From an optimization exercise on the open Yosys and OpenROAD flow, aimed at small area; shortcuts taken in it are not production practice.
Where RTL was checked, it was by simulation tests only, not by an equivalence proof against the original.
The series may have gaps, and a smaller design here may also do less where the tests do not look.
Only the layout flow was run in run 2; the RTL was not checked for function there.

[design.v]
`timescale 1ns/10ps
module CannyEdge(dAddrRegRow, dAddrRegCol, bWE, bCE, InData, OutData,
	OPMode, bOPEnable, dReadReg, dWriteReg,	clk, rst_b);
	input 	[2:0]						dAddrRegRow, dAddrRegCol;  
	input									bWE, bCE;  
	input 	[8-1:0] 	InData;
	output 	[8-1:0] 	OutData;
	reg     	[8-1:0] 	OutData;
	input 	[2:0]						OPMode;   
	input 								bOPEnable;  
	input 	[3:0]						dReadReg, dWriteReg;
	input									clk, rst_b;
	reg   [8-1:0]			regX[0:24];	 
	reg 	[8-1:0]			regY[0:24];	 
	reg 	[8-1:0]			regZ[0:24];	 
	wire 	[8-1:0]			gf[0:24];	 
	wire signed [31:0]	sobelX[0:8]; 
	wire signed [31:0]	sobelY[0:8]; 
	reg 	[8-1:0]			Out_gf, Out_gradient, Out_direction, Out_bThres;
	parameter 							dThresHigh = 15;
	parameter							dThresLow = 10;
	reg 		[31:0]					tpSum, Sum;
	reg		[1:0]						IntSignal;
	reg signed	 	[31:0] 			Gx, Gy, fGx, fGy, Gxadd, Gyadd, Gxyadd, fGx_t;
	reg signed	[1:0]					dx, dy;
	integer 								i, j, k;
	assign gf[0] =1;  assign gf[1] =3;  assign gf[2]=4;   assign gf[3]=3;   assign gf[4]=1;
	assign gf[5] =3;  assign gf[6] =7;  assign gf[7]=10;  assign gf[8]=7;   assign gf[9]=3;
	assign gf[10]=4;  assign gf[11]=10; assign gf[12]=16; assign gf[13]=10; assign gf[14]=4;
	assign gf[15]=3;  assign gf[16]=7;  assign gf[17]=10; assign gf[18]=7;  assign gf[19]=3;
	assign gf[20]=1;  assign gf[21]=3;  assign gf[22]=4;  assign gf[23]=3;  assign gf[24]=1;
	assign sobelX[0]=-1;	assign sobelX[1]=0; assign sobelX[2]=1;
	assign sobelX[3]=-2;	assign sobelX[4]=0; assign sobelX[5]=2;
	assign sobelX[6]=-1;	assign sobelX[7]=0; assign sobelX[8]=1;
	assign sobelY[0]=1;	assign sobelY[1]=2; assign sobelY[2]=1;
	assign sobelY[3]=0;	assign sobelY[4]=0; assign sobelY[5]=0;
	assign sobelY[6]=-1;	assign sobelY[7]=-2; assign sobelY[8]=-1;
	always @(posedge clk or negedge rst_b)
		begin
			if(!rst_b)
				IntSignal <= 2'b00;
			else if(bCE==1'b0)
				IntSignal <= IntSignal;
			else if(bOPEnable==1'b1)
				IntSignal <= 2'b00;
			else if(OPMode == 0)
				IntSignal <= (IntSignal == 2'b00) ? 2'b01 : (IntSignal == 2'b01) ? 2'b00 : IntSignal;
			else if(OPMode == 1)
				IntSignal <= IntSignal + 2'b01;
			else if(OPMode == 2 || OPMode == 3)
				IntSignal <= (IntSignal == 2'b00) ? 2'b01 : (IntSignal == 2'b01) ? 2'b00 : IntSignal;
			else
				IntSignal <= IntSignal;
		end
	always @(posedge clk)
		begin
			if(!rst_b) 
				begin
				end
			else if(bCE==1'b0 && bWE==1'b0) 
				begin
					if(dWriteReg == 0)
						regX[dAddrRegRow*5+dAddrRegCol] <= InData;
					else if(dWriteReg == 1)
						regY[dAddrRegRow*5+dAddrRegCol] <= InData;
					else if(dWriteReg == 2)
						regZ[dAddrRegRow*5+dAddrRegCol] <= InData;
				end
			else if(bCE==1'b0 && bWE==1'b1)
				begin
					if(dReadReg == 0)
						OutData <= Out_gf;
					else if(dReadReg == 1)
						OutData <= Out_gradient;
					else if(dReadReg == 2)
						OutData <= Out_direction;
					else if(dReadReg == 3)
						OutData <= regX[dAddrRegRow*5+dAddrRegCol];
					else if(dReadReg == 4)
						OutData <= Out_bThres;
				end
			else
				begin
					if(bOPEnable==1'b0)
						begin
							if(OPMode == 0)
								begin
									if(IntSignal == 2'b00)	
										begin
											tpSum = 0;
											for(i=0; i<25; i=i+1)
												begin
													Sum = regX[i]*gf[i];
													tpSum = tpSum + Sum;
												end
										end
									else if(IntSignal == 2'b01) 
										begin
										 Out_gf <= (tpSum>>7);
										end
									else 
										begin
											Out_gf <= Out_gf;
										end
								end
							else if(OPMode == 1)
								begin
									if(IntSignal == 2'b00)	
										begin
											Gx = 0;
											Gy = 0;
											for (j=0; j<3; j=j+1)
												for (k=0; k<3; k=k+1)
													begin
														Gxadd = regX[j*5+k]*sobelX[j*3+k];
														Gx = Gx + Gxadd;
														Gyadd = regX[j*5+k]*sobelY[j*3+k];
														Gy = Gy + Gyadd;
													end 
										end
									else if(IntSignal == 2'b01) 
										begin
											if(Gx<0 && Gy<0)
												begin
													Gxyadd = (-Gx) + (-Gy);
												end
											else if(Gx>0 && Gy<0)
												begin
													Gxyadd = Gx + (-Gy);
												end
											else if(Gx<0 && Gy>0)
												begin
													Gxyadd = (-Gx) + Gy;
												end
											else 
												begin
													Gxyadd = Gx + Gy;
												end
											if(Gxyadd < 0)	Gxyadd = -Gxyadd;
											Out_gradient <= (Gxyadd>>3);
										end	
									else if(IntSignal == 2'b10) 
										begin
											if(Gy < 0)
												begin
													fGx <= -Gx;
													fGy <= -Gy;
												end
											else
												begin
													fGx <= Gx;
													fGy <= Gy;
												end
										end
									else if(IntSignal == 2'b11) 
										begin
											if(fGx >= 0)
												begin
													fGx_t = (5*fGx)>>1;
													if(fGx_t < 0) fGx_t = -fGx_t;
													if(fGy <= (fGx>>1))
														begin
															Out_direction <= 0;
														end
													else if(fGy <= fGx_t)
														begin
															Out_direction <= 45;
														end
													else
														begin
															Out_direction <= 90;
														end
												end
											else  
												begin
													fGx_t = ((-5)*fGx)>>1;
													if(fGx_t < 0) fGx_t = -fGx_t;
													if(fGy <= ((-fGx)>>1))
														begin
															Out_direction <= 0;
														end
													else if(fGy <= fGx_t)
														begin
															Out_direction <= 135;
														end
													else
														begin
															Out_direction <= 90;
														end
												end
										end
								end
							else if(OPMode == 2)
								begin
									if(IntSignal == 2'b00) 
										begin
											if(regY[6] == 0)
												begin
													dx <= 1;
													dy <= 0;
												end
											else if(regY[6] == 45)
												begin
													dx <= 1;
													dy <= -1;
												end
											else if(regY[6] == 90)
												begin
													dx <= 0;
													dy <= -1;
												end
											else 
												begin
													dx <= -1;
													dy <= -1;
												end
										end
									else if(IntSignal == 2'b01) 
										begin
											if(regX[6]>=regX[(1+dy)*5+dx+1] && regX[6]>=regX[(1-dy)*5-dx+1])
												begin
													regX[(1+dy)*5+dx+1] <= 0;
													regX[(1-dy)*5-dx+1] <= 0;
												end
											else
												begin
													regX[6] <= 0;
												end
										end
								end
							else if(OPMode == 3)
								begin
									if(IntSignal == 2'b00) 
										begin
											if(regY[6] == 0)
												begin
													dx <= 0;
													dy <= -1;
												end
											else if(regY[6] == 45)
												begin
													dx <= -1;
													dy <= -1;
												end
											else if(regY[6] == 90)
												begin
													dx <= 1;
													dy <= 0;
												end
											else 
												begin
													dx <= 1;
													dy <= -1;
												end
										end	
									else if(IntSignal == 2'b01) 
										begin
											if(regX[6] >= dThresHigh)		 
												Out_bThres <= 1;
											else if(regX[6] <= dThresLow)		 
												Out_bThres <= 0;
											else					 
												begin
													if(regX[6-5*dy-dx] >= dThresHigh || regX[6+5*dy+dx] >= dThresHigh)
														Out_bThres <= 1;
													else if(regZ[6-5*dy-dx] == 1 || regZ[6+5*dy+dx] == 1)
														Out_bThres <= 1;
													else
														Out_bThres <= 0;
												end
										end
								end
						end	
				end  
		end
endmodule
[run.sh]
#!/bin/bash
# synth_recipe.tcl (not shown) runs the flow's synth.tcl, then flattens the netlist and writes it again
# the make line also repeats each setting of config.mk as NAME=value (left out here)
make -C /OpenROAD-flow-scripts/flow DESIGN_CONFIG=/design/flow/config.mk WORK_HOME=/design/flow/orfs CLKGATE_MAP_FILE= SYNTH_SCRIPT=/design/flow/synth_recipe.tcl finish
[config.mk]
export PLATFORM = sky130hd
export DESIGN_NAME = CannyEdge
export DESIGN_NICKNAME = CannyEdge
export VERILOG_FILES = /design/flow/design.v
export SDC_FILE = /design/flow/constraint.sdc
export NUM_CORES = 4
export LEC_CHECK = 0
export CAP_MARGIN = 20
export CORE_MARGIN = 2
export CORE_UTILIZATION = 40
export PLACE_DENSITY = 0.6
export SLEW_MARGIN = 20
[constraint.sdc]
create_clock -name core_clock -period 12.0 [get_ports {clk}]
set_input_delay 2.4000 -clock core_clock [delete_from_list [all_inputs] [get_ports {clk}]]
set_output_delay 2.4000 -clock core_clock [all_outputs]
set_load 0.01 [all_outputs]
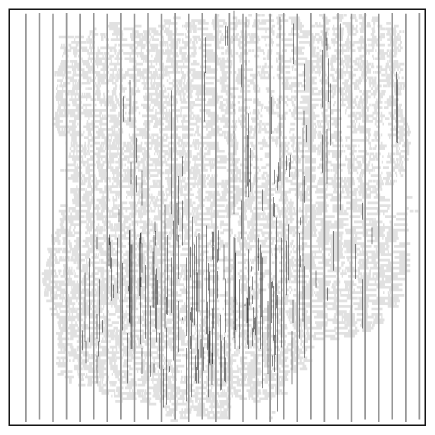
Run 1: signal wires on met4
(1 px per um) Supply wires on this layer in grey. Cells faint in the background.
main direction	vertical
wire length on this layer	8840 um
share of all routed wire	4.2%
longest straight run	203 um

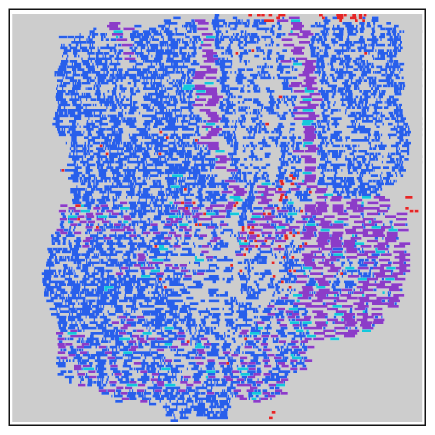
Run 1: placement by cell class
(1 px per um) Fill, decap, tap and diode cells in grey.
colour	class	cells	share of their area
red	remaining buffers and delay cells	111	1.3%
purple	registers	636	24%
blue	remaining logic cells	5725	72%
cyan	clock drivers and dummy loads	129	3.4%

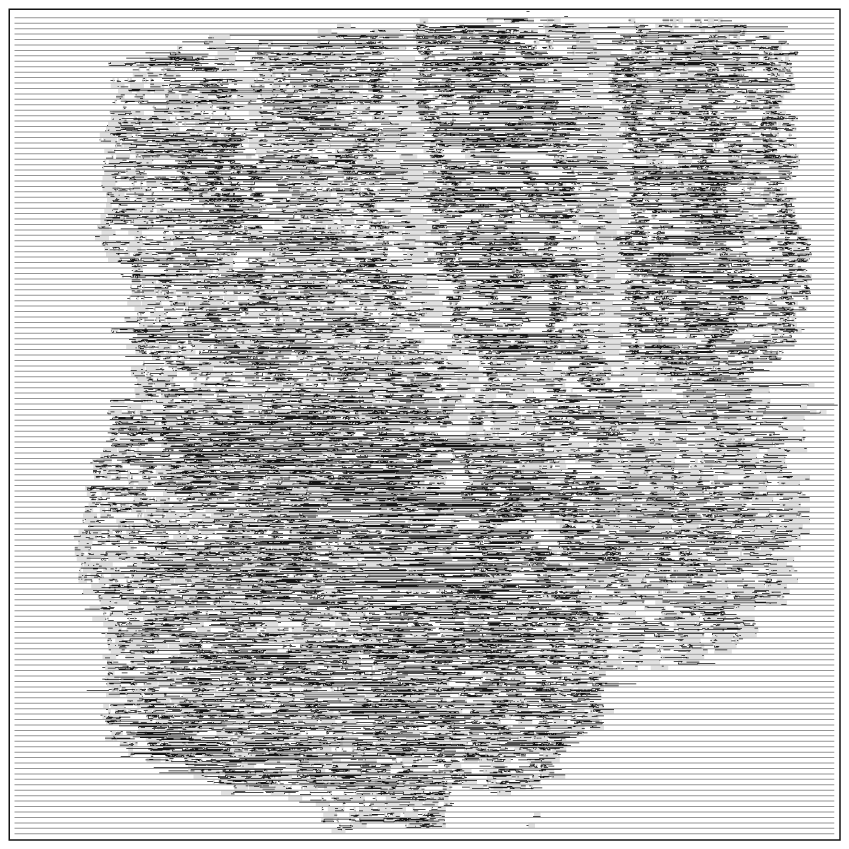
Run 1: signal wires on met1
(2 px per um) Supply wires on this layer in grey. Cells faint in the background.
main direction	horizontal
nets with wire on the layer	7744

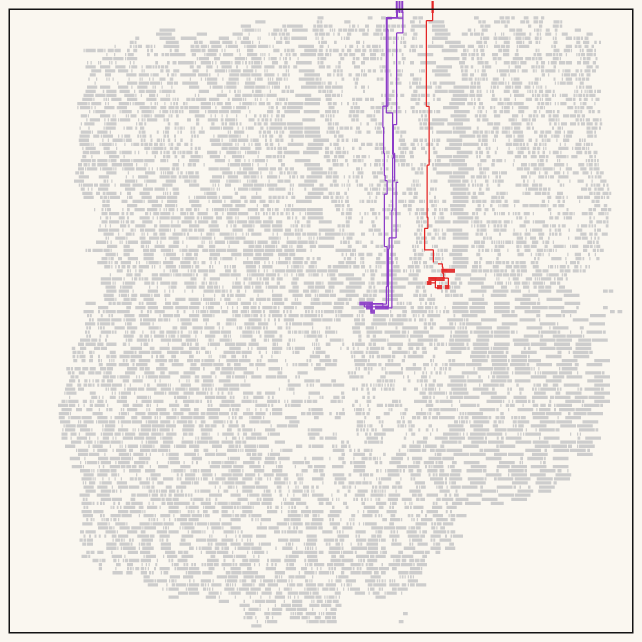
Run 1: I/O nets highlighted
(1.5 px per um)
colour	port	bits	direction	edge	end cells	buffers	wire
purple	`dAddrRegRow`	3	input	north	5	3	696 um
red	`rst_b`	1	input	north	6	1	229 um
Port-buffer cells: 37
# IOs: 38

==> impl_metrics.ini, run 1 <==
[final_layout]
utilization_pct = 43.7
dominant_cells = multi-input combinational cells
buffers = 111
drive_above_1_share_pct = 5.92
nNonClkInverters = 1180
syn_to_final_growth_pct = 8.25
seq_cell_count = 636
clkCellAreaFrac_pct = 3.30
sh_seq_area_pct = 22.6
nClkBuffers = 94
seq_area_sq_um = 16500
multi_input_area_share_pct = 62.9
diodes = 6
nMultiInputCombCells = 4545
fin_nets = 8053
bufAreaShareNonClock_pct = 1.27
multiInputGateArea_sq_um = 45900
n_fill_cell = 15800

[die]
die_x_um = 415
rows = 150
fp.coreArea_sq_um = 167000
die_y_um = 415
n_tap_cell = 2204
start_util_pct = 40.3
die_area_sq_um = 172000

[sta]
setup-tns-final_ns = 0
max_slew_margin_pct = 12.8
period_minus_slack_ns = 10.68
finalHoldViolations = 0
worstMarginPinSlew_ns = 1.31
fin_crit_sh_pct = 89.0
holdWs_ns = 0.418
clock_skew_ns = 0.0623
fmax_mhz = 93.7
setup_viol = 0

[placed_design]
gp_congestion = 0.980
dp_slack_ns = 1.50
dp_hpwl_mm = 171

[clocking]
ctsResizeCount = 0
cts_tree = done
cts_hold_buf = 0
htree_levels = 3
clockRootBuffer = clkbuf_16
clk_latency_ns = 0.71
post_cts_buffers = 0
clock_sinks = 636
cts_max_path_buffers = 3
clkTransAtPathRegs_ns = 0.06
cts_made_buffers = 72

[routing]
avgViaCountPerCell = 5.56
vias = 49000
wl_per_cell_um = 24.2
ant_nets = 0
drc = 0
drt-pass1-iter-count = 6
routed_wl_mm = 213
drt_iter0_drc = 4441
top_layer_used = met5
drt-met1-wl_mm = 92.2
met2_length_mm = 95.8
wl_met3_mm = 16.0

[worst_hold_path]
hold_depth = 0
hp-start = tpSum[11]
holdPathEnd = Out_gf[4]
hold_class = reg2reg

[logic_synthesis]
avgSynthCellArea_sq_um = 10.3
async_flop_share_pct = 0.314
yosys_warnings = 1
ys.flop_type = edfxtp_1
synth_nets = 8043
synth_cell_types = 92
synth.cell_area_sq_um = 67400
yosysMostFrequentCell = inv_1
synth_top_area_share_pct = 22.2
yosysTopAreaCell = fa_1
synth-seq-cells = 636
yosysSeqAreaShare_pct = 24.5
synth.area.top_cells = fa_1, edfxtp_1, ha_1, dfxtp_1, inv_1
synth_edf_count = 378
synthTopCellsByCount = inv_1, fa_1, ha_1
synth_cells = 6536

[critical_path]
rr_endpoint = Gy[30]
crit_end = Gy[30]
cp_slowest_cell = fa_1
timing.rr.start = regX[10][2]
crit_start = regX[10][2]
crit_path_end_kind = register
reg2regPathDepth = 39
cp_max_fo = 7
cp.required_ns = 12.39
startpoint_type = register
path_buf_inv = 9
critPathMaxStageDelay_ns = 0.67
r2r_setup_slack_ns = 1.32
worstPathArrival_ns = 11.07

[outcome]
status = timing/DRC/antenna clean

[global_route]
grt_remaining_overflow = 0
grt_usage_pct = 24.9
antenna_found_initial = 18
grt_pass1_vias = 50000
grt_pass1_wl_mm = 322
grt_start_max_net_pins = 72

[job]
max_cap_violations = 0
run 1: stage by stage:
stage / cell area, sq um / std cells
finish: 73000 / 8811
global route: 73000 / 8806
CTS: 73000 / 8804
detailed placement: 70600 / 8675
global placement: 70600 / 8675
floorplan: 67400 / 6536
run 1: flip-flops by register name, summed over array words and instances (netlist names):
signal / flops
Gx: 32
tpSum: 8
regZ: 200
fGx: 32
regY: 8
Out_direction: 6
dy: 1
dx: 2
OutData: 8
Out_gf: 8
regX: 256
IntSignal: 2
Gy: 32
Out_bThres: 1
Out_gradient: 8
fGy: 32
run 1: cell families after synthesis:
kind of cell,after synthesis,share of synthesized area [%]
AO/OA/AOI/OAI,973,8.95
AND/OR/NAND/NOR,1324,9.72
buffers and inverters,1355,7.58
flip-flops,636,24.5
XOR/XNOR,399,5.18
multiplexers,372,8.33
adder cells (fa/ha/maj),1477,35.7
run 1: routing by layer:
metal  global-route usage, %  vias up
li1                        -    22200
met5                       0        -
met2                    39.6     1876
met1                    33.8    24500
met4                    9.36        8
met3                    4.50      394
run 1: placed cells by master (no fill, tap or decap), types with 28 or more instances in the layout:
master | Yosys | layout
edfxtp_1 | 378 | 378
nand2b_1 | 53 | 53
mux4_2 | 151 | 151
fa_1 | 748 | 747
dfxtp_1 | 256 | 256
o21a_1 | 40 | 40
mux2i_1 | 217 | 217
a31oi_1 | 28 | 28
nor2b_1 | 52 | 52
nor4_1 | 61 | 59
nand3_1 | 210 | 210
nand2_1 | 332 | 332
xor2_1 | 112 | 110
xnor2_1 | 287 | 285
o31ai_1 | 37 | 37
o21bai_1 | 45 | 45
nor3_1 | 94 | 92
o21ai_0 | 315 | 315
clkdlybuf4s50_1 | 0 | 37
a21o_1 | 127 | 127
ha_1 | 729 | 724
inv_1 | 1179 | 1176
and2_1 | 34 | 32
buf_4 | 0 | 74
a21oi_1 | 226 | 226
nand4_1 | 52 | 52
clkbuf_16 | 0 | 73
or3_1 | 54 | 54
nor2_1 | 279 | 278
## Run 2: files that changed since run 1, shown whole
==> design.v <==
`timescale 1ns/10ps
module CannyEdge(dAddrRegRow, dAddrRegCol, bWE, bCE, InData, OutData,
	OPMode, bOPEnable, dReadReg, dWriteReg, clk, rst_b);
	input      [2:0] dAddrRegRow, dAddrRegCol;
	input            bWE, bCE;
	input      [7:0] InData;
	output reg [7:0] OutData;
	input      [2:0] OPMode;
	input            bOPEnable;
	input      [3:0] dReadReg, dWriteReg;
	input            clk, rst_b;
	function [16:0] rca;
		input [15:0] a, b;
		input        ci;
		integer k;
		reg c;
		begin
			c = ci;
			for (k = 0; k < 16; k = k + 1) begin
				rca[k] = a[k] ^ b[k] ^ c;
				c = (a[k] & b[k]) | (c & (a[k] ^ b[k]));
			end
			rca[16] = c;
		end
	endfunction
	function geq;
		input [15:0] a, b;
		integer k;
		reg c;
		begin
			c = 1'b1;
			for (k = 0; k < 16; k = k + 1)
				c = (a[k] & ~b[k]) | (c & ~(a[k] ^ b[k]));
			geq = c;
		end
	endfunction
	wire wr    = ~bCE & ~bWE;
	wire rd    = ~bCE &  bWE;
	wire run   =  bCE & ~bOPEnable;
	wire run_g = run & (OPMode == 3'd0);
	wire run_s = run & (OPMode == 3'd1);
	wire run_n = run & (OPMode == 3'd2);
	wire run_h = run & (OPMode == 3'd3);
	wire wr_x  = wr & (dWriteReg == 4'd0);
	wire wr_y  = wr & (dWriteReg == 4'd1);
	wire wr_z  = wr & (dWriteReg == 4'd2);
	reg  [7:0]  X [0:24];
	reg  [1:0]  yc;           
	reg  [7:0]  z1;           
	reg  [14:0] accG;         
	reg  [10:0] accX, accY;   
	reg  [7:0]  Out_gf, Out_gradient;
	reg  [1:0]  Out_dir;      
	reg         Out_bThres;
	wire [1:0] p = {yc[1] ^ run_h, yc[0]};
	reg  [7:0] nA, nB;
	reg        zA, zB;
	reg  [2:0] aR, aC, bR, bC;
	always @* begin
		case (p)
			2'd0: begin nA = X[7];  nB = X[5];  zA = z1[4]; zB = z1[3]; aR = 1; aC = 2; bR = 1; bC = 0; end
			2'd1: begin nA = X[2];  nB = X[10]; zA = z1[2]; zB = z1[5]; aR = 0; aC = 2; bR = 2; bC = 0; end
			2'd2: begin nA = X[1];  nB = X[11]; zA = z1[1]; zB = z1[6]; aR = 0; aC = 1; bR = 2; bC = 1; end
			default: begin nA = X[0]; nB = X[12]; zA = z1[0]; zB = z1[7]; aR = 0; aC = 0; bR = 2; bC = 2; end
		endcase
	end
	wire [7:0] cen = X[6];
	wire keep = geq({8'd0, cen}, {8'd0, nA}) & geq({8'd0, cen}, {8'd0, nB});
	wire selA = (nA != 8'd0);
	wire [2:0] nR = keep ? (selA ? aR : bR) : 3'd1;
	wire [2:0] nC = keep ? (selA ? aC : bC) : 3'd1;
	wire [2:0] cr = run_n ? nR : dAddrRegRow;
	wire [2:0] cc = run_n ? nC : dAddrRegCol;
	wire [4:0] ci = cr * 3'd5 + cc;
	wire [7:0] old = X[ci];
	wire [7:0] nv  = InData & {8{~bCE}};    
	wire       chg = wr_x | run_n;
	wire [16:0] dsum = rca({8'd0, nv}, {8'hff, ~old}, 1'b1);
	wire [8:0]  d = dsum[8:0];
	reg [1:0] gp, gq;    
	reg [2:0] sx, sy;    
	always @* begin
		gp = 2'd0; gq = 2'd0; sx = 3'd0; sy = 3'd0;
		case ({cr, cc})
			{3'd0,3'd0}: begin gp = 0; gq = 0; sx = 5; sy = 1; end
			{3'd0,3'd1}: begin gp = 1; gq = 1;         sy = 2; end
			{3'd0,3'd2}: begin gp = 1; gq = 0; sx = 1; sy = 1; end
			{3'd0,3'd3}: begin gp = 1; gq = 1; end
			{3'd0,3'd4}: begin gp = 0; gq = 0; end
			{3'd1,3'd0}: begin gp = 1; gq = 1; sx = 6; end
			{3'd1,3'd1}: begin gp = 2; gq = 1; end
			{3'd1,3'd2}: begin gp = 2; gq = 2; sx = 2; end
			{3'd1,3'd3}: begin gp = 2; gq = 1; end
			{3'd1,3'd4}: begin gp = 1; gq = 1; end
			{3'd2,3'd0}: begin gp = 1; gq = 0; sx = 5; sy = 5; end
			{3'd2,3'd1}: begin gp = 2; gq = 2;         sy = 6; end
			{3'd2,3'd2}: begin gp = 3; gq = 0; sx = 1; sy = 5; end
			{3'd2,3'd3}: begin gp = 2; gq = 2; end
			{3'd2,3'd4}: begin gp = 1; gq = 0; end
			{3'd3,3'd0}: begin gp = 1; gq = 1; end
			{3'd3,3'd1}: begin gp = 2; gq = 1; end
			{3'd3,3'd2}: begin gp = 2; gq = 2; end
			{3'd3,3'd3}: begin gp = 2; gq = 1; end
			{3'd3,3'd4}: begin gp = 1; gq = 1; end
			{3'd4,3'd0}: begin gp = 0; gq = 0; end
			{3'd4,3'd1}: begin gp = 1; gq = 1; end
			{3'd4,3'd2}: begin gp = 1; gq = 0; end
			{3'd4,3'd3}: begin gp = 1; gq = 1; end
			{3'd4,3'd4}: begin gp = 0; gq = 0; end
			default: ;
		endcase
	end
	wire [14:0] de = {{6{d[8]}}, d};
	wire [14:0] gP = ~chg ? 15'd0 :
	                 (gp == 2'd0) ? de :
	                 (gp == 2'd1) ? {de[12:0], 2'b0} :
	                 (gp == 2'd2) ? {de[11:0], 3'b0} : {de[10:0], 4'b0};
	wire        gN = chg & (gq == 2'd1);
	wire [14:0] gQ = ((~chg || gq == 2'd0) ? 15'd0 : (gq == 2'd1) ? de : {de[13:0], 1'b0}) ^ {15{gN}};
	wire [16:0] gT = rca({1'b0, gP}, {1'b0, gQ}, gN);
	wire [16:0] gS = rca({1'b0, accG}, {1'b0, gT[14:0]}, 1'b0);
	wire [10:0] d11 = {{2{d[8]}}, d};
	wire        nX = chg & sx[2];
	wire        nY = chg & sy[2];
	wire [10:0] tX = ((~chg || sx[1:0] == 2'd0) ? 11'd0 : (sx[1:0] == 2'd1) ? d11 : {d11[9:0], 1'b0}) ^ {11{nX}};
	wire [10:0] tY = ((~chg || sy[1:0] == 2'd0) ? 11'd0 : (sy[1:0] == 2'd1) ? d11 : {d11[9:0], 1'b0}) ^ {11{nY}};
	wire [16:0] xS = rca({5'd0, accX}, {5'd0, tX}, nX);
	wire [16:0] yS = rca({5'd0, accY}, {5'd0, tY}, nY);
	wire        sgx = accX[10], sgy = accY[10];
	wire [16:0] axs = rca({6'd0, accX[9:0] ^ {10{sgx}}}, 16'd0, sgx);
	wire [16:0] ays = rca({6'd0, accY[9:0] ^ {10{sgy}}}, 16'd0, sgy);
	wire [9:0]  ax = axs[9:0], ay = ays[9:0];
	wire [16:0] gsum = rca({6'd0, ax}, {6'd0, ay}, 1'b0);
	wire [16:0] a5 = rca({4'd0, ax, 2'b0}, {6'd0, ax}, 1'b0);      
	wire        c1 = geq({6'd0, ax}, {5'd0, ay, 1'b0});              
	wire        c2 = geq({3'd0, a5[12:0]}, {5'd0, ay, 1'b0});        
	wire [1:0]  dir = c1 ? 2'd0 : c2 ? ((sgx == sgy) ? 2'd1 : 2'd3) : 2'd2;
	wire bth = (cen >= 8'd15) ||
	           ((cen > 8'd10) && ((nA >= 8'd15) || (nB >= 8'd15) || zA || zB));
	integer i;
	always @(posedge clk or negedge rst_b) begin
		if (!rst_b) begin
			for (i = 0; i < 25; i = i + 1) X[i] <= 8'd0;
			accG <= 15'd0;
			accX <= 11'd0;
			accY <= 11'd0;
		end else begin
			if (chg) X[ci] <= nv;
			accG <= gS[14:0];
			accX <= xS[10:0];
			accY <= yS[10:0];
		end
	end
	always @(posedge clk) begin
		if (wr_y && dAddrRegRow == 3'd1 && dAddrRegCol == 3'd1)
			yc <= (InData == 8'd0)  ? 2'd0 :
			      (InData == 8'd45) ? 2'd1 :
			      (InData == 8'd90) ? 2'd2 : 2'd3;
		if (wr_z)
			case ({dAddrRegRow, dAddrRegCol})
				{3'd0,3'd0}: z1[0] <= (InData == 8'd1);
				{3'd0,3'd1}: z1[1] <= (InData == 8'd1);
				{3'd0,3'd2}: z1[2] <= (InData == 8'd1);
				{3'd1,3'd0}: z1[3] <= (InData == 8'd1);
				{3'd1,3'd2}: z1[4] <= (InData == 8'd1);
				{3'd2,3'd0}: z1[5] <= (InData == 8'd1);
				{3'd2,3'd1}: z1[6] <= (InData == 8'd1);
				{3'd2,3'd2}: z1[7] <= (InData == 8'd1);
				default: ;
			endcase
		if (run_g) Out_gf <= accG[14:7];
		if (run_s) begin
			Out_gradient <= gsum[10:3];
			Out_dir <= dir;
		end
		if (run_h) Out_bThres <= bth;
		if (rd)
			case (dReadReg)
				4'd0: OutData <= Out_gf;
				4'd1: OutData <= Out_gradient;
				4'd2: OutData <= (Out_dir == 2'd0) ? 8'd0 :
				                 (Out_dir == 2'd1) ? 8'd45 :
				                 (Out_dir == 2'd2) ? 8'd90 : 8'd135;
				4'd3: OutData <= old;
				4'd4: OutData <= {7'd0, Out_bThres};
				default: ;
			endcase
	end
endmodule
==> config.mk <==
export PLATFORM = sky130hd
export DESIGN_NAME = CannyEdge
export DESIGN_NICKNAME = CannyEdge
export VERILOG_FILES = /design/flow/design.v
export SDC_FILE = /design/flow/constraint.sdc
export NUM_CORES = 4
export LEC_CHECK = 0
export CAP_MARGIN = 20
export CORE_MARGIN = 2
export CORE_UTILIZATION = 50
export GPL_TIMING_DRIVEN = 0
export PLACE_DENSITY = 0.65
export SLEW_MARGIN = 20
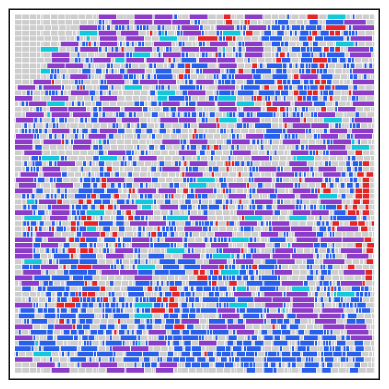
Run 2: placement by cell class
(2 px per um) Fill, decap, tap and diode cells in grey.
colour	class	cells	share of their area
red	remaining buffers and delay cells	190	7.4%
blue	remaining logic cells	1325	50%
purple	registers	274	37%
cyan	clock drivers and dummy loads	62	6.0%

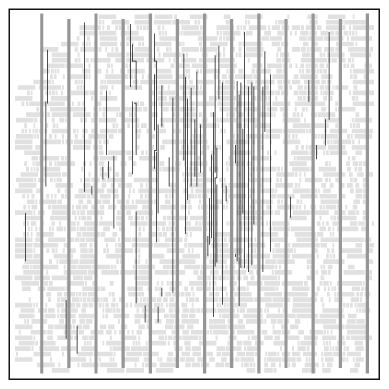
Run 2: signal wires on met4
(2 px per um) Supply wires on this layer in grey. Cells faint in the background.
main direction	vertical
wire length on this layer	2630 um

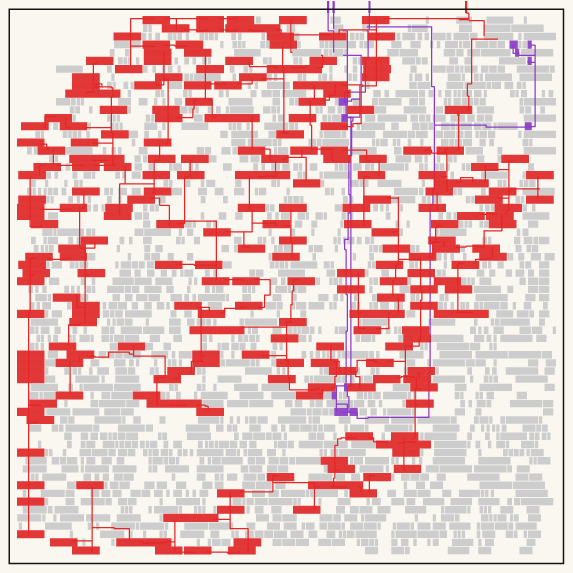
Run 2: I/O nets highlighted
(3 px per um)
colour	port	bits	direction	edge	end cells	buffers	wire
purple	`dAddrRegRow`	3	input	north	13	3	611 um
red	`rst_b`	1	input	north	237	3	1940 um
Port-buffer cells: 34

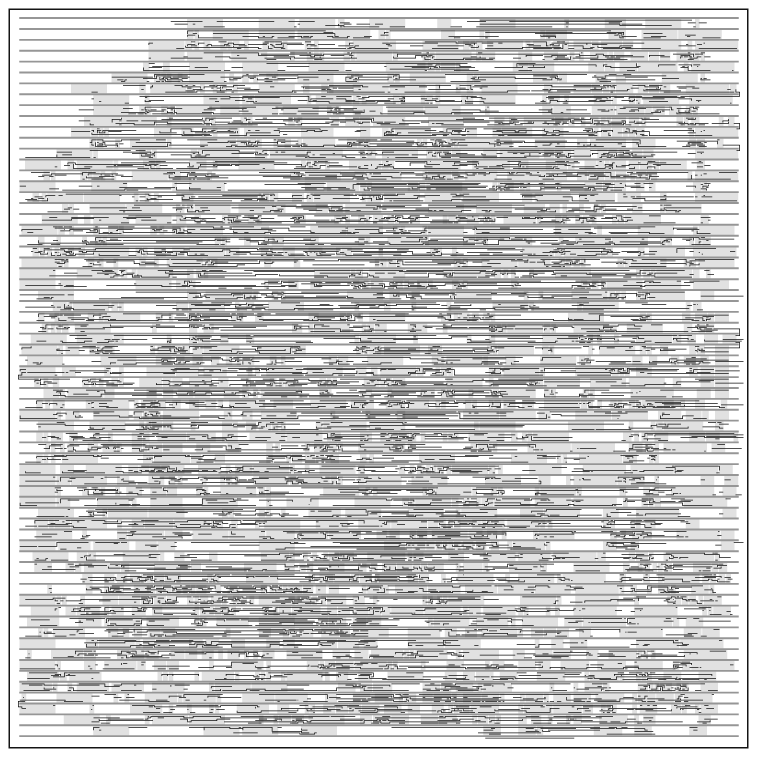
Run 2: signal wires on met1
(4 px per um) Supply wires on this layer in grey. Cells faint in the background.
wire length on this layer	25.8 mm
nets with wire on the layer	1889
longest straight run	84.2 um

==> run 2 against run 1 <==
Net effect: sequential share of layout area increased by 13 points; fmax decreased by 28%; the layout now fails its checks (negative setup slack); utilization increased by 18 points; largest cell class unchanged; setup slack worse by 4.3 ns.
==> impl_metrics.ini, run 2 <==
[outcome]
status = complete, but fails checks
so_faults = negative setup slack

[die]
die_y_um = 184
die_x_um = 184
rows = 66
io_pins = 38
die_area_sq_um = 34000
start_util_pct = 50.3
fp.coreArea_sq_um = 32300

[logic_synthesis]
yosysTopAreaCell = dfrtp_1
yosysSeqAreaShare_pct = 43.3
synth_edf_count = 37
synthTopCellsByCount = nand2_1, dfrtp_1, o21ai_0
ys.flop_type = dfrtp_1
synth_cell_types = 88
yosys_warnings = 2
synth-seq-cells = 274
async_flop_share_pct = 86.5
yosysMostFrequentCell = nand2_1
avgSynthCellArea_sq_um = 9.69
synth_nets = 1841
synth.area.top_cells = dfrtp_1, fa_1, nand2_1, o21ai_0, edfxtp_1
synth.cell_area_sq_um = 16200
synth_top_area_share_pct = 36.5
synth_cells = 1676

[final_layout]
multiInputGateArea_sq_um = 9060
largest_reg_flops = 200
reg.largest.list = X (200), accG (15)
regMostFlops = X
seq_area_sq_um = 7040
fin_nets = 1990
utilization_pct = 61.2
syn_to_final_growth_pct = 21.7
drive_above_1_share_pct = 17.6
n_fill_cell = 2728
final_cell_mix = nand2_1, dfrtp_1, o21ai_0, inv_1, buf_4
layout_commonest_cell = nand2_1

[sta]
period_minus_slack_ns = 14.93
fin_crit_sh_pct = 124
rsz0062_at_grt = true
max_slew_margin_pct = 27.2
finalMaxSlewViolations = 0
fmax_mhz = 67.0
clock_skew_ns = 0.0272
setup_viol = 17
finalHoldViolations = 0
worstMarginPinSlew_ns = 1.08
timing.final.ws_setup_ns = -2.93

[global_route]
antenna_found_initial = 0
grt_pass1_wl_mm = 88.8
grt_start_max_net_pins = 93
grt_pass1_vias = 13500
grt_remaining_overflow = 0
grt_usage_pct = 36.4

[critical_path]
crit_path_end_kind = register
path_buf_inv = 11
crit_start = OPMode[2]
worstPathArrival_ns = 15.33
startpoint_type = input port
crit_family = adder cells
r2r_setup_slack_ns = -1.75
crit_type = in2reg
path_common_cell = fa_2
cp.required_ns = 12.40
timing.rr.start = yc[0]
cp_slowest_cell = a2111oi_4
critPathMaxStageDelay_ns = 0.61
cp_max_fo = 9

[worst_hold_path]
hold_class = reg2reg
hp-start = accG[9]

[job]
max_cap_violations = 0

[routing]
wl_per_cell_um = 26.2
drt-pass1-iter-count = 6
vias = 14100
ant_nets = 0
drt_iter0_drc = 1772
drc = 0
avgViaCountPerCell = 6.13
routed_wl_mm = 60.1

[clocking]
clock_sinks = 274
htree_levels = 2
clockRootBuffer = clkbuf_16
cts_max_path_buffers = 3
cts_hold_buf = 0
clkTransAtPathRegs_ns = 0.05
cts_tree = done
cts_made_buffers = 34
clk_latency_ns = 0.54

[placed_design]
dp_hpwl_mm = 44.7
gp_congestion = 1.04
run 2: worst register-to-register path, delay by kind of cell, from the launching register on:
family / cells / cell delay, ns
AOI/OAI and AO/OA: 6 / 1.26
xor gates and xnor gates: 2 / 0.27
adders and majority gates: 19 / 7.03
buffers and inverters: 11 / 1.99
DFF: 1 / 0.44
muxes: 1 / 0.68
and+or+nand+nor: 7 / 1.96
run 2: logic make-up after synthesis:
family	after synthesis	share of synthesized area (%)
buffers and inverters	220	5.23
adders and majority gates	136	13.5
xor gates and xnor gates	47	2.71
DFF	274	43.3
AOI/OAI and AO/OA	429	16.7
muxes	39	3.33
and+or+nand+nor	531	15.2
run 2: layer usage:
layer | wire (um) | part of all wire [%] | track usage, % | vias up
li1 | - | - | - | 6184
met1 | 25800 | 43 | 52.8 | 6935
met2 | 24200 | 40 | 50.4 | 816
met3 | 7500 | 12 | 11.9 | 133
met4 | 2630 | 4.4 | 14.3 | 0
met5 | 0 | 0 | 0 | -
run 2: worst paths after layout:
check,cells past startpoint,end
max in group asynchronous,2,accY[10]
setup / recovery,49,accG[14]
min in group asynchronous,1,X[6][5]
hold / removal,0,Out_gf[2]
setup reg to reg,46,accG[14]
hold reg to reg,0,Out_gf[2]
run 2: per-stage QoR:
stage	hold slack, ns	instances	setup TNS [ns]	area, sq um	setup slack, ns
after floorplan	0.425	1676	-16.67	16600	-2.76
after global placement	0.435	2152	-508.76	17500	-5.74
after detailed placement	0.436	2155	-91.99	17600	-5.77
after CTS	0.449	2261	-22.89	19400	-3.18
after global routing	0.451	2293	-23.82	19800	-3.21
final	0.450	2294	-19.53	19800	-2.93
run 2: layout make-up:
class	count	area share (%)
flip-flops and latches	274	35.6
multi-input cells	1183	45.8
inverters	142	2.72
clock inverters	11	0.430
plain buffers	73	1.79
repair buffers	117	5.43
clock buffers	51	5.36
well taps	442	2.80
diodes	1	0.0127
run 2: timing repair:
item / CTS / global route
pin swaps: 61 / 67
endpoints found under the setup margin: 33 / 21
gates resized for setup: 99 / 38
endpoints found under the hold margin: 0 / 0
buffers inserted: 47 / 33
cloned: 0 / 1
==> run 3: a larger rewrite; changed files in full <==
==> design.v <==
`timescale 1ns/10ps
module CannyEdge(dAddrRegRow, dAddrRegCol, bWE, bCE, InData, OutData,
	OPMode, bOPEnable, dReadReg, dWriteReg, clk, rst_b);
	input      [2:0] dAddrRegRow, dAddrRegCol;
	input            bWE, bCE;
	input      [7:0] InData;
	output reg [7:0] OutData;
	input      [2:0] OPMode;
	input            bOPEnable;
	input      [3:0] dReadReg, dWriteReg;
	input            clk, rst_b;
	wire wr    = ~bCE & ~bWE;
	wire rd    = ~bCE &  bWE;
	wire run   =  bCE & ~bOPEnable;
	wire run_g = run & (OPMode == 3'd0);
	wire run_s = run & (OPMode == 3'd1);
	wire run_n = run & (OPMode == 3'd2);
	wire run_h = run & (OPMode == 3'd3);
	wire wr_x  = wr & (dWriteReg == 4'd0);
	wire wr_y  = wr & (dWriteReg == 4'd1);
	wire wr_z  = wr & (dWriteReg == 4'd2);
	reg  [7:0]  X [0:24];
	reg  [1:0]  yc;           
	reg  [7:0]  z1;           
	reg  [14:0] accG;         
	reg  [10:0] accX, accY;   
	reg  [7:0]  Out_gf, Out_gradient;
	reg  [1:0]  Out_dir;      
	reg         Out_bThres;
	wire [1:0] p = {yc[1] ^ run_h, yc[0]};
	reg  [7:0] nA, nB;
	reg        zA, zB;
	reg  [2:0] aR, aC, bR, bC;
	always @* begin
		case (p)
			2'd0: begin nA = X[7];  nB = X[5];  zA = z1[4]; zB = z1[3]; aR = 1; aC = 2; bR = 1; bC = 0; end
			2'd1: begin nA = X[2];  nB = X[10]; zA = z1[2]; zB = z1[5]; aR = 0; aC = 2; bR = 2; bC = 0; end
			2'd2: begin nA = X[1];  nB = X[11]; zA = z1[1]; zB = z1[6]; aR = 0; aC = 1; bR = 2; bC = 1; end
			default: begin nA = X[0]; nB = X[12]; zA = z1[0]; zB = z1[7]; aR = 0; aC = 0; bR = 2; bC = 2; end
		endcase
	end
	wire [7:0] cen = X[6];
	wire keep = (cen >= nA) && (cen >= nB);
	wire selA = (nA != 8'd0);
	wire [2:0] nR = keep ? (selA ? aR : bR) : 3'd1;
	wire [2:0] nC = keep ? (selA ? aC : bC) : 3'd1;
	wire [2:0] cr = run_n ? nR : dAddrRegRow;
	wire [2:0] cc = run_n ? nC : dAddrRegCol;
	wire [4:0] ci = cr * 3'd5 + cc;
	wire [7:0] old = X[ci];
	wire [7:0] nv  = InData & {8{~bCE}};    
	wire       chg = wr_x | run_n;
	wire signed [8:0] d = {1'b0, nv} - {1'b0, old};
	reg [1:0] gp, gq;    
	reg [2:0] sx, sy;    
	always @* begin
		gp = 2'd0; gq = 2'd0; sx = 3'd0; sy = 3'd0;
		case ({cr, cc})
			{3'd0,3'd0}: begin gp = 0; gq = 0; sx = 5; sy = 1; end
			{3'd0,3'd1}: begin gp = 1; gq = 1;         sy = 2; end
			{3'd0,3'd2}: begin gp = 1; gq = 0; sx = 1; sy = 1; end
			{3'd0,3'd3}: begin gp = 1; gq = 1; end
			{3'd0,3'd4}: begin gp = 0; gq = 0; end
			{3'd1,3'd0}: begin gp = 1; gq = 1; sx = 6; end
			{3'd1,3'd1}: begin gp = 2; gq = 1; end
			{3'd1,3'd2}: begin gp = 2; gq = 2; sx = 2; end
			{3'd1,3'd3}: begin gp = 2; gq = 1; end
			{3'd1,3'd4}: begin gp = 1; gq = 1; end
			{3'd2,3'd0}: begin gp = 1; gq = 0; sx = 5; sy = 5; end
			{3'd2,3'd1}: begin gp = 2; gq = 2;         sy = 6; end
			{3'd2,3'd2}: begin gp = 3; gq = 0; sx = 1; sy = 5; end
			{3'd2,3'd3}: begin gp = 2; gq = 2; end
			{3'd2,3'd4}: begin gp = 1; gq = 0; end
			{3'd3,3'd0}: begin gp = 1; gq = 1; end
			{3'd3,3'd1}: begin gp = 2; gq = 1; end
			{3'd3,3'd2}: begin gp = 2; gq = 2; end
			{3'd3,3'd3}: begin gp = 2; gq = 1; end
			{3'd3,3'd4}: begin gp = 1; gq = 1; end
			{3'd4,3'd0}: begin gp = 0; gq = 0; end
			{3'd4,3'd1}: begin gp = 1; gq = 1; end
			{3'd4,3'd2}: begin gp = 1; gq = 0; end
			{3'd4,3'd3}: begin gp = 1; gq = 1; end
			{3'd4,3'd4}: begin gp = 0; gq = 0; end
			default: ;
		endcase
	end
	wire signed [14:0] de = {{6{d[8]}}, d};
	wire signed [14:0] gP = ~chg ? 15'sd0 :
	                        (gp == 2'd0) ? de :
	                        (gp == 2'd1) ? (de <<< 2) :
	                        (gp == 2'd2) ? (de <<< 3) : (de <<< 4);
	wire signed [14:0] gQ = (~chg || gq == 2'd0) ? 15'sd0 :
	                        (gq == 2'd1) ? -de : (de <<< 1);
	wire signed [10:0] d11 = {{2{d[8]}}, d};
	wire signed [10:0] tX = (~chg || sx[1:0] == 2'd0) ? 11'sd0 :
	                        (sx[1:0] == 2'd1) ? (sx[2] ? -d11 : d11) :
	                                            (sx[2] ? -(d11 <<< 1) : (d11 <<< 1));
	wire signed [10:0] tY = (~chg || sy[1:0] == 2'd0) ? 11'sd0 :
	                        (sy[1:0] == 2'd1) ? (sy[2] ? -d11 : d11) :
	                                            (sy[2] ? -(d11 <<< 1) : (d11 <<< 1));
	wire        sgx = accX[10], sgy = accY[10];
	wire [9:0]  ax = sgx ? -accX[9:0] : accX[9:0];
	wire [9:0]  ay = sgy ? -accY[9:0] : accY[9:0];
	wire [10:0] gsum = ax + ay;
	wire [11:0] a52 = {ax, 1'b0} + (ax >> 1);
	wire [1:0]  dir = (ay <= (ax >> 1)) ? 2'd0 :
	                  ({2'b0, ay} <= a52) ? ((sgx == sgy) ? 2'd1 : 2'd3) : 2'd2;
	wire bth = (cen >= 8'd15) ||
	           ((cen > 8'd10) && ((nA >= 8'd15) || (nB >= 8'd15) || zA || zB));
	integer i;
	always @(posedge clk or negedge rst_b) begin
		if (!rst_b) begin
			for (i = 0; i < 25; i = i + 1) X[i] <= 8'd0;
			accG <= 15'd0;
			accX <= 11'd0;
			accY <= 11'd0;
		end else begin
			if (chg) X[ci] <= nv;
			accG <= accG + gP + gQ;
			accX <= accX + tX;
			accY <= accY + tY;
		end
	end
	always @(posedge clk) begin
		if (wr_y && dAddrRegRow == 3'd1 && dAddrRegCol == 3'd1)
			yc <= (InData == 8'd0)  ? 2'd0 :
			      (InData == 8'd45) ? 2'd1 :
			      (InData == 8'd90) ? 2'd2 : 2'd3;
		if (wr_z)
			case ({dAddrRegRow, dAddrRegCol})
				{3'd0,3'd0}: z1[0] <= (InData == 8'd1);
				{3'd0,3'd1}: z1[1] <= (InData == 8'd1);
				{3'd0,3'd2}: z1[2] <= (InData == 8'd1);
				{3'd1,3'd0}: z1[3] <= (InData == 8'd1);
				{3'd1,3'd2}: z1[4] <= (InData == 8'd1);
				{3'd2,3'd0}: z1[5] <= (InData == 8'd1);
				{3'd2,3'd1}: z1[6] <= (InData == 8'd1);
				{3'd2,3'd2}: z1[7] <= (InData == 8'd1);
				default: ;
			endcase
		if (run_g) Out_gf <= accG[14:7];
		if (run_s) begin
			Out_gradient <= gsum[10:3];
			Out_dir <= dir;
		end
		if (run_h) Out_bThres <= bth;
		if (rd)
			case (dReadReg)
				4'd0: OutData <= Out_gf;
				4'd1: OutData <= Out_gradient;
				4'd2: OutData <= (Out_dir == 2'd0) ? 8'd0 :
				                 (Out_dir == 2'd1) ? 8'd45 :
				                 (Out_dir == 2'd2) ? 8'd90 : 8'd135;
				4'd3: OutData <= old;
				4'd4: OutData <= {7'd0, Out_bThres};
				default: ;
			endcase
	end
endmodule
==> config.mk <==
export PLATFORM = sky130hd
export DESIGN_NAME = CannyEdge
export DESIGN_NICKNAME = CannyEdge
export VERILOG_FILES = /design/flow/design.v
export SDC_FILE = /design/flow/constraint.sdc
export NUM_CORES = 4
export LEC_CHECK = 0
export ABC_AREA = 1
export CAP_MARGIN = 20
export CORE_MARGIN = 2
export CORE_UTILIZATION = 40
export PLACE_DENSITY = 0.6
export SLEW_MARGIN = 20
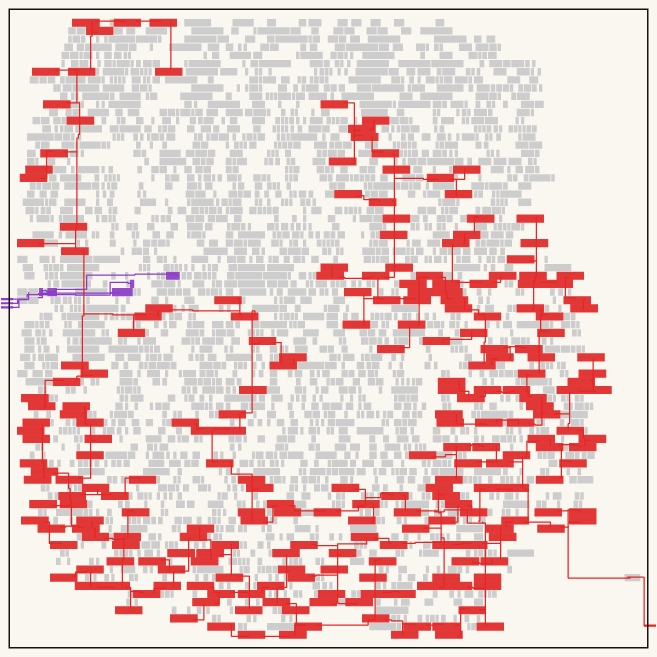
Run 3: I/O nets highlighted
(3 px per um)
colour	port	bits	direction	edge	end cells	buffers	wire
purple	`dAddrRegRow`	3	input	west	8	3	149 um
red	`rst_b`	1	input	east	237	3	1880 um
Port-buffer cells: 37

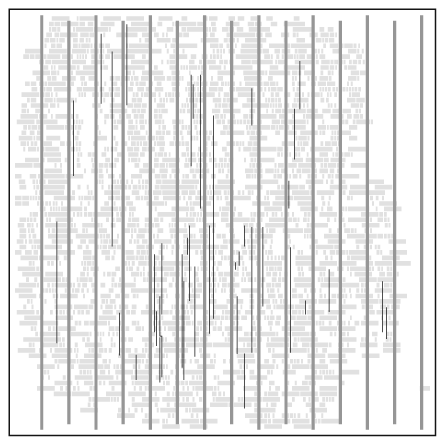
Run 3: signal wires on met4
(2 px per um) Supply wires on this layer in grey. Cells faint in the background.
share of all routed wire	2.3%
main direction	vertical
nets with wire on the layer	29
wire length on this layer	1320 um

==> run 3 against run 2 <==
Net effect: now clean on timing, DRC and antenna; synthesized cell count up 28%; wire length down 4.5%; critical endpoint is now accG[13]; clock skew down 0.0011 ns; design area up 13%.
==> impl_metrics.ini, run 3 <==
[outcome]
status = timing/DRC/antenna clean

[die]
die_area_sq_um = 45100
die_y_um = 212
io_pins = 38
die_x_um = 212
start_util_pct = 40.4

[final_layout]
regMostFlops = X
layout_commonest_cell = nand2_1
syn_to_final_growth_pct = 28.1
fin_nets = 2592
n_fill_cell = 4157
drive_above_1_share_pct = 21.5
stdcell_count = 3044
multiInputGateArea_sq_um = 9820
largest_reg_flops = 200
reg.largest.list = X (200), accG (15)
final_cell_mix = nand2_1, o21ai_0, buf_4, dfrtp_1, inv_1
diodes = 0
seq_area_sq_um = 7040

[routing]
drc = 0
drt-pass1-iter-count = 7
avgViaCountPerCell = 5.33
wl_per_cell_um = 18.9
ant_nets = 0
drt_iter0_drc = 1331

[clocking]
cts_tree = done
clock_sinks = 274
clockRootBuffer = clkbuf_16
cts_max_path_buffers = 3
clkTransAtPathRegs_ns = 0.05
htree_levels = 2
cts_made_buffers = 34
cts_hold_buf = 0
clk_latency_ns = 0.57

[logic_synthesis]
synth_cell_types = 66
synth_top_area_share_pct = 34.2
yosysTopAreaCell = dfrtp_1
avgSynthCellArea_sq_um = 8.07
async_flop_share_pct = 86.5
yosysSeqAreaShare_pct = 40.6
synth-seq-cells = 274
synthTopCellsByCount = nand2_1, o21ai_0, dfrtp_1
ys.flop_type = dfrtp_1
synth_cells = 2151
synth_edf_count = 37
synth_nets = 2309
synth.area.top_cells = dfrtp_1, nand2_1, ha_1, o21ai_0, edfxtp_1
synth.cell_area_sq_um = 17400
yosysMostFrequentCell = nand2_1
yosys_warnings = 2

[sta]
worstMarginPinSlew_ns = 1.09
finalMaxSlewViolations = 0
clock_skew_ns = 0.0260
period_minus_slack_ns = 11.53
max_slew_margin_pct = 27.5
setup_viol = 0
fmax_mhz = 86.7
finalHoldViolations = 0
fin_crit_sh_pct = 96.1
holdWs_ns = 0.484
setup-tns-final_ns = 0

[critical_path]
crit_path_end_kind = register
path_buf_inv = 17
cp_max_fo = 7
path_common_cell = inv_1
worstPathArrival_ns = 12.00
critPathMaxStageDelay_ns = 0.66
startpoint_type = input port
cp.required_ns = 12.47
cp_slowest_cell = fa_2
crit_family = adder cells

[placed_design]
dp_hpwl_mm = 43.4
post_dp_cell_area_sq_um = 20200
placed_cells = 2969
gp_congestion = 0.976

[global_route]
grt_pass1_vias = 15700
antenna_found_initial = 0
grt_pass1_wl_mm = 89.2
grt_start_max_net_pins = 106
grt_remaining_overflow = 0
grt_usage_pct = 25.8

[job]
max_cap_violations = 0

[worst_hold_path]
hold_class = reg2reg
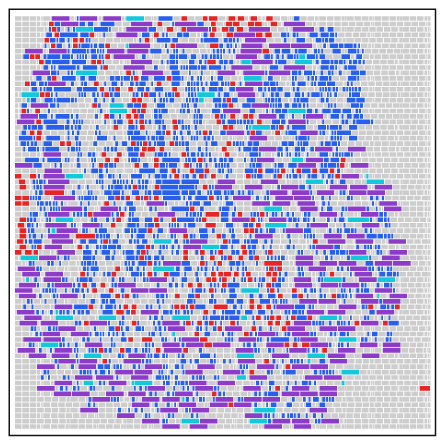
Run 3: placement by cell class
(2 px per um) Fill, decap, tap and diode cells in grey.
colour	class	cells	share of their area
cyan	clock drivers and dummy loads	61	5.4%
purple	registers	274	33%
blue	remaining logic cells	1818	50%
red	remaining buffers and delay cells	306	12%
sequential share of cell area: 31.7%
final instance area: 22200 sq um
core area: 43000 sq um
Site Rows: 76
final core utilization: 51.7%

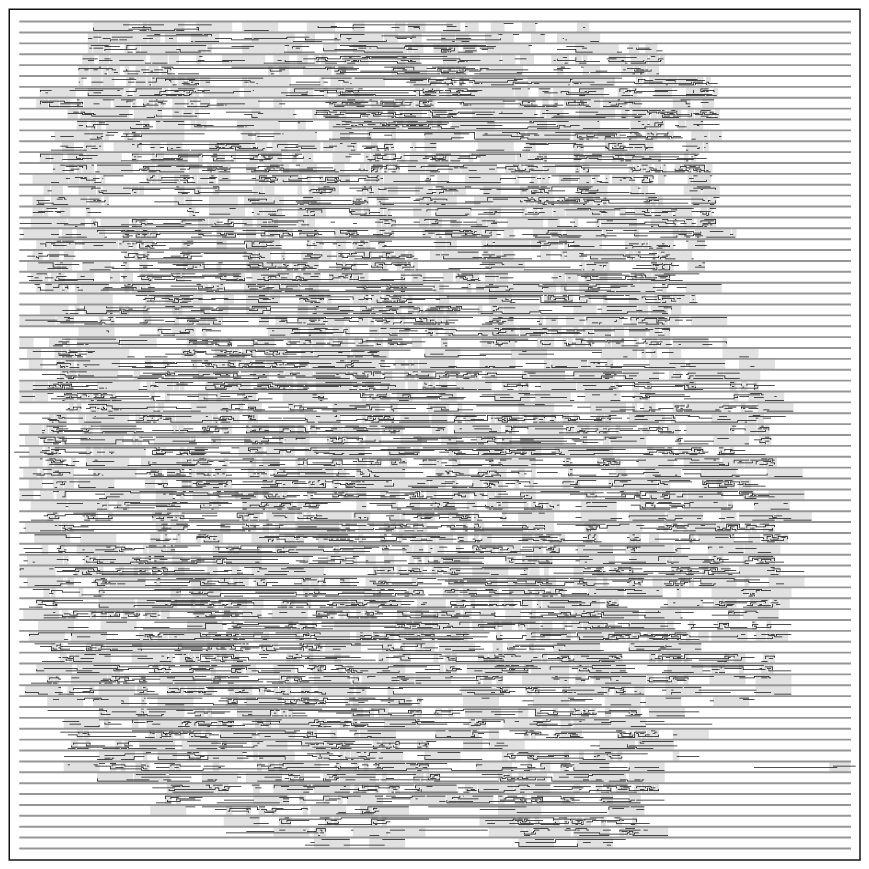
Run 3: signal wires on met1
(4 px per um) Supply wires on this layer in grey. Cells faint in the background.
main direction	horizontal
share of all routed wire	47%
met1 GRT Util: 37.6%
final wirelength: 57.5 mm
via count: 16200

==> run 3: metal layers <==
layer / GRT usage, % / vias up / routed length [um]
met2: 40.1 / 506 / 25400
met5: 0 / - / 0
met3: 4.05 / 85 / 3980
met1: 37.6 / 7819 / 26800
met4: 6.46 / 0 / 1320
li1: - / 7818 / -
==> run 3: logic make-up (layout without fill, tap and decap cells) <==
group	after synthesis	in the layout	synth area share [%]
buf+inv	310	618	7.03
simple gates	859	859	21.7
compound gates	512	512	17.2
flops	274	274	40.6
fa+ha+maj	128	128	10.1
xor+xnor	68	68	3.43
==> run 3: layout make-up <==
type,instances,area share [%]
multi-input cells,1567,44.2
flip-flops and latches,274,31.7
repair buffers,306,11.3
inverters,251,4.30
clock buffers,42,4.10
well taps,585,3.29
clock inverters,19,1.16
==> run 3: through the flow <==
stage / worst slack [ns]
after global routing: -0.138
after CTS: 0.0134
after detailed placement: -1.04
after floorplan: 0.214
final: 0.472
after global placement: -0.828
==> run 3: worst paths after layout <==
check | slack, ns | to | startpoint | depth (start not counted)
setup / recovery | 0.47 | accG[13] | bOPEnable | 61
hold / removal | 0.48 | Out_gf[4] | accG[11] | 0
setup reg to reg | 2.14 | accG[13] | yc[0] | 56
hold reg to reg | 0.48 | Out_gf[4] | accG[11] | 0
max in group asynchronous | 7.92 | accG[9] | rst_b | 3
min in group asynchronous | 1.87 | X[18][6] | rst_b | 1
==> run 3: timing repair <==
action / in CTS / in global routing
pin swaps: 5 / 72
gates cloned: 0 / 1
endpoints found under the setup margin: 3 / 13
gates resized for setup: 21 / 164
buffers inserted: 2 / 10
--- run 4 (changed files replaced; the others as in run 3) ---
==> design.v <==
`timescale 1ns/10ps
module CannyEdge(dAddrRegRow, dAddrRegCol, bWE, bCE, InData, OutData,
	OPMode, bOPEnable, dReadReg, dWriteReg, clk, rst_b);
	input      [2:0] dAddrRegRow, dAddrRegCol;
	input            bWE, bCE;
	input      [7:0] InData;
	output reg [7:0] OutData;
	input      [2:0] OPMode;
	input            bOPEnable;
	input      [3:0] dReadReg, dWriteReg;
	input            clk, rst_b;
	function [16:0] rca;
		input [15:0] a, b;
		input        ci;
		integer k;
		reg c;
		begin
			c = ci;
			for (k = 0; k < 16; k = k + 1) begin
				rca[k] = a[k] ^ b[k] ^ c;
				c = (a[k] & b[k]) | (c & (a[k] ^ b[k]));
			end
			rca[16] = c;
		end
	endfunction
	function geq;
		input [15:0] a, b;
		integer k;
		reg c;
		begin
			c = 1'b1;
			for (k = 0; k < 16; k = k + 1)
				c = (a[k] & ~b[k]) | (c & (a[k] | ~b[k]));
			geq = c;
		end
	endfunction
	function [9:0] mag;
		input [10:0] v;
		integer k;
		reg o;
		begin
			o = 1'b0;
			for (k = 0; k < 10; k = k + 1) begin
				mag[k] = v[k] ^ (v[10] & o);
				o = o | v[k];
			end
		end
	endfunction
	wire wr    = ~bCE & ~bWE;
	wire rd    = ~bCE &  bWE;
	wire run   =  bCE & ~bOPEnable;
	wire run_g = run & (OPMode == 3'd0);
	wire run_s = run & (OPMode == 3'd1);
	wire run_n = run & (OPMode == 3'd2);
	wire run_h = run & (OPMode == 3'd3);
	wire wr_x  = wr & (dWriteReg == 4'd0);
	wire wr_y  = wr & (dWriteReg == 4'd1);
	wire wr_z  = wr & (dWriteReg == 4'd2);
	reg  [7:0]  X [0:24];
	reg  [24:0] xv;           
	reg  [1:0]  yc;           
	reg  [7:0]  z1;           
	reg  [14:0] accG;         
	reg  [10:0] accX, accY;   
	reg  [7:0]  Out_gf, Out_gradient;
	reg  [1:0]  Out_dir;      
	reg         Out_bThres;
	wire [1:0] p = {yc[1] ^ run_h, yc[0]};
	reg  [7:0] nA, nB;
	reg        zA, zB;
	reg  [1:0] aR, aC, bR, bC;
	always @* begin
		case (p)
			2'd0: begin nA = X[7];  nB = X[5];  zA = z1[4]; zB = z1[3]; aR = 1; aC = 2; bR = 1; bC = 0; end
			2'd1: begin nA = X[2];  nB = X[10]; zA = z1[2]; zB = z1[5]; aR = 0; aC = 2; bR = 2; bC = 0; end
			2'd2: begin nA = X[1];  nB = X[11]; zA = z1[1]; zB = z1[6]; aR = 0; aC = 1; bR = 2; bC = 1; end
			default: begin nA = X[0]; nB = X[12]; zA = z1[0]; zB = z1[7]; aR = 0; aC = 0; bR = 2; bC = 2; end
		endcase
	end
	wire [7:0] cen = X[6];
	wire keep = geq({8'd0, cen}, {8'd0, nA}) & geq({8'd0, cen}, {8'd0, nB});
	wire selA = (nA != 8'd0);
	wire [1:0] nR = keep ? (selA ? aR : bR) : 2'd1;
	wire [1:0] nC = keep ? (selA ? aC : bC) : 2'd1;
	wire [2:0] cr = run_n ? {1'b0, nR} : dAddrRegRow;
	wire [2:0] cc = run_n ? {1'b0, nC} : dAddrRegCol;
	wire [4:0] rs, cs;
	genvar g;
	generate
		for (g = 0; g < 5; g = g + 1) begin : dec
			assign rs[g] = (cr == g);
			assign cs[g] = (cc == g);
		end
	endgenerate
	reg [7:0] ov;
	reg       of;
	integer i, j;
	always @* begin
		ov = 8'd0;
		of = 1'b0;
		for (i = 0; i < 5; i = i + 1)
			for (j = 0; j < 5; j = j + 1) begin
				ov = ov | (X[i*5+j] & {8{rs[i] & cs[j]}});
				of = of | (xv[i*5+j] & rs[i] & cs[j]);
			end
	end
	wire [7:0] old = ov & {8{of}};
	wire [7:0] nv  = InData & {8{~bCE}};    
	wire       chg = wr_x | run_n;
	wire [16:0] dsum = rca({8'd0, nv}, {8'hff, ~old}, 1'b1);
	reg        pc;           
	reg [8:0]  d;            
	reg [1:0]  qgp, qgq;     
	reg [2:0]  qsx, qsy;
	reg [1:0] gp, gq;    
	reg [2:0] sx, sy;    
	always @* begin
		gp = 2'd0; gq = 2'd0; sx = 3'd0; sy = 3'd0;
		case ({cr, cc})
			{3'd0,3'd0}: begin gp = 0; gq = 0; sx = 5; sy = 1; end
			{3'd0,3'd1}: begin gp = 1; gq = 1;         sy = 2; end
			{3'd0,3'd2}: begin gp = 1; gq = 0; sx = 1; sy = 1; end
			{3'd0,3'd3}: begin gp = 1; gq = 1; end
			{3'd0,3'd4}: begin gp = 0; gq = 0; end
			{3'd1,3'd0}: begin gp = 1; gq = 1; sx = 6; end
			{3'd1,3'd1}: begin gp = 2; gq = 1; end
			{3'd1,3'd2}: begin gp = 2; gq = 2; sx = 2; end
			{3'd1,3'd3}: begin gp = 2; gq = 1; end
			{3'd1,3'd4}: begin gp = 1; gq = 1; end
			{3'd2,3'd0}: begin gp = 1; gq = 0; sx = 5; sy = 5; end
			{3'd2,3'd1}: begin gp = 2; gq = 2;         sy = 6; end
			{3'd2,3'd2}: begin gp = 3; gq = 0; sx = 1; sy = 5; end
			{3'd2,3'd3}: begin gp = 2; gq = 2; end
			{3'd2,3'd4}: begin gp = 1; gq = 0; end
			{3'd3,3'd0}: begin gp = 1; gq = 1; end
			{3'd3,3'd1}: begin gp = 2; gq = 1; end
			{3'd3,3'd2}: begin gp = 2; gq = 2; end
			{3'd3,3'd3}: begin gp = 2; gq = 1; end
			{3'd3,3'd4}: begin gp = 1; gq = 1; end
			{3'd4,3'd0}: begin gp = 0; gq = 0; end
			{3'd4,3'd1}: begin gp = 1; gq = 1; end
			{3'd4,3'd2}: begin gp = 1; gq = 0; end
			{3'd4,3'd3}: begin gp = 1; gq = 1; end
			{3'd4,3'd4}: begin gp = 0; gq = 0; end
			default: ;
		endcase
	end
	wire [14:0] de = {{6{d[8]}}, d};
	wire [14:0] gP = ~pc ? 15'd0 :
	                 (qgp == 2'd0) ? de :
	                 (qgp == 2'd1) ? {de[12:0], 2'b0} :
	                 (qgp == 2'd2) ? {de[11:0], 3'b0} : {de[10:0], 4'b0};
	wire        gN = pc & (qgq == 2'd1);
	wire [14:0] gQ = ((~pc || qgq == 2'd0) ? 15'd0 : (qgq == 2'd1) ? de : {de[13:0], 1'b0}) ^ {15{gN}};
	wire [14:0] gs = accG ^ gP ^ gQ;
	wire [14:0] gc = (accG & gP) | (accG & gQ) | (gP & gQ);
	wire [16:0] gS = rca({1'b0, gs}, {gc, 1'b0}, gN);
	wire [10:0] d11 = {{2{d[8]}}, d};
	wire        nX = pc & qsx[2];
	wire        nY = pc & qsy[2];
	wire [10:0] tX = ((~pc || qsx[1:0] == 2'd0) ? 11'd0 : (qsx[1:0] == 2'd1) ? d11 : {d11[9:0], 1'b0}) ^ {11{nX}};
	wire [10:0] tY = ((~pc || qsy[1:0] == 2'd0) ? 11'd0 : (qsy[1:0] == 2'd1) ? d11 : {d11[9:0], 1'b0}) ^ {11{nY}};
	wire [16:0] xS = rca({5'd0, accX}, {5'd0, tX}, nX);
	wire [16:0] yS = rca({5'd0, accY}, {5'd0, tY}, nY);
	wire        sgx = accX[10], sgy = accY[10];
	wire [9:0]  ax = mag(accX), ay = mag(accY);
	wire [16:0] gsum = rca({6'd0, ax}, {6'd0, ay}, 1'b0);
	wire [16:0] ws = rca({4'd0, 1'b0, ay, 1'b0}, {4'd0, ~{2'b0, ax}}, 1'b0);
	wire        c1 = ws[11];
	wire        c2 = ~geq({6'd0, ws[11:2]}, {6'd0, ax});
	wire [1:0]  dir = c1 ? 2'd0 : c2 ? ((sgx == sgy) ? 2'd1 : 2'd3) : 2'd2;
	wire bth = (cen >= 8'd15) ||
	           ((cen > 8'd10) && ((nA >= 8'd15) || (nB >= 8'd15) || zA || zB));
	always @(posedge clk or negedge rst_b) begin
		if (!rst_b) begin
			xv   <= 25'd0;
			pc   <= 1'b0;
			accG <= 15'd0;
			accX <= 11'd0;
			accY <= 11'd0;
		end else begin
			for (i = 0; i < 5; i = i + 1)
				for (j = 0; j < 5; j = j + 1)
					if (chg & rs[i] & cs[j]) xv[i*5+j] <= 1'b1;
			pc   <= chg;
			accG <= gS[14:0];
			accX <= xS[10:0];
			accY <= yS[10:0];
		end
	end
	always @(posedge clk) begin
		d   <= dsum[8:0];
		qgp <= gp;
		qgq <= gq;
		qsx <= sx;
		qsy <= sy;
		for (i = 0; i < 5; i = i + 1)
			for (j = 0; j < 5; j = j + 1)
				if (chg & rs[i] & cs[j]) X[i*5+j] <= nv;
		if (wr_y && dAddrRegRow == 3'd1 && dAddrRegCol == 3'd1)
			yc <= (InData == 8'd0)  ? 2'd0 :
			      (InData == 8'd45) ? 2'd1 :
			      (InData == 8'd90) ? 2'd2 : 2'd3;
		if (wr_z)
			case ({dAddrRegRow, dAddrRegCol})
				{3'd0,3'd0}: z1[0] <= (InData == 8'd1);
				{3'd0,3'd1}: z1[1] <= (InData == 8'd1);
				{3'd0,3'd2}: z1[2] <= (InData == 8'd1);
				{3'd1,3'd0}: z1[3] <= (InData == 8'd1);
				{3'd1,3'd2}: z1[4] <= (InData == 8'd1);
				{3'd2,3'd0}: z1[5] <= (InData == 8'd1);
				{3'd2,3'd1}: z1[6] <= (InData == 8'd1);
				{3'd2,3'd2}: z1[7] <= (InData == 8'd1);
				default: ;
			endcase
		if (run_g) Out_gf <= accG[14:7];
		if (run_s) begin
			Out_gradient <= gsum[10:3];
			Out_dir <= dir;
		end
		if (run_h) Out_bThres <= bth;
		if (rd)
			case (dReadReg)
				4'd0: OutData <= Out_gf;
				4'd1: OutData <= Out_gradient;
				4'd2: OutData <= (Out_dir == 2'd0) ? 8'd0 :
				                 (Out_dir == 2'd1) ? 8'd45 :
				                 (Out_dir == 2'd2) ? 8'd90 : 8'd135;
				4'd3: OutData <= ov;
				4'd4: OutData <= {7'd0, Out_bThres};
				default: ;
			endcase
	end
endmodule
==> config.mk <==
export PLATFORM = sky130hd
export DESIGN_NAME = CannyEdge
export DESIGN_NICKNAME = CannyEdge
export VERILOG_FILES = /design/flow/design.v
export SDC_FILE = /design/flow/constraint.sdc
export NUM_CORES = 4
export LEC_CHECK = 0
export ABC_AREA = 1
export CAP_MARGIN = 20
export CORE_MARGIN = 2
export CORE_UTILIZATION = 60
export CTS_BUF_LIST = sky130_fd_sc_hd__clkbuf_4
export GPL_TIMING_DRIVEN = 0
export PLACE_DENSITY = 0.75
export SLEW_MARGIN = 20
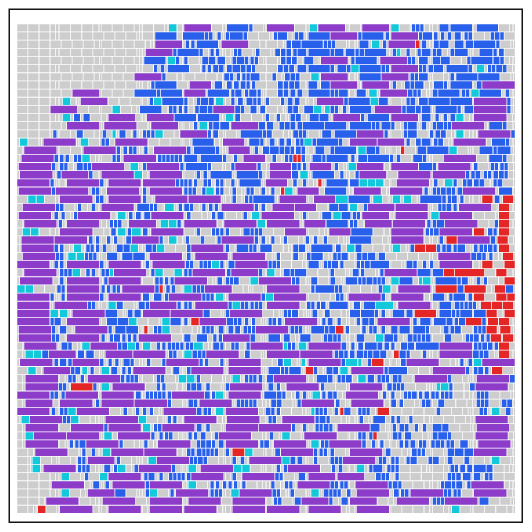
Run 4: placement by cell class
(3 px per um) Fill, decap, tap and diode cells in grey.
colour	class	cells	share of their area
blue	remaining logic cells	1367	41%
cyan	clock drivers and dummy loads	152	6.1%
purple	registers	318	49%
red	remaining buffers and delay cells	60	3.2%
Site Rows: 60
sequential share of cell area: 48.1%
final core utilization: 69.5%

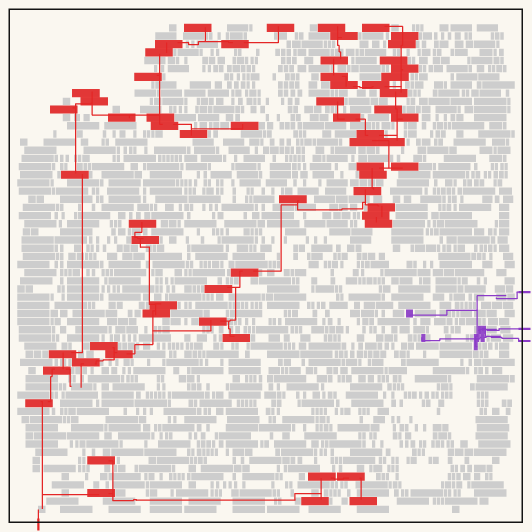
Run 4: I/O nets highlighted
(3 px per um)
colour	port	bits	direction	edge	end cells	buffers	wire
purple	`dAddrRegRow`	3	input	east	7	3	125 um
red	`rst_b`	1	input	south	63	2	783 um

==> run 4 against run 3 <==
Net effect: utilization rose by 18 points; design area shrank 15%; area after synthesis decreased by 4.2%; synthesized cell count is 21% lower; non-clock buffer count down 246; final cell count is 25% lower; clock-buffer cell count up 92; critical path type unchanged; largest cell class is now flip-flops and latches.
==> impl_metrics.ini, run 4 <==
[routing]
drt-pass1-iter-count = 8
avgViaCountPerCell = 5.53
drc = 0
drt_iter0_drc = 1484
drt-met1-wl_mm = 18.5
ant_nets = 0
top_layer_used = met4
met2_length_mm = 19.7
wl_per_cell_um = 19.8
wl_met3_mm = 5.02

[clocking]
cts_hold_buf = 0
clkTransAtPathRegs_ns = 0.07
cts_made_buffers = 82
post_cts_buffers = 0
ctsResizeCount = 0
clock_sinks = 318
cts_max_path_buffers = 3
clk_latency_ns = 0.76
cts_tree = done
clockRootBuffer = clkbuf_4
htree_levels = 3

[global_route]
grt_pass1_wl_mm = 68.5
grt_usage_pct = 32.0
grt_pass1_vias = 12200
antenna_found_initial = 1
grt_start_max_net_pins = 40
grt_remaining_overflow = 0

[sta]
finalMaxSlewViolations = 0
fin_crit_sh_pct = 76.8
max_slew_margin_pct = 30.7
setup-tns-final_ns = 0
fmax_mhz = 109
setup_viol = 0
worstMarginPinSlew_ns = 1.04
period_minus_slack_ns = 9.22
clock_skew_ns = 0.0810
finalHoldViolations = 0
rsz0062_at_grt = false

[critical_path]
worstPathArrival_ns = 9.81
crit_start = OPMode[0]
crit_cells = 41
crit_path_end_kind = register
cp.required_ns = 12.60
crit_end = d[7]
cp_slowest_cell = clkdlybuf4s50_1
cp_max_fo = 10
path_buf_inv = 6
startpoint_type = input port
timing.rr.start = qgq[1]
r2r_setup_slack_ns = 3.94
reg2regPathDepth = 26
rr_endpoint = accG[14]
critPathMaxStageDelay_ns = 0.56
crit_type = in2reg
crit_family = simple AND/OR/NAND/NOR gates

[final_layout]
reg.largest.list = X (200), xv (25), accG (15)
syn_to_final_growth_pct = 13.2
final_cell_mix = nand2_1, inv_1, edfxtp_1, nor2_1, clkbuf_4
fin_nets = 1937
largest_reg_flops = 200
drive_above_1_share_pct = 14.8
regMostFlops = X
layout_commonest_cell = nand2_1

[job]
max_cap_violations = 0

[die]
io_pins = 38
die_x_um = 171
start_util_pct = 61.4
fp.coreArea_sq_um = 27100
die_y_um = 171
die_area_sq_um = 29100

[logic_synthesis]
ys.flop_type = edfxtp_1
synth.cell_area_sq_um = 16600
synth_cell_types = 59
synth_edf_count = 237
synth_top_area_share_pct = 42.8
synthTopCellsByCount = nand2_1, inv_1, edfxtp_1
synth_nets = 1809
synth.area.top_cells = edfxtp_1, nand2_1, dfrtp_1, fa_1, inv_1
yosysTopAreaCell = edfxtp_1
avgSynthCellArea_sq_um = 9.78
async_flop_share_pct = 19.8
yosysSeqAreaShare_pct = 54.4
yosysMostFrequentCell = nand2_1
synth-seq-cells = 318
synth_cells = 1701
yosys_warnings = 2

[worst_hold_path]
hold_class = reg2reg

[placed_design]
dp_hpwl_mm = 33.3
gp_congestion = 0.945
port_buffers = 36

[outcome]
status = timing/DRC/antenna clean
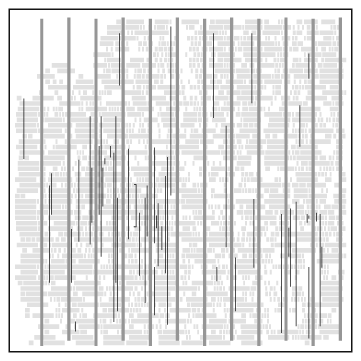
Run 4: signal wires on met4
(2 px per um) Supply wires on this layer in grey. Cells faint in the background.
nets with wire on the layer	37
share of all routed wire	3.7%
main direction	vertical
longest straight run	84.3 um
wire length on this layer	1680 um
via count: 12600
final wirelength: 44.9 mm

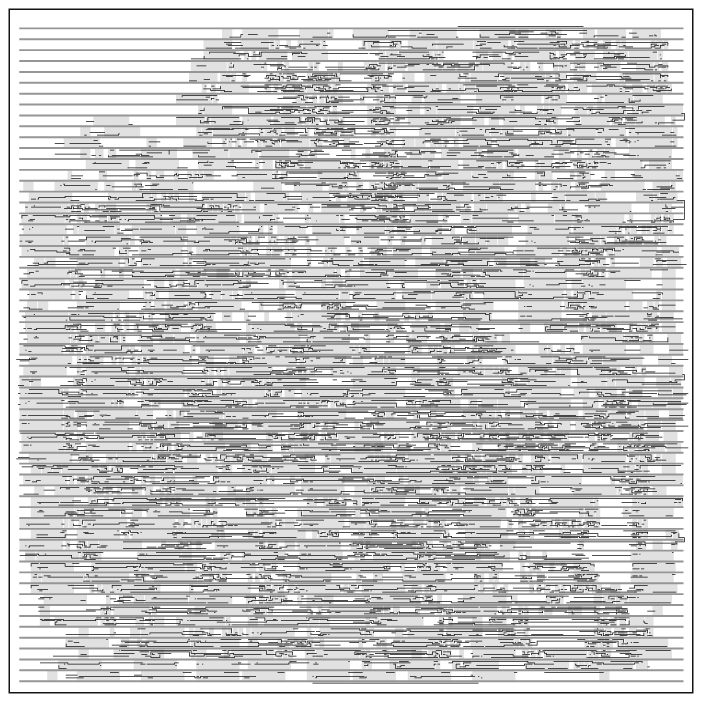
Run 4: signal wires on met1
(4 px per um) Supply wires on this layer in grey. Cells faint in the background.
nets with wire on the layer	1843
share of all routed wire	41%
wire length on this layer	18500 um
longest straight run	75.9 um
main direction	horizontal

run 4: cell types whose count changed in the layout (fill, tap and decap cells not counted), moves of 35 or more:
| cell | before | now |
|---|---|---|
| o21ai_0 | 257 | 70 |
| dfrtp_1 | 237 | 63 |
| buf_4 | 256 | 5 |
| nand2_1 | 501 | 465 |
| fa_1 | 18 | 67 |
| edfxtp_1 | 37 | 237 |
| clkbuf_16 | 35 | 0 |
| ha_1 | 94 | 11 |
| clkbuf_4 | 0 | 134 |
run 4: layout make-up:
cell class	count	area [sq um]
diodes	1	2.50
plain buffers	16	91.3
clock buffers	134	1010
clock inverters	18	118
fillers	2084	8260
inverters	264	996
multi-input cells	1103	6610
flip-flops and latches	318	9050
well taps	372	465
repair buffers	44	495
run 4: metrics by stage:
stage	worst slack (ns)	std cells	area, sq um	hold slack (ns)
3_3_place_gp	2.26	2109	17500	0.434
3_5_place_dp	2.22	2117	17700	0.445
2_1_floorplan	3.90	1701	16600	0.419
4_1_cts	2.93	2269	18800	0.449
5_1_grt	2.51	2270	18800	0.472
6_report	2.78	2270	18800	0.450
run 4: cell families (layout without fill, tap and decap cells):
group	count (synthesis)	after routing	synth area share (%)
AND/OR/NAND/NOR	800	800	21.6
AO/OA/AOI/OAI	177	177	6.01
flip-flops	318	318	54.4
other	0	1	0
adder cells (fa/ha/maj)	78	78	8.89
XOR/XNOR	48	48	2.53
buffers and inverters	280	476	6.54
run 4: worst min path at each step:
stage / from / endpoint / slack, ns / cells past startpoint
finish: accG[12] / Out_gf[5] / 0.45 / 0
global route: accG[12] / Out_gf[5] / 0.47 / 0
CTS: accG[12] / Out_gf[5] / 0.45 / 0
detailed placement: xv[13] / xv[13] / 0.45 / 2
global placement: xv[0] / xv[0] / 0.43 / 2
floorplan: xv[0] / xv[0] / 0.42 / 2
run 4: layer usage:
layer | GRT usage, % | up-vias
met1 | 46.2 | 5938
met5 | 0 | -
li1 | - | 5819
met3 | 7.12 | 109
met2 | 47.8 | 696
met4 | 12.7 | 0
==> run 4 -> run 5 <==
--- a/config.mk
+++ b/config.mk
@@ -5,11 +5,11 @@
 export SDC_FILE = /design/flow/constraint.sdc
 export NUM_CORES = 4
 export LEC_CHECK = 0
-export ABC_AREA = 1
 export CAP_MARGIN = 20
 export CORE_MARGIN = 2
 export CORE_UTILIZATION = 60
-export CTS_BUF_LIST = sky130_fd_sc_hd__clkbuf_4
+export CTS_BUF_LIST = sky130_fd_sc_hd__clkbuf_8
+export CTS_CLUSTER_SIZE = 20
 export GPL_TIMING_DRIVEN = 0
 export PLACE_DENSITY = 0.75
 export SLEW_MARGIN = 20
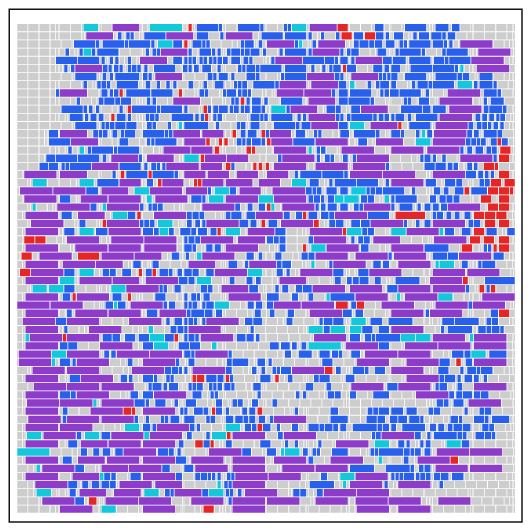
Run 5: placement by cell class
(3 px per um) Fill, decap, tap and diode cells in grey.
colour	class	cells	share of their area
blue	remaining logic cells	1031	41%
red	remaining buffers and delay cells	105	3.8%
purple	registers	318	50%
cyan	clock drivers and dummy loads	95	5.7%
final core utilization: 68.8%
sequential share of cell area: 48.6%

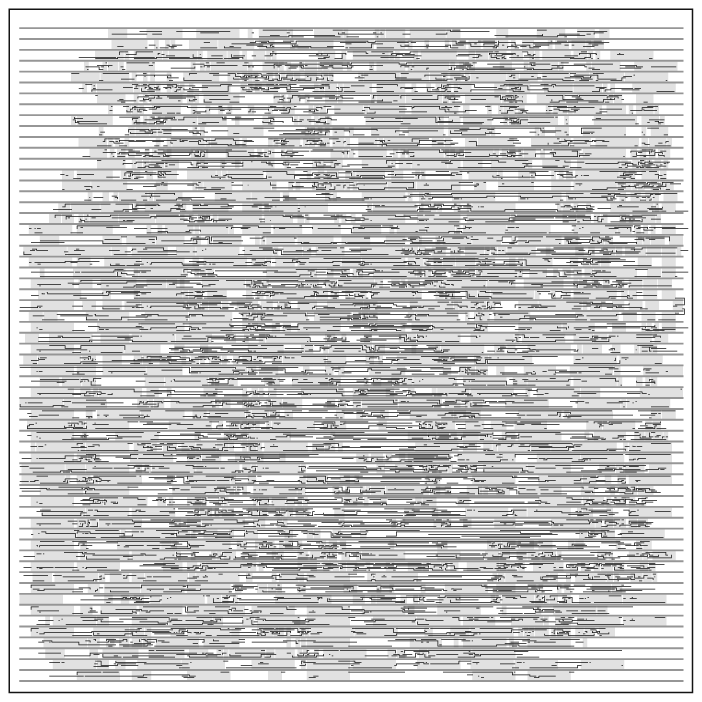
Run 5: signal wires on met1
(4 px per um) Supply wires on this layer in grey. Cells faint in the background.
longest straight run	65.3 um
main direction	horizontal
share of all routed wire	40%
wire length on this layer	19900 um
via count: 12400
final wirelength: 49.4 mm

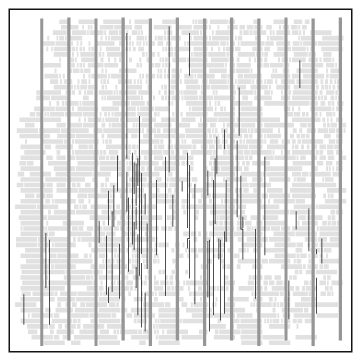
Run 5: signal wires on met4
(2 px per um) Supply wires on this layer in grey. Cells faint in the background.
nets with wire on the layer	49
wire length on this layer	1750 um
main direction	vertical
share of all routed wire	3.5%

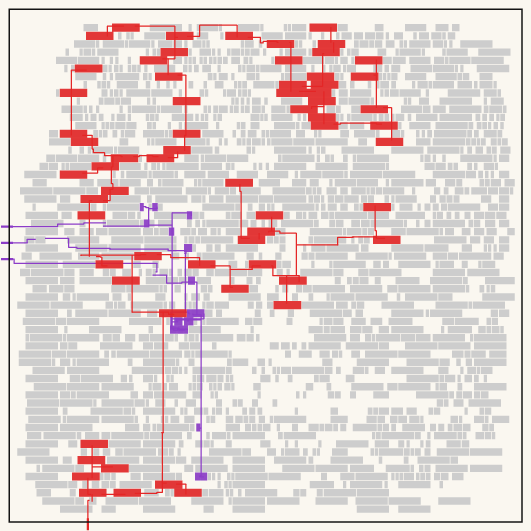
Run 5: I/O nets highlighted
(3 px per um)
colour	port	bits	direction	edge	end cells	buffers	wire
purple	`dAddrRegRow`	3	input	west	18	3	385 um
red	`rst_b`	1	input	south	63	2	676 um

==> run 5 against run 4 <==
Net effect: register-to-register slack got worse by 0.35 ns; largest cell class unchanged.
==> impl_metrics.ini, run 5 <==
[clocking]
htree_levels = 2
clockRootBuffer = clkbuf_8
cts_hold_buf = 0
cts_tree = done
cts_made_buffers = 51
clkTransAtPathRegs_ns = 0.06
clock_sinks = 318
cts_max_path_buffers = 3
ctsResizeCount = 0
post_cts_buffers = 0
clk_latency_ns = 0.61

[logic_synthesis]
synth.cell_area_sq_um = 16600
synthTopCellsByCount = edfxtp_1, nand2_1, inv_1
ys.flop_type = edfxtp_1
synth-seq-cells = 318
yosys_warnings = 2
avgSynthCellArea_sq_um = 11.8
yosysTopAreaCell = edfxtp_1
synth_top_area_share_pct = 42.8
synth.area.top_cells = edfxtp_1, dfrtp_1, fa_1, nand2_1, inv_1
async_flop_share_pct = 19.8
yosysMostFrequentCell = edfxtp_1
synth_cell_types = 89
synth_cells = 1413
synth_edf_count = 237
yosysSeqAreaShare_pct = 54.5
synth_nets = 1521

[sta]
finalMaxSlewViolations = 0
holdWs_ns = 0.468
rsz0062_at_grt = false
setup-tns-final_ns = 0
timing.final.ws_setup_ns = 1.50
max_slew_margin_pct = 19.0
fin_crit_sh_pct = 87.5
clock_skew_ns = 0.0337
period_minus_slack_ns = 10.50
finalHoldViolations = 0
setup_viol = 0
fmax_mhz = 95.3
worstMarginPinSlew_ns = 1.21

[critical_path]
crit_type = in2reg
startpoint_type = input port
timing.rr.start = yc[1]
crit_path_end_kind = register
cp_slowest_cell = a221oi_1
cp.required_ns = 12.49
critPathMaxStageDelay_ns = 0.73
crit_end = d[7]
worstPathArrival_ns = 10.98
path_common_cell = fa_1
r2r_setup_slack_ns = 3.59
reg2regPathDepth = 25
cp_max_fo = 10
rr_endpoint = d[7]
crit_start = OPMode[1]

[die]
die_y_um = 170
rows = 60
die_area_sq_um = 29100
fp.coreArea_sq_um = 27100
start_util_pct = 61.3
io_pins = 38
die_x_um = 170

[routing]
drt_iter0_drc = 1910
drc = 0
drt-pass1-iter-count = 8
wl_per_cell_um = 25.7
avgViaCountPerCell = 6.43
ant_nets = 0

[worst_hold_path]
hp-start = xv[12]
hold_depth = 1
hold_class = reg2reg
holdPathEnd = xv[12]

[placed_design]
dp_slack_ns = 1.21
gp_congestion = 1.01
port_buffers = 33
dp_hpwl_mm = 36.0

[final_layout]
regMostFlops = X
multiInputGateArea_sq_um = 6900
final_cell_mix = edfxtp_1, inv_1, nand2_1, nor2_1, o21ai_0
largest_reg_flops = 200
seq_area_sq_um = 9050
layout_commonest_cell = edfxtp_1
drive_above_1_share_pct = 11.7
syn_to_final_growth_pct = 12.1
n_fill_cell = 1995
fin_nets = 1615
reg.largest.list = X (200), xv (25), accG (15)

[job]
max_cap_violations = 0

[global_route]
grt_pass1_vias = 11900
antenna_found_initial = 1
grt_remaining_overflow = 0
grt_pass1_wl_mm = 73.2
grt_usage_pct = 34.8
grt_start_max_net_pins = 42

[outcome]
status = timing/DRC/antenna clean
run 5: cell count changes after synthesis, moves of 25 or more:
cell	before	now
clkbuf_1	10	51
xnor2_1	3	28
nor2_1	146	79
nand2_1	465	144
nand3_1	58	32
inv_1	247	135
xor2_1	45	19
run 5: worst max-delay path: cells and delay by family:
| kind | cells | cell delay, ns |
|---|---|---|
| AO/OA/AOI/OAI | 7 | 2.26 |
| buffers and inverters | 6 | 1.31 |
| multiplexers | 1 | 0.65 |
| AND/OR/NAND/NOR | 5 | 1.33 |
| adder cells (fa/ha/maj) | 8 | 2.99 |
run 5: metal layers:
| metal | up-vias | track usage [%] | wire, um |
|---|---|---|---|
| li1 | 5322 | - | - |
| met1 | 5993 | 52.0 | 19900 |
| met2 | 900 | 50.0 | 20900 |
| met3 | 138 | 8.84 | 6800 |
| met4 | 0 | 11.8 | 1750 |
| met5 | - | 0 | 0 |
run 5: area by class of cell:
cell class              instances  share of cell area [%]
well taps                     372                    2.50
clock buffers                  56                    4.13
plain buffers                  64                    1.42
clock inverters                39                    1.38
inverters                     137                    2.76
multi-input cells             894                    37.0
repair buffers                 41                    2.24
diodes                          1                  0.0134
flip-flops and latches        318                    48.6
run 5: through the flow:
step                      instances  utilization (%)  area, sq um
after floorplan                1413                -        16600
after global placement         1818             64.3        17400
after detailed placement       1826             64.9        17600
after CTS                      1921             68.7        18600
after global routing           1921             68.8        18600
final                          1922             68.8        18600
run 5: logic make-up (layout without fill, tap and decap cells):
kind of cell             after synthesis  in the layout  synth area share (%)
XOR/XNOR                              47             47                  2.48
adder cells (fa/ha/maj)               87             87                  9.44
flip-flops                           318            318                  54.5
AO/OA/AOI/OAI                        277            277                  11.6
AND/OR/NAND/NOR                      436            436                  13.2
other                                  0              1                     0
buffers and inverters                201            337                  4.68
multiplexers                          47             47                  4.13
==> run 5 -> run 6 <==
--- a/config.mk
+++ b/config.mk
@@ -7,9 +7,10 @@
 export LEC_CHECK = 0
 export CAP_MARGIN = 20
 export CORE_MARGIN = 2
-export CORE_UTILIZATION = 60
-export CTS_BUF_LIST = sky130_fd_sc_hd__clkbuf_8
-export CTS_CLUSTER_SIZE = 20
+export CORE_UTILIZATION = 70
+export CTS_BUF_LIST = sky130_fd_sc_hd__clkbuf_16
+export CTS_CLUSTER_DIAMETER = 100
+export CTS_CLUSTER_SIZE = 25
 export GPL_TIMING_DRIVEN = 0
-export PLACE_DENSITY = 0.75
+export PLACE_DENSITY = 0.8
 export SLEW_MARGIN = 20
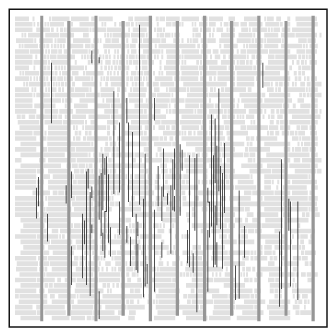
Run 6: signal wires on met4
(2 px per um) Supply wires on this layer in grey. Cells faint in the background.
share of all routed wire	4.4%
nets with wire on the layer	65
longest straight run	89.8 um
main direction	vertical

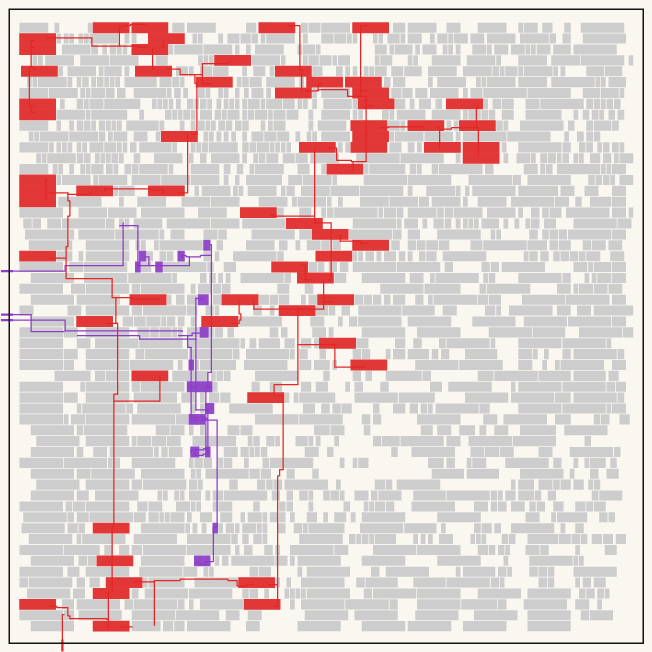
Run 6: I/O nets highlighted
(4 px per um)
colour	port	bits	direction	edge	end cells	buffers	wire
red	`rst_b`	1	input	south	63	2	743 um
purple	`dAddrRegRow`	3	input	west	18	3	369 um
Port-buffer cells: 33

==> run 6 against run 5 <==
Net effect: still clean on timing, DRC and antenna; synthesized cell count unchanged; setup slack worse by 0.21 ns; critical path depth fell by 1; fmax down 2.0%; wire length up 0.83%; non-clock buffer count shrank 1; clock-buffer cell count is 38 lower; largest cell class unchanged; highest routed layer unchanged.
==> impl_metrics.ini, run 6 <==
[final_layout]
reg.largest.list = X (200), xv (25), accG (15)
layout_commonest_cell = edfxtp_1
n_fill_cell = 1538
final_cell_mix = edfxtp_1, inv_1, nand2_1, nor2_1, o21ai_0
largest_reg_flops = 200
utilization_pct = 77.1
syn_to_final_growth_pct = 8.49
fin_nets = 1579
diodes = 0
regMostFlops = X

[die]
die_area_sq_um = 25000
io_pins = 38
rows = 56
die_x_um = 158
start_util_pct = 71.0

[sta]
finalHoldViolations = 0
fin_crit_sh_pct = 89.2
timing.final.ws_setup_ns = 1.29
fmax_mhz = 93.4
max_slew_margin_pct = 23.3
worstMarginPinSlew_ns = 1.15
period_minus_slack_ns = 10.71

[logic_synthesis]
synth.area.top_cells = edfxtp_1, dfrtp_1, fa_1, nand2_1, inv_1
synth-compound-area-share_pct = 11.6
muxShareOfSynthArea_pct = 4.13
synth.cell_area_sq_um = 16600
synthTopCellsByCount = edfxtp_1, nand2_1, inv_1
ys.flop_type = edfxtp_1
synth_top_family_by_area = simple AND/OR/NAND/NOR gates
yosysSeqAreaShare_pct = 54.5
synth_cell_types = 89
yosysTopAreaCell = edfxtp_1
async_flop_share_pct = 19.8
synthSimpleGateAreaFrac_pct = 13.2
synth_top_area_share_pct = 42.8
avgSynthCellArea_sq_um = 11.8
synth_cells = 1413
synth-seq-cells = 318
yosysMostFrequentCell = edfxtp_1
yosys.area_share.xor_xnor_pct = 2.48

[global_route]
grt_start_max_net_pins = 37
grt_usage_pct = 40.7
grt_pass1_vias = 11800
grt_pass1_wl_mm = 72.9

[critical_path]
crit_family = adder cells
cp_slowest_cell = nor4_1
reg2regPathDepth = 25
cp_max_fo = 10
critPathMaxStageDelay_ns = 0.82
r2r_setup_slack_ns = 3.50
timing.rr.start = yc[0]
crit_cells = 26
path_buf_inv = 8

[placed_design]
dp_slack_ns = 1.08
gp_congestion = 1.06

[clocking]
ctsResizeCount = 0
post_cts_buffers = 0
clk_latency_ns = 0.53
cts_max_path_buffers = 3
clock_sinks = 318
cts_made_buffers = 16
clockRootBuffer = clkbuf_16
htree_levels = 1
cts_tree = done
clkTransAtPathRegs_ns = 0.10

[outcome]
status = timing/DRC/antenna clean

[routing]
avgViaCountPerCell = 6.91
wl_per_cell_um = 27.7
drt_iter0_drc = 2017
ant_nets = 0
drc = 0

[worst_hold_path]
hold_depth = 0
holdPathEnd = Out_gf[6]

[job]
max_cap_violations = 0
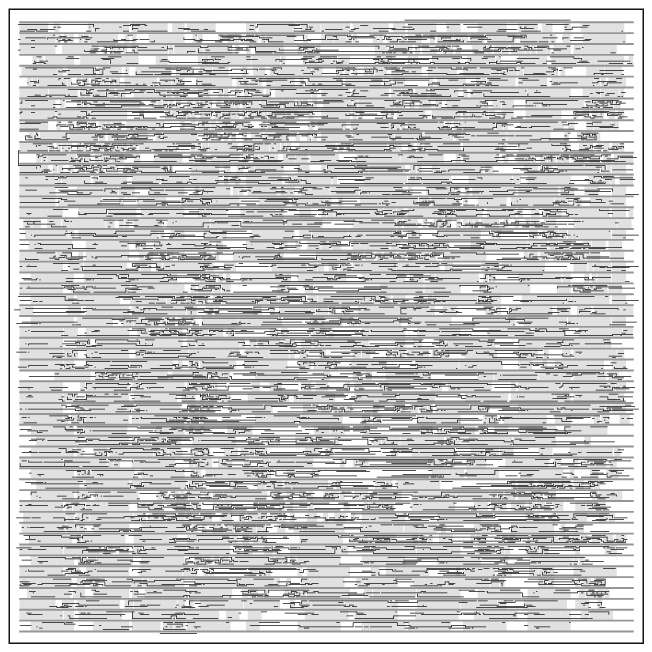
Run 6: signal wires on met1
(4 px per um) Supply wires on this layer in grey. Cells faint in the background.
nets with wire on the layer	1518
main direction	horizontal
share of all routed wire	37%
longest straight run	54.3 um
final wirelength: 49.8 mm
via count: 12400
met1 GRT Util: 58.3%

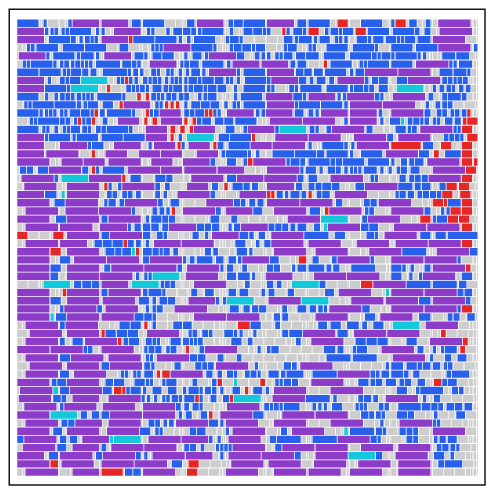
Run 6: placement by cell class
(3 px per um) Fill, decap, tap and diode cells in grey.
colour	class	cells	share of their area
purple	registers	318	51%
blue	remaining logic cells	1031	42%
red	remaining buffers and delay cells	104	3.8%
cyan	clock drivers and dummy loads	28	2.8%

==> run 6: cell counts after synthesis <==
Identical to the previous run, type by type.
==> run 6: routing by layer <==
| layer | up-vias | GRT usage [%] | routed length (um) | share of wire, % |
|---|---|---|---|---|
| met5 | - | 0 | 0 | 0 |
| met4 | 0 | 14.6 | 2190 | 4.4 |
| met3 | 168 | 12.9 | 7720 | 15 |
| met2 | 1037 | 59.6 | 21300 | 43 |
| met1 | 6004 | 58.3 | 18600 | 37 |
| li1 | 5222 | - | - | - |
==> run 6: worst max path at each step <==
stage	slack, ns	startpoint	endpoint
after floorplan	3.24	OPMode[2]	d[7]
after global placement	1.19	OPMode[0]	d[7]
after detailed placement	1.08	OPMode[0]	d[7]
after CTS	1.60	OPMode[0]	d[7]
after global routing	1.13	OPMode[0]	d[7]
final	1.29	OPMode[0]	d[7]
==> run 6: stage by stage <==
stage,std cells,instance area (sq um),hold slack [ns]
2_1_floorplan,1413,16600,0.425
3_3_place_gp,1765,17400,0.431
3_5_place_dp,1772,17500,0.447
4_1_cts,1800,18000,0.469
5_1_grt,1800,18000,0.482
6_report,1800,18000,0.468
==> run 6: logic make-up (layout without fill, tap and decap cells) <==
group / Yosys count / in the layout
mux: 47 / 47
flops: 318 / 318
fa+ha+maj: 87 / 87
xor+xnor: 47 / 47
buf+inv: 201 / 269
simple gates: 436 / 436
compound gates: 277 / 277
==> run 6: cell type report <==
cell class	count	area (sq um)	area share, %
buffer	64	264	1.46
clock buffer	18	450	2.50
clock inverter	10	38.8	0.215
inverter	137	514	2.85
multi-input combinational	894	6900	38.3
sequential	318	9050	50.2
tap	319	399	2.21
timing repair buffer	40	414	2.30
==> run 6 -> run 7 <==
--- a/config.mk
+++ b/config.mk
@@ -8,9 +8,9 @@
 export CAP_MARGIN = 20
 export CORE_MARGIN = 2
 export CORE_UTILIZATION = 70
-export CTS_BUF_LIST = sky130_fd_sc_hd__clkbuf_16
-export CTS_CLUSTER_DIAMETER = 100
-export CTS_CLUSTER_SIZE = 25
-export GPL_TIMING_DRIVEN = 0
+export CTS_BUF_LIST = sky130_fd_sc_hd__clkbuf_8
+export CTS_CLUSTER_DIAMETER = 80
+export CTS_CLUSTER_SIZE = 16
+export GPL_TIMING_DRIVEN = 1
 export PLACE_DENSITY = 0.8
 export SLEW_MARGIN = 20
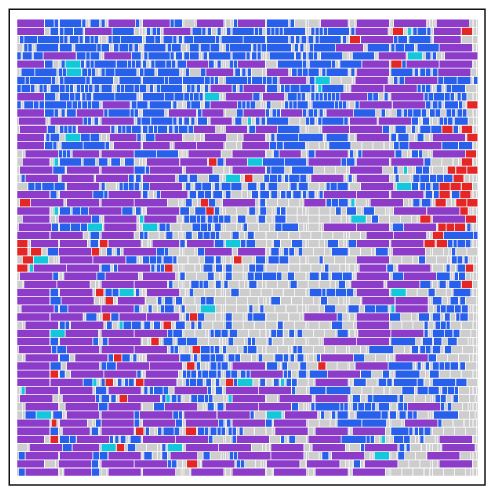
Run 7: placement by cell class
(3 px per um) Fill, decap, tap and diode cells in grey.
colour	class	cells	share of their area
purple	registers	318	52%
blue	remaining logic cells	1031	42%
cyan	clock drivers and dummy loads	41	2.3%
red	remaining buffers and delay cells	68	3.4%
sequential share of cell area: 50.9%
final instance area: 17800 sq um
core area: 23400 sq um
final core utilization: 76.0%
Site Rows: 56

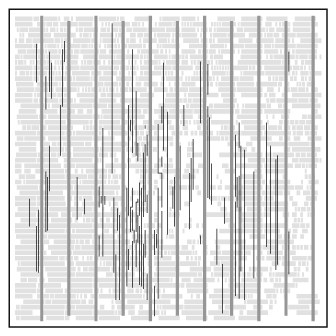
Run 7: signal wires on met4
(2 px per um) Supply wires on this layer in grey. Cells faint in the background.
wire length on this layer	2380 um
nets with wire on the layer	71

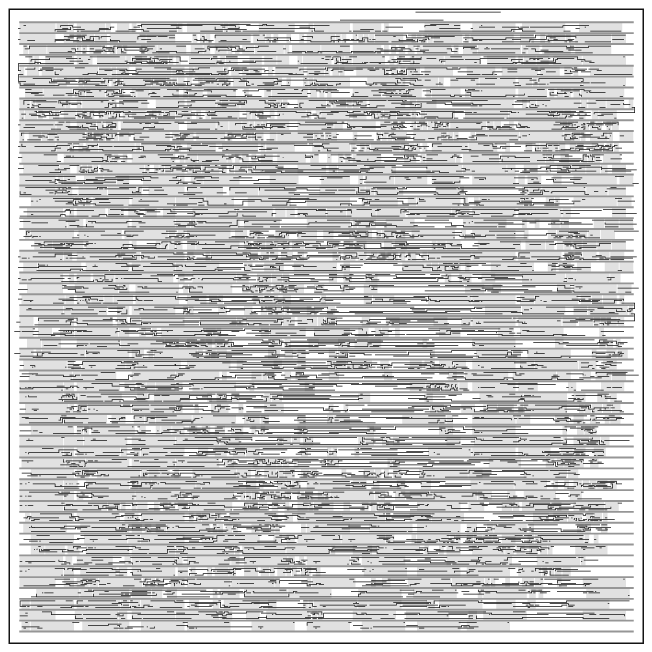
Run 7: signal wires on met1
(4 px per um) Supply wires on this layer in grey. Cells faint in the background.
main direction	horizontal
share of all routed wire	37%
wire length on this layer	19000 um
via count: 12500
met1 GRT Util: 62.6%
final wirelength: 51.8 mm

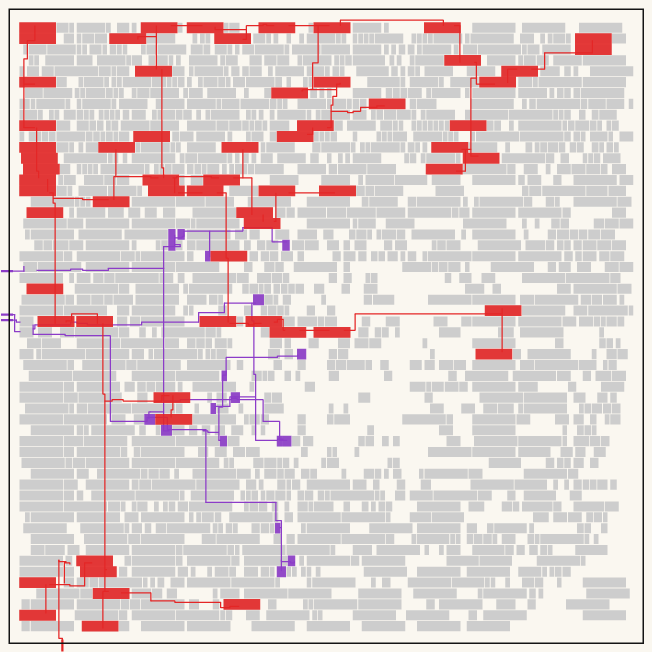
Run 7: I/O nets highlighted
(4 px per um)
colour	port	bits	direction	edge	end cells	buffers	wire
purple	`dAddrRegRow`	3	input	west	18	3	487 um
red	`rst_b`	1	input	south	63	2	751 um
Port-buffer cells: 37

==> run 7 against run 6 <==
Net effect: still clean; critical path type unchanged; setup slack gained 0.40 ns; register-to-register slack gained 0.42 ns; critical endpoint unchanged; fmax grew 3.9%.
==> impl_metrics.ini, run 7 <==
[logic_synthesis]
async_flop_share_pct = 19.8
synth.area.top_cells = edfxtp_1, dfrtp_1, fa_1, nand2_1, inv_1
synth_cell_types = 89
synth-seq-cells = 318
yosysMostFrequentCell = edfxtp_1
synth_nets = 1521
synthTopCellsByCount = edfxtp_1, nand2_1, inv_1
yosysTopAreaCell = edfxtp_1
yosysSeqAreaShare_pct = 54.5
yosys_warnings = 2
synth_top_area_share_pct = 42.8
avgSynthCellArea_sq_um = 11.8
ys.flop_type = edfxtp_1
synth_cells = 1413
synth.cell_area_sq_um = 16600
synth_edf_count = 237

[global_route]
grt_start_max_net_pins = 64
grt_pass1_wl_mm = 76.4
grt_pass1_vias = 12000
grt_remaining_overflow = 0
grt_usage_pct = 42.9
antenna_found_initial = 0

[job]
max_cap_violations = 0

[placed_design]
dp_hpwl_mm = 37.7
gp_congestion = 1.02

[routing]
avgViaCountPerCell = 7.04
drc = 0
wl_per_cell_um = 29.1
drt_iter0_drc = 2012
drt-pass1-iter-count = 6
ant_nets = 0

[sta]
setup_viol = 0
rsz0062_at_grt = false
fin_crit_sh_pct = 85.9
finalHoldViolations = 0
holdWs_ns = 0.456
period_minus_slack_ns = 10.30
finalMaxSlewViolations = 0
worstMarginPinSlew_ns = 1.24
fmax_mhz = 97.1

[clocking]
cts_tree = done
post_cts_buffers = 0
clock_sinks = 318
cts_hold_buf = 0
ctsResizeCount = 0
clkTransAtPathRegs_ns = 0.11
clockRootBuffer = clkbuf_8
cts_made_buffers = 23

[final_layout]
regMostFlops = X
syn_to_final_growth_pct = 6.92
largest_reg_flops = 200
reg.largest.list = X (200), xv (25), accG (15)
drive_above_1_share_pct = 8.92
diodes = 0
final_cell_mix = edfxtp_1, inv_1, nand2_1, nor2_1, o21ai_0
layout_commonest_cell = edfxtp_1
n_fill_cell = 1474

[critical_path]
reg2regPathDepth = 24
cp_max_fo = 14
crit_family = adder cells
crit_type = in2reg
worstPathArrival_ns = 10.80
startpoint_type = input port
path_common_cell = fa_1
crit_path_end_kind = register
crit_cells = 26
cp.required_ns = 12.50
critPathMaxStageDelay_ns = 0.78
path_buf_inv = 5

[worst_hold_path]
hold_class = reg2reg

[die]
die_x_um = 158
die_area_sq_um = 25000
io_pins = 38
die_y_um = 158

[outcome]
status = timing/DRC/antenna clean
## run 7: changes by cell type in the layout (fill, tap and decap cells not counted), moves of 4 or more
cell             before  now
clkdlybuf4s50_1      32   36
nor3_2               17    3
clkbuf_1             51    0
buf_4                 5   31
clkbuf_16            18    0
inv_1               144  151
buf_2                 8    1
clkbuf_8              0   24
nor3_1               22   36
## run 7: cell type report
class / count / area (sq um) / area share (%)
Clock buffer: 24 / 330 / 1.86
Clock inverter: 17 / 63.8 / 0.359
Inverter: 137 / 514 / 2.89
Multi-Input combinational cell: 894 / 6820 / 38.3
Sequential cell: 318 / 9050 / 50.9
Tap cell: 319 / 399 / 2.25
Timing Repair Buffer: 68 / 598 / 3.36
## run 7: cells by family (layout without fill, tap and decap cells)
kind of cell / count (synthesis) / in the layout / synth area share, %
fa+ha+maj: 87 / 87 / 9.44
compound gates: 277 / 277 / 11.6
xor+xnor: 47 / 47 / 2.48
buf+inv: 201 / 246 / 4.68
mux: 47 / 47 / 4.13
flops: 318 / 318 / 54.5
simple gates: 436 / 436 / 13.2
## run 7: layer usage
metal / wire, um / track usage (%) / vias up
li1: - / - / 5157
met1: 19000 / 62.6 / 6090
met2: 22500 / 62.3 / 1062
met3: 7880 / 12.3 / 193
met4: 2380 / 15.9 / 0
met5: 0 / 0 / -
## run 7: through the flow
stage | cells | area [sq um] | worst slack, ns
3_5_place_dp | 1736 | 17400 | 1.16
6_report | 1777 | 17800 | 1.70
5_1_grt | 1777 | 17800 | 1.25
3_3_place_gp | 1736 | 17400 | 1.38
4_1_cts | 1777 | 17800 | 1.78
2_1_floorplan | 1413 | 16600 | 3.24
## run 7: final timing paths
check                      slack (ns)     from         to
max in group asynchronous        9.33    rst_b   accG[13]
setup reg to reg                 3.92    yc[1]       d[7]
setup / recovery                 1.70      bCE       d[7]
min in group asynchronous        2.00    rst_b      xv[6]
hold reg to reg                  0.46  accG[8]  Out_gf[1]
hold / removal                   0.46  accG[8]  Out_gf[1]
==> run 7 -> run 8 <==
--- a/config.mk
+++ b/config.mk
@@ -11,6 +11,6 @@
 export CTS_BUF_LIST = sky130_fd_sc_hd__clkbuf_8
 export CTS_CLUSTER_DIAMETER = 80
 export CTS_CLUSTER_SIZE = 16
-export GPL_TIMING_DRIVEN = 1
+export GPL_TIMING_DRIVEN = 0
 export PLACE_DENSITY = 0.8
 export SLEW_MARGIN = 20
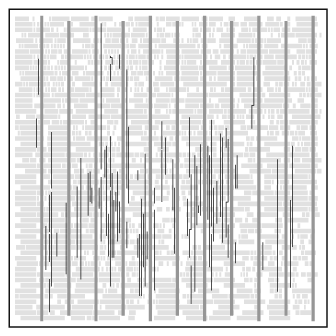
Run 8: signal wires on met4
(2 px per um) Supply wires on this layer in grey. Cells faint in the background.
nets with wire on the layer	63
longest straight run	72.8 um
share of all routed wire	4.3%
final wirelength: 49.9 mm
via count: 12400

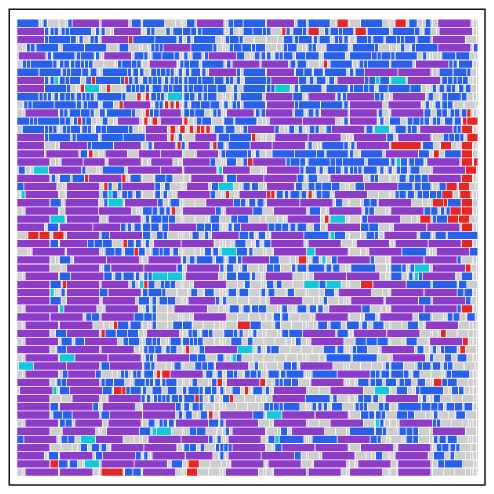
Run 8: placement by cell class
(3 px per um) Fill, decap, tap and diode cells in grey.
colour	class	cells	share of their area
purple	registers	318	52%
red	remaining buffers and delay cells	104	3.9%
blue	remaining logic cells	1031	42%
cyan	clock drivers and dummy loads	42	2.3%
final instance area: 17900 sq um
final core utilization: 76.7%
sequential share of cell area: 50.5%

==> run 8 against run 7 <==
Net effect: largest cell class unchanged; design area is 0.96% higher; critical endpoint unchanged; register-to-register slack worse by 0.39 ns; fmax is 2.9% lower; clock skew is 0.0020 ns higher; hold slack better by 0.010 ns; non-clock buffer count is 36 higher; first-iteration DRC count is 2.3% lower; still clean on timing, DRC and antenna.
==> impl_metrics.ini, run 8 <==
[global_route]
grt_start_max_net_pins = 37
antenna_found_initial = 0
grt_pass1_vias = 11900
grt_use_met3_pct = 13.5
grt_usage_pct = 41.0
busiest_layer = met2
grt.met2_usage_pct = 60.1
grt_pass1_wl_mm = 73.4
met1_usage_pct = 58.1
grt_remaining_overflow = 0

[die]
fp.coreArea_sq_um = 23400
io_pins = 38
die_x_um = 158
die_y_um = 158
start_util_pct = 71.0
die_area_sq_um = 25000
rows = 56

[clocking]
clkTransAtPathRegs_ns = 0.11
clock_sinks = 318
cts_max_path_buffers = 3
cts_made_buffers = 23
htree_levels = 1
post_cts_buffers = 0
ctsResizeCount = 0
clk_latency_ns = 0.61
cts_tree = done
cts_hold_buf = 0
clockRootBuffer = clkbuf_8

[routing]
wl_per_cell_um = 27.5
drt-pass1-iter-count = 6
ant_nets = 0
drc = 0
avgViaCountPerCell = 6.84
drt_iter0_drc = 1965

[critical_path]
cp.required_ns = 12.51
timing.rr.start = yc[0]
r2r_setup_slack_ns = 3.53
crit_type = in2reg
reg2regPathDepth = 25
worstPathArrival_ns = 11.13
startpoint_type = input port
cp_max_fo = 10
path_common_cell = fa_1
crit_path_end_kind = register
rr_endpoint = d[7]
critPathMaxStageDelay_ns = 0.83
cp_slowest_cell = nor4_1

[sta]
setup-tns-final_ns = 0
finalHoldViolations = 0
fmax_mhz = 94.2
period_minus_slack_ns = 10.61
clock_skew_ns = 0.0392
max_slew_margin_pct = 18.7
fin_crit_sh_pct = 88.4
finalMaxSlewViolations = 0
setup_viol = 0
worstMarginPinSlew_ns = 1.21
rsz0062_at_grt = false
timing.final.ws_setup_ns = 1.39

[final_layout]
fin_nets = 1586
syn_to_final_growth_pct = 7.95
multiInputGateArea_sq_um = 6900
diodes = 0
n_fill_cell = 1552
regMostFlops = X
final_cell_mix = edfxtp_1, inv_1, nand2_1, nor2_1, o21ai_0
layout_commonest_cell = edfxtp_1
drive_above_1_share_pct = 9.03
largest_reg_flops = 200
seq_area_sq_um = 9050
reg.largest.list = X (200), xv (25), accG (15)

[logic_synthesis]
synth.area.top_cells = edfxtp_1, dfrtp_1, fa_1, nand2_1, inv_1
synth_nets = 1521
synth_edf_count = 237
synth-seq-cells = 318
ys.flop_type = edfxtp_1
yosysMostFrequentCell = edfxtp_1
synth.cell_area_sq_um = 16600
async_flop_share_pct = 19.8
avgSynthCellArea_sq_um = 11.8
synth_cells = 1413
synthTopCellsByCount = edfxtp_1, nand2_1, inv_1
yosys_warnings = 2
yosysSeqAreaShare_pct = 54.5
synth_cell_types = 89
yosysTopAreaCell = edfxtp_1

[placed_design]
dp_hpwl_mm = 36.5
gp_congestion = 1.06
dp_slack_ns = 1.08
post_dp_cell_area_sq_um = 17500

[job]
max_cap_violations = 0

[worst_hold_path]
holdPathEnd = Out_gf[6]
hold_class = reg2reg
hp-start = accG[13]
hold_depth = 0

[outcome]
status = timing/DRC/antenna clean
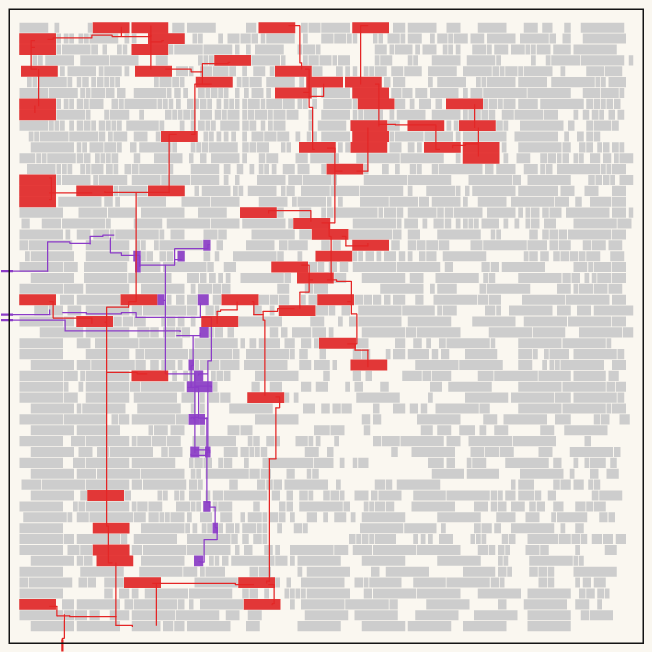
Run 8: I/O nets highlighted
(4 px per um)
colour	port	bits	direction	edge	end cells	buffers	wire
purple	`dAddrRegRow`	3	input	west	18	3	360 um
red	`rst_b`	1	input	south	63	2	713 um

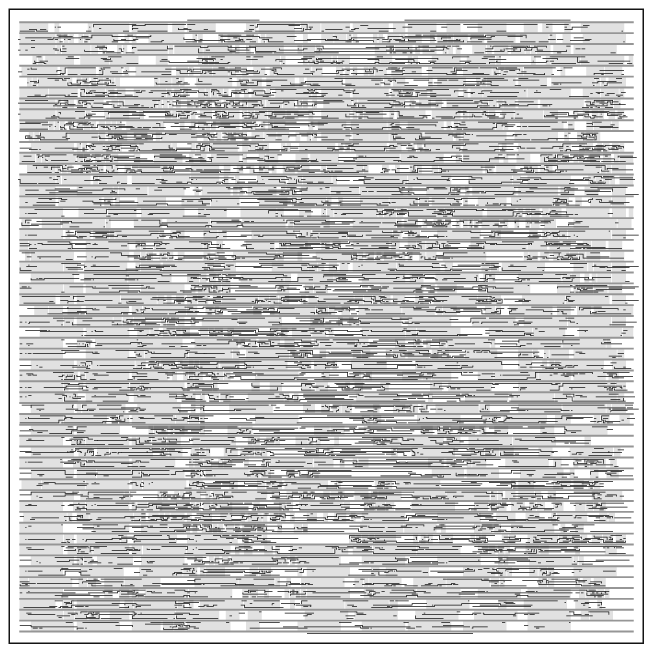
Run 8: signal wires on met1
(4 px per um) Supply wires on this layer in grey. Cells faint in the background.
longest straight run	46.0 um
share of all routed wire	37%
nets with wire on the layer	1513
wire length on this layer	18400 um

## run 8: cell counts after synthesis
Identical to the previous run, type by type.
## run 8: routing by layer
metal | part of all wire, % | vias up
li1 | - | 5226
met3 | 16 | 159
met4 | 4.3 | 0
met1 | 37 | 6049
met2 | 43 | 980
met5 | 0 | -
## run 8: worst max-delay path by stage
stage / startpoint / to / slack (ns) / cells after the start
CTS: OPMode[0] / d[7] / 1.68 / 25
global placement: OPMode[0] / d[7] / 1.19 / 25
global route: OPMode[0] / d[7] / 1.23 / 25
finish: OPMode[0] / d[7] / 1.39 / 26
detailed placement: OPMode[0] / d[7] / 1.08 / 25
floorplan: OPMode[2] / d[7] / 3.24 / 26
## run 8: kinds of logic after synthesis
group / Yosys count / synth area share, %
XOR/XNOR: 47 / 2.48
buffers and inverters: 201 / 4.68
AO/OA/AOI/OAI: 277 / 11.6
adder cells (fa/ha/maj): 87 / 9.44
multiplexers: 47 / 4.13
flip-flops: 318 / 54.5
AND/OR/NAND/NOR: 436 / 13.2
## run 8: critical path: cells and delay by family
kind	cells	cell delay (ns)
adders and majority gates	7	2.82
buffers and inverters	8	2.03
and+or+nand+nor	5	1.96
AOI/OAI and AO/OA	6	1.91
## run 8: layout make-up
type / instances / share of cell area (%)
repair buffers: 40 / 2.31
multi-input cells: 894 / 38.4
well taps: 319 / 2.22
flip-flops and latches: 318 / 50.5
inverters: 137 / 2.87
clock buffers: 24 / 1.84
clock inverters: 18 / 0.397
plain buffers: 64 / 1.47
## run 8: metrics by stage
step / hold WS [ns] / instances
2_1_floorplan: 0.425 / 1413
3_3_place_gp: 0.431 / 1765
3_5_place_dp: 0.447 / 1772
4_1_cts: 0.470 / 1814
5_1_grt: 0.485 / 1814
6_report: 0.466 / 1814

==> static timing again, ports no longer ideal <==
How much do the figures lean on ideal ports? The routed layouts below were timed once more, with nothing changed but the port constraints.
Step 1 assumes that a clkbuf_16 drives the clock port and a buf_2 every other input.
Step 2 adds t to the input delays and takes it off the output delays; t is the mean of the earliest and latest rising clock arrival at the registers after step 1. Input paths then give back, and output paths get back, about the clock's delay inside the block.
Three values: no drivers, after step 1, after step 2; two values: the first two.
run	t (ns)	setup WS [ns]	hold WS [ns]	worst register clock-pin slew, ns
run 1	0.741	1.322 / 1.322 / 1.322	0.418 / 0.418 / 0.418	0.07 / 0.07
run 2	0.583	-2.931 / -2.913 / -3.496	0.450 / 0.450 / 0.450	0.07 / 0.07
run 3	0.611	0.472 / 0.494 / -0.117	0.484 / 0.484 / 0.484	0.07 / 0.07
run 4	0.764	2.784 / 2.771 / 2.007	0.450 / 0.450 / 0.450	0.08 / 0.08
run 5	0.640	1.504 / 1.525 / 0.885	0.468 / 0.468 / 0.468	0.07 / 0.07
run 6	0.568	1.294 / 1.320 / 0.752	0.468 / 0.468 / 0.468	0.11 / 0.11
run 7	0.638	1.697 / 1.720 / 1.082	0.456 / 0.456 / 0.456	0.12 / 0.12
run 8	0.637	1.388 / 1.407 / 0.770	0.466 / 0.466 / 0.466	0.12 / 0.12
Met with ideal ports but missed after step 2: setup timing in run 3. The setup slack of run 4, which loses most, moves by -0.013 ns with the drivers and by -0.777 ns with both steps.
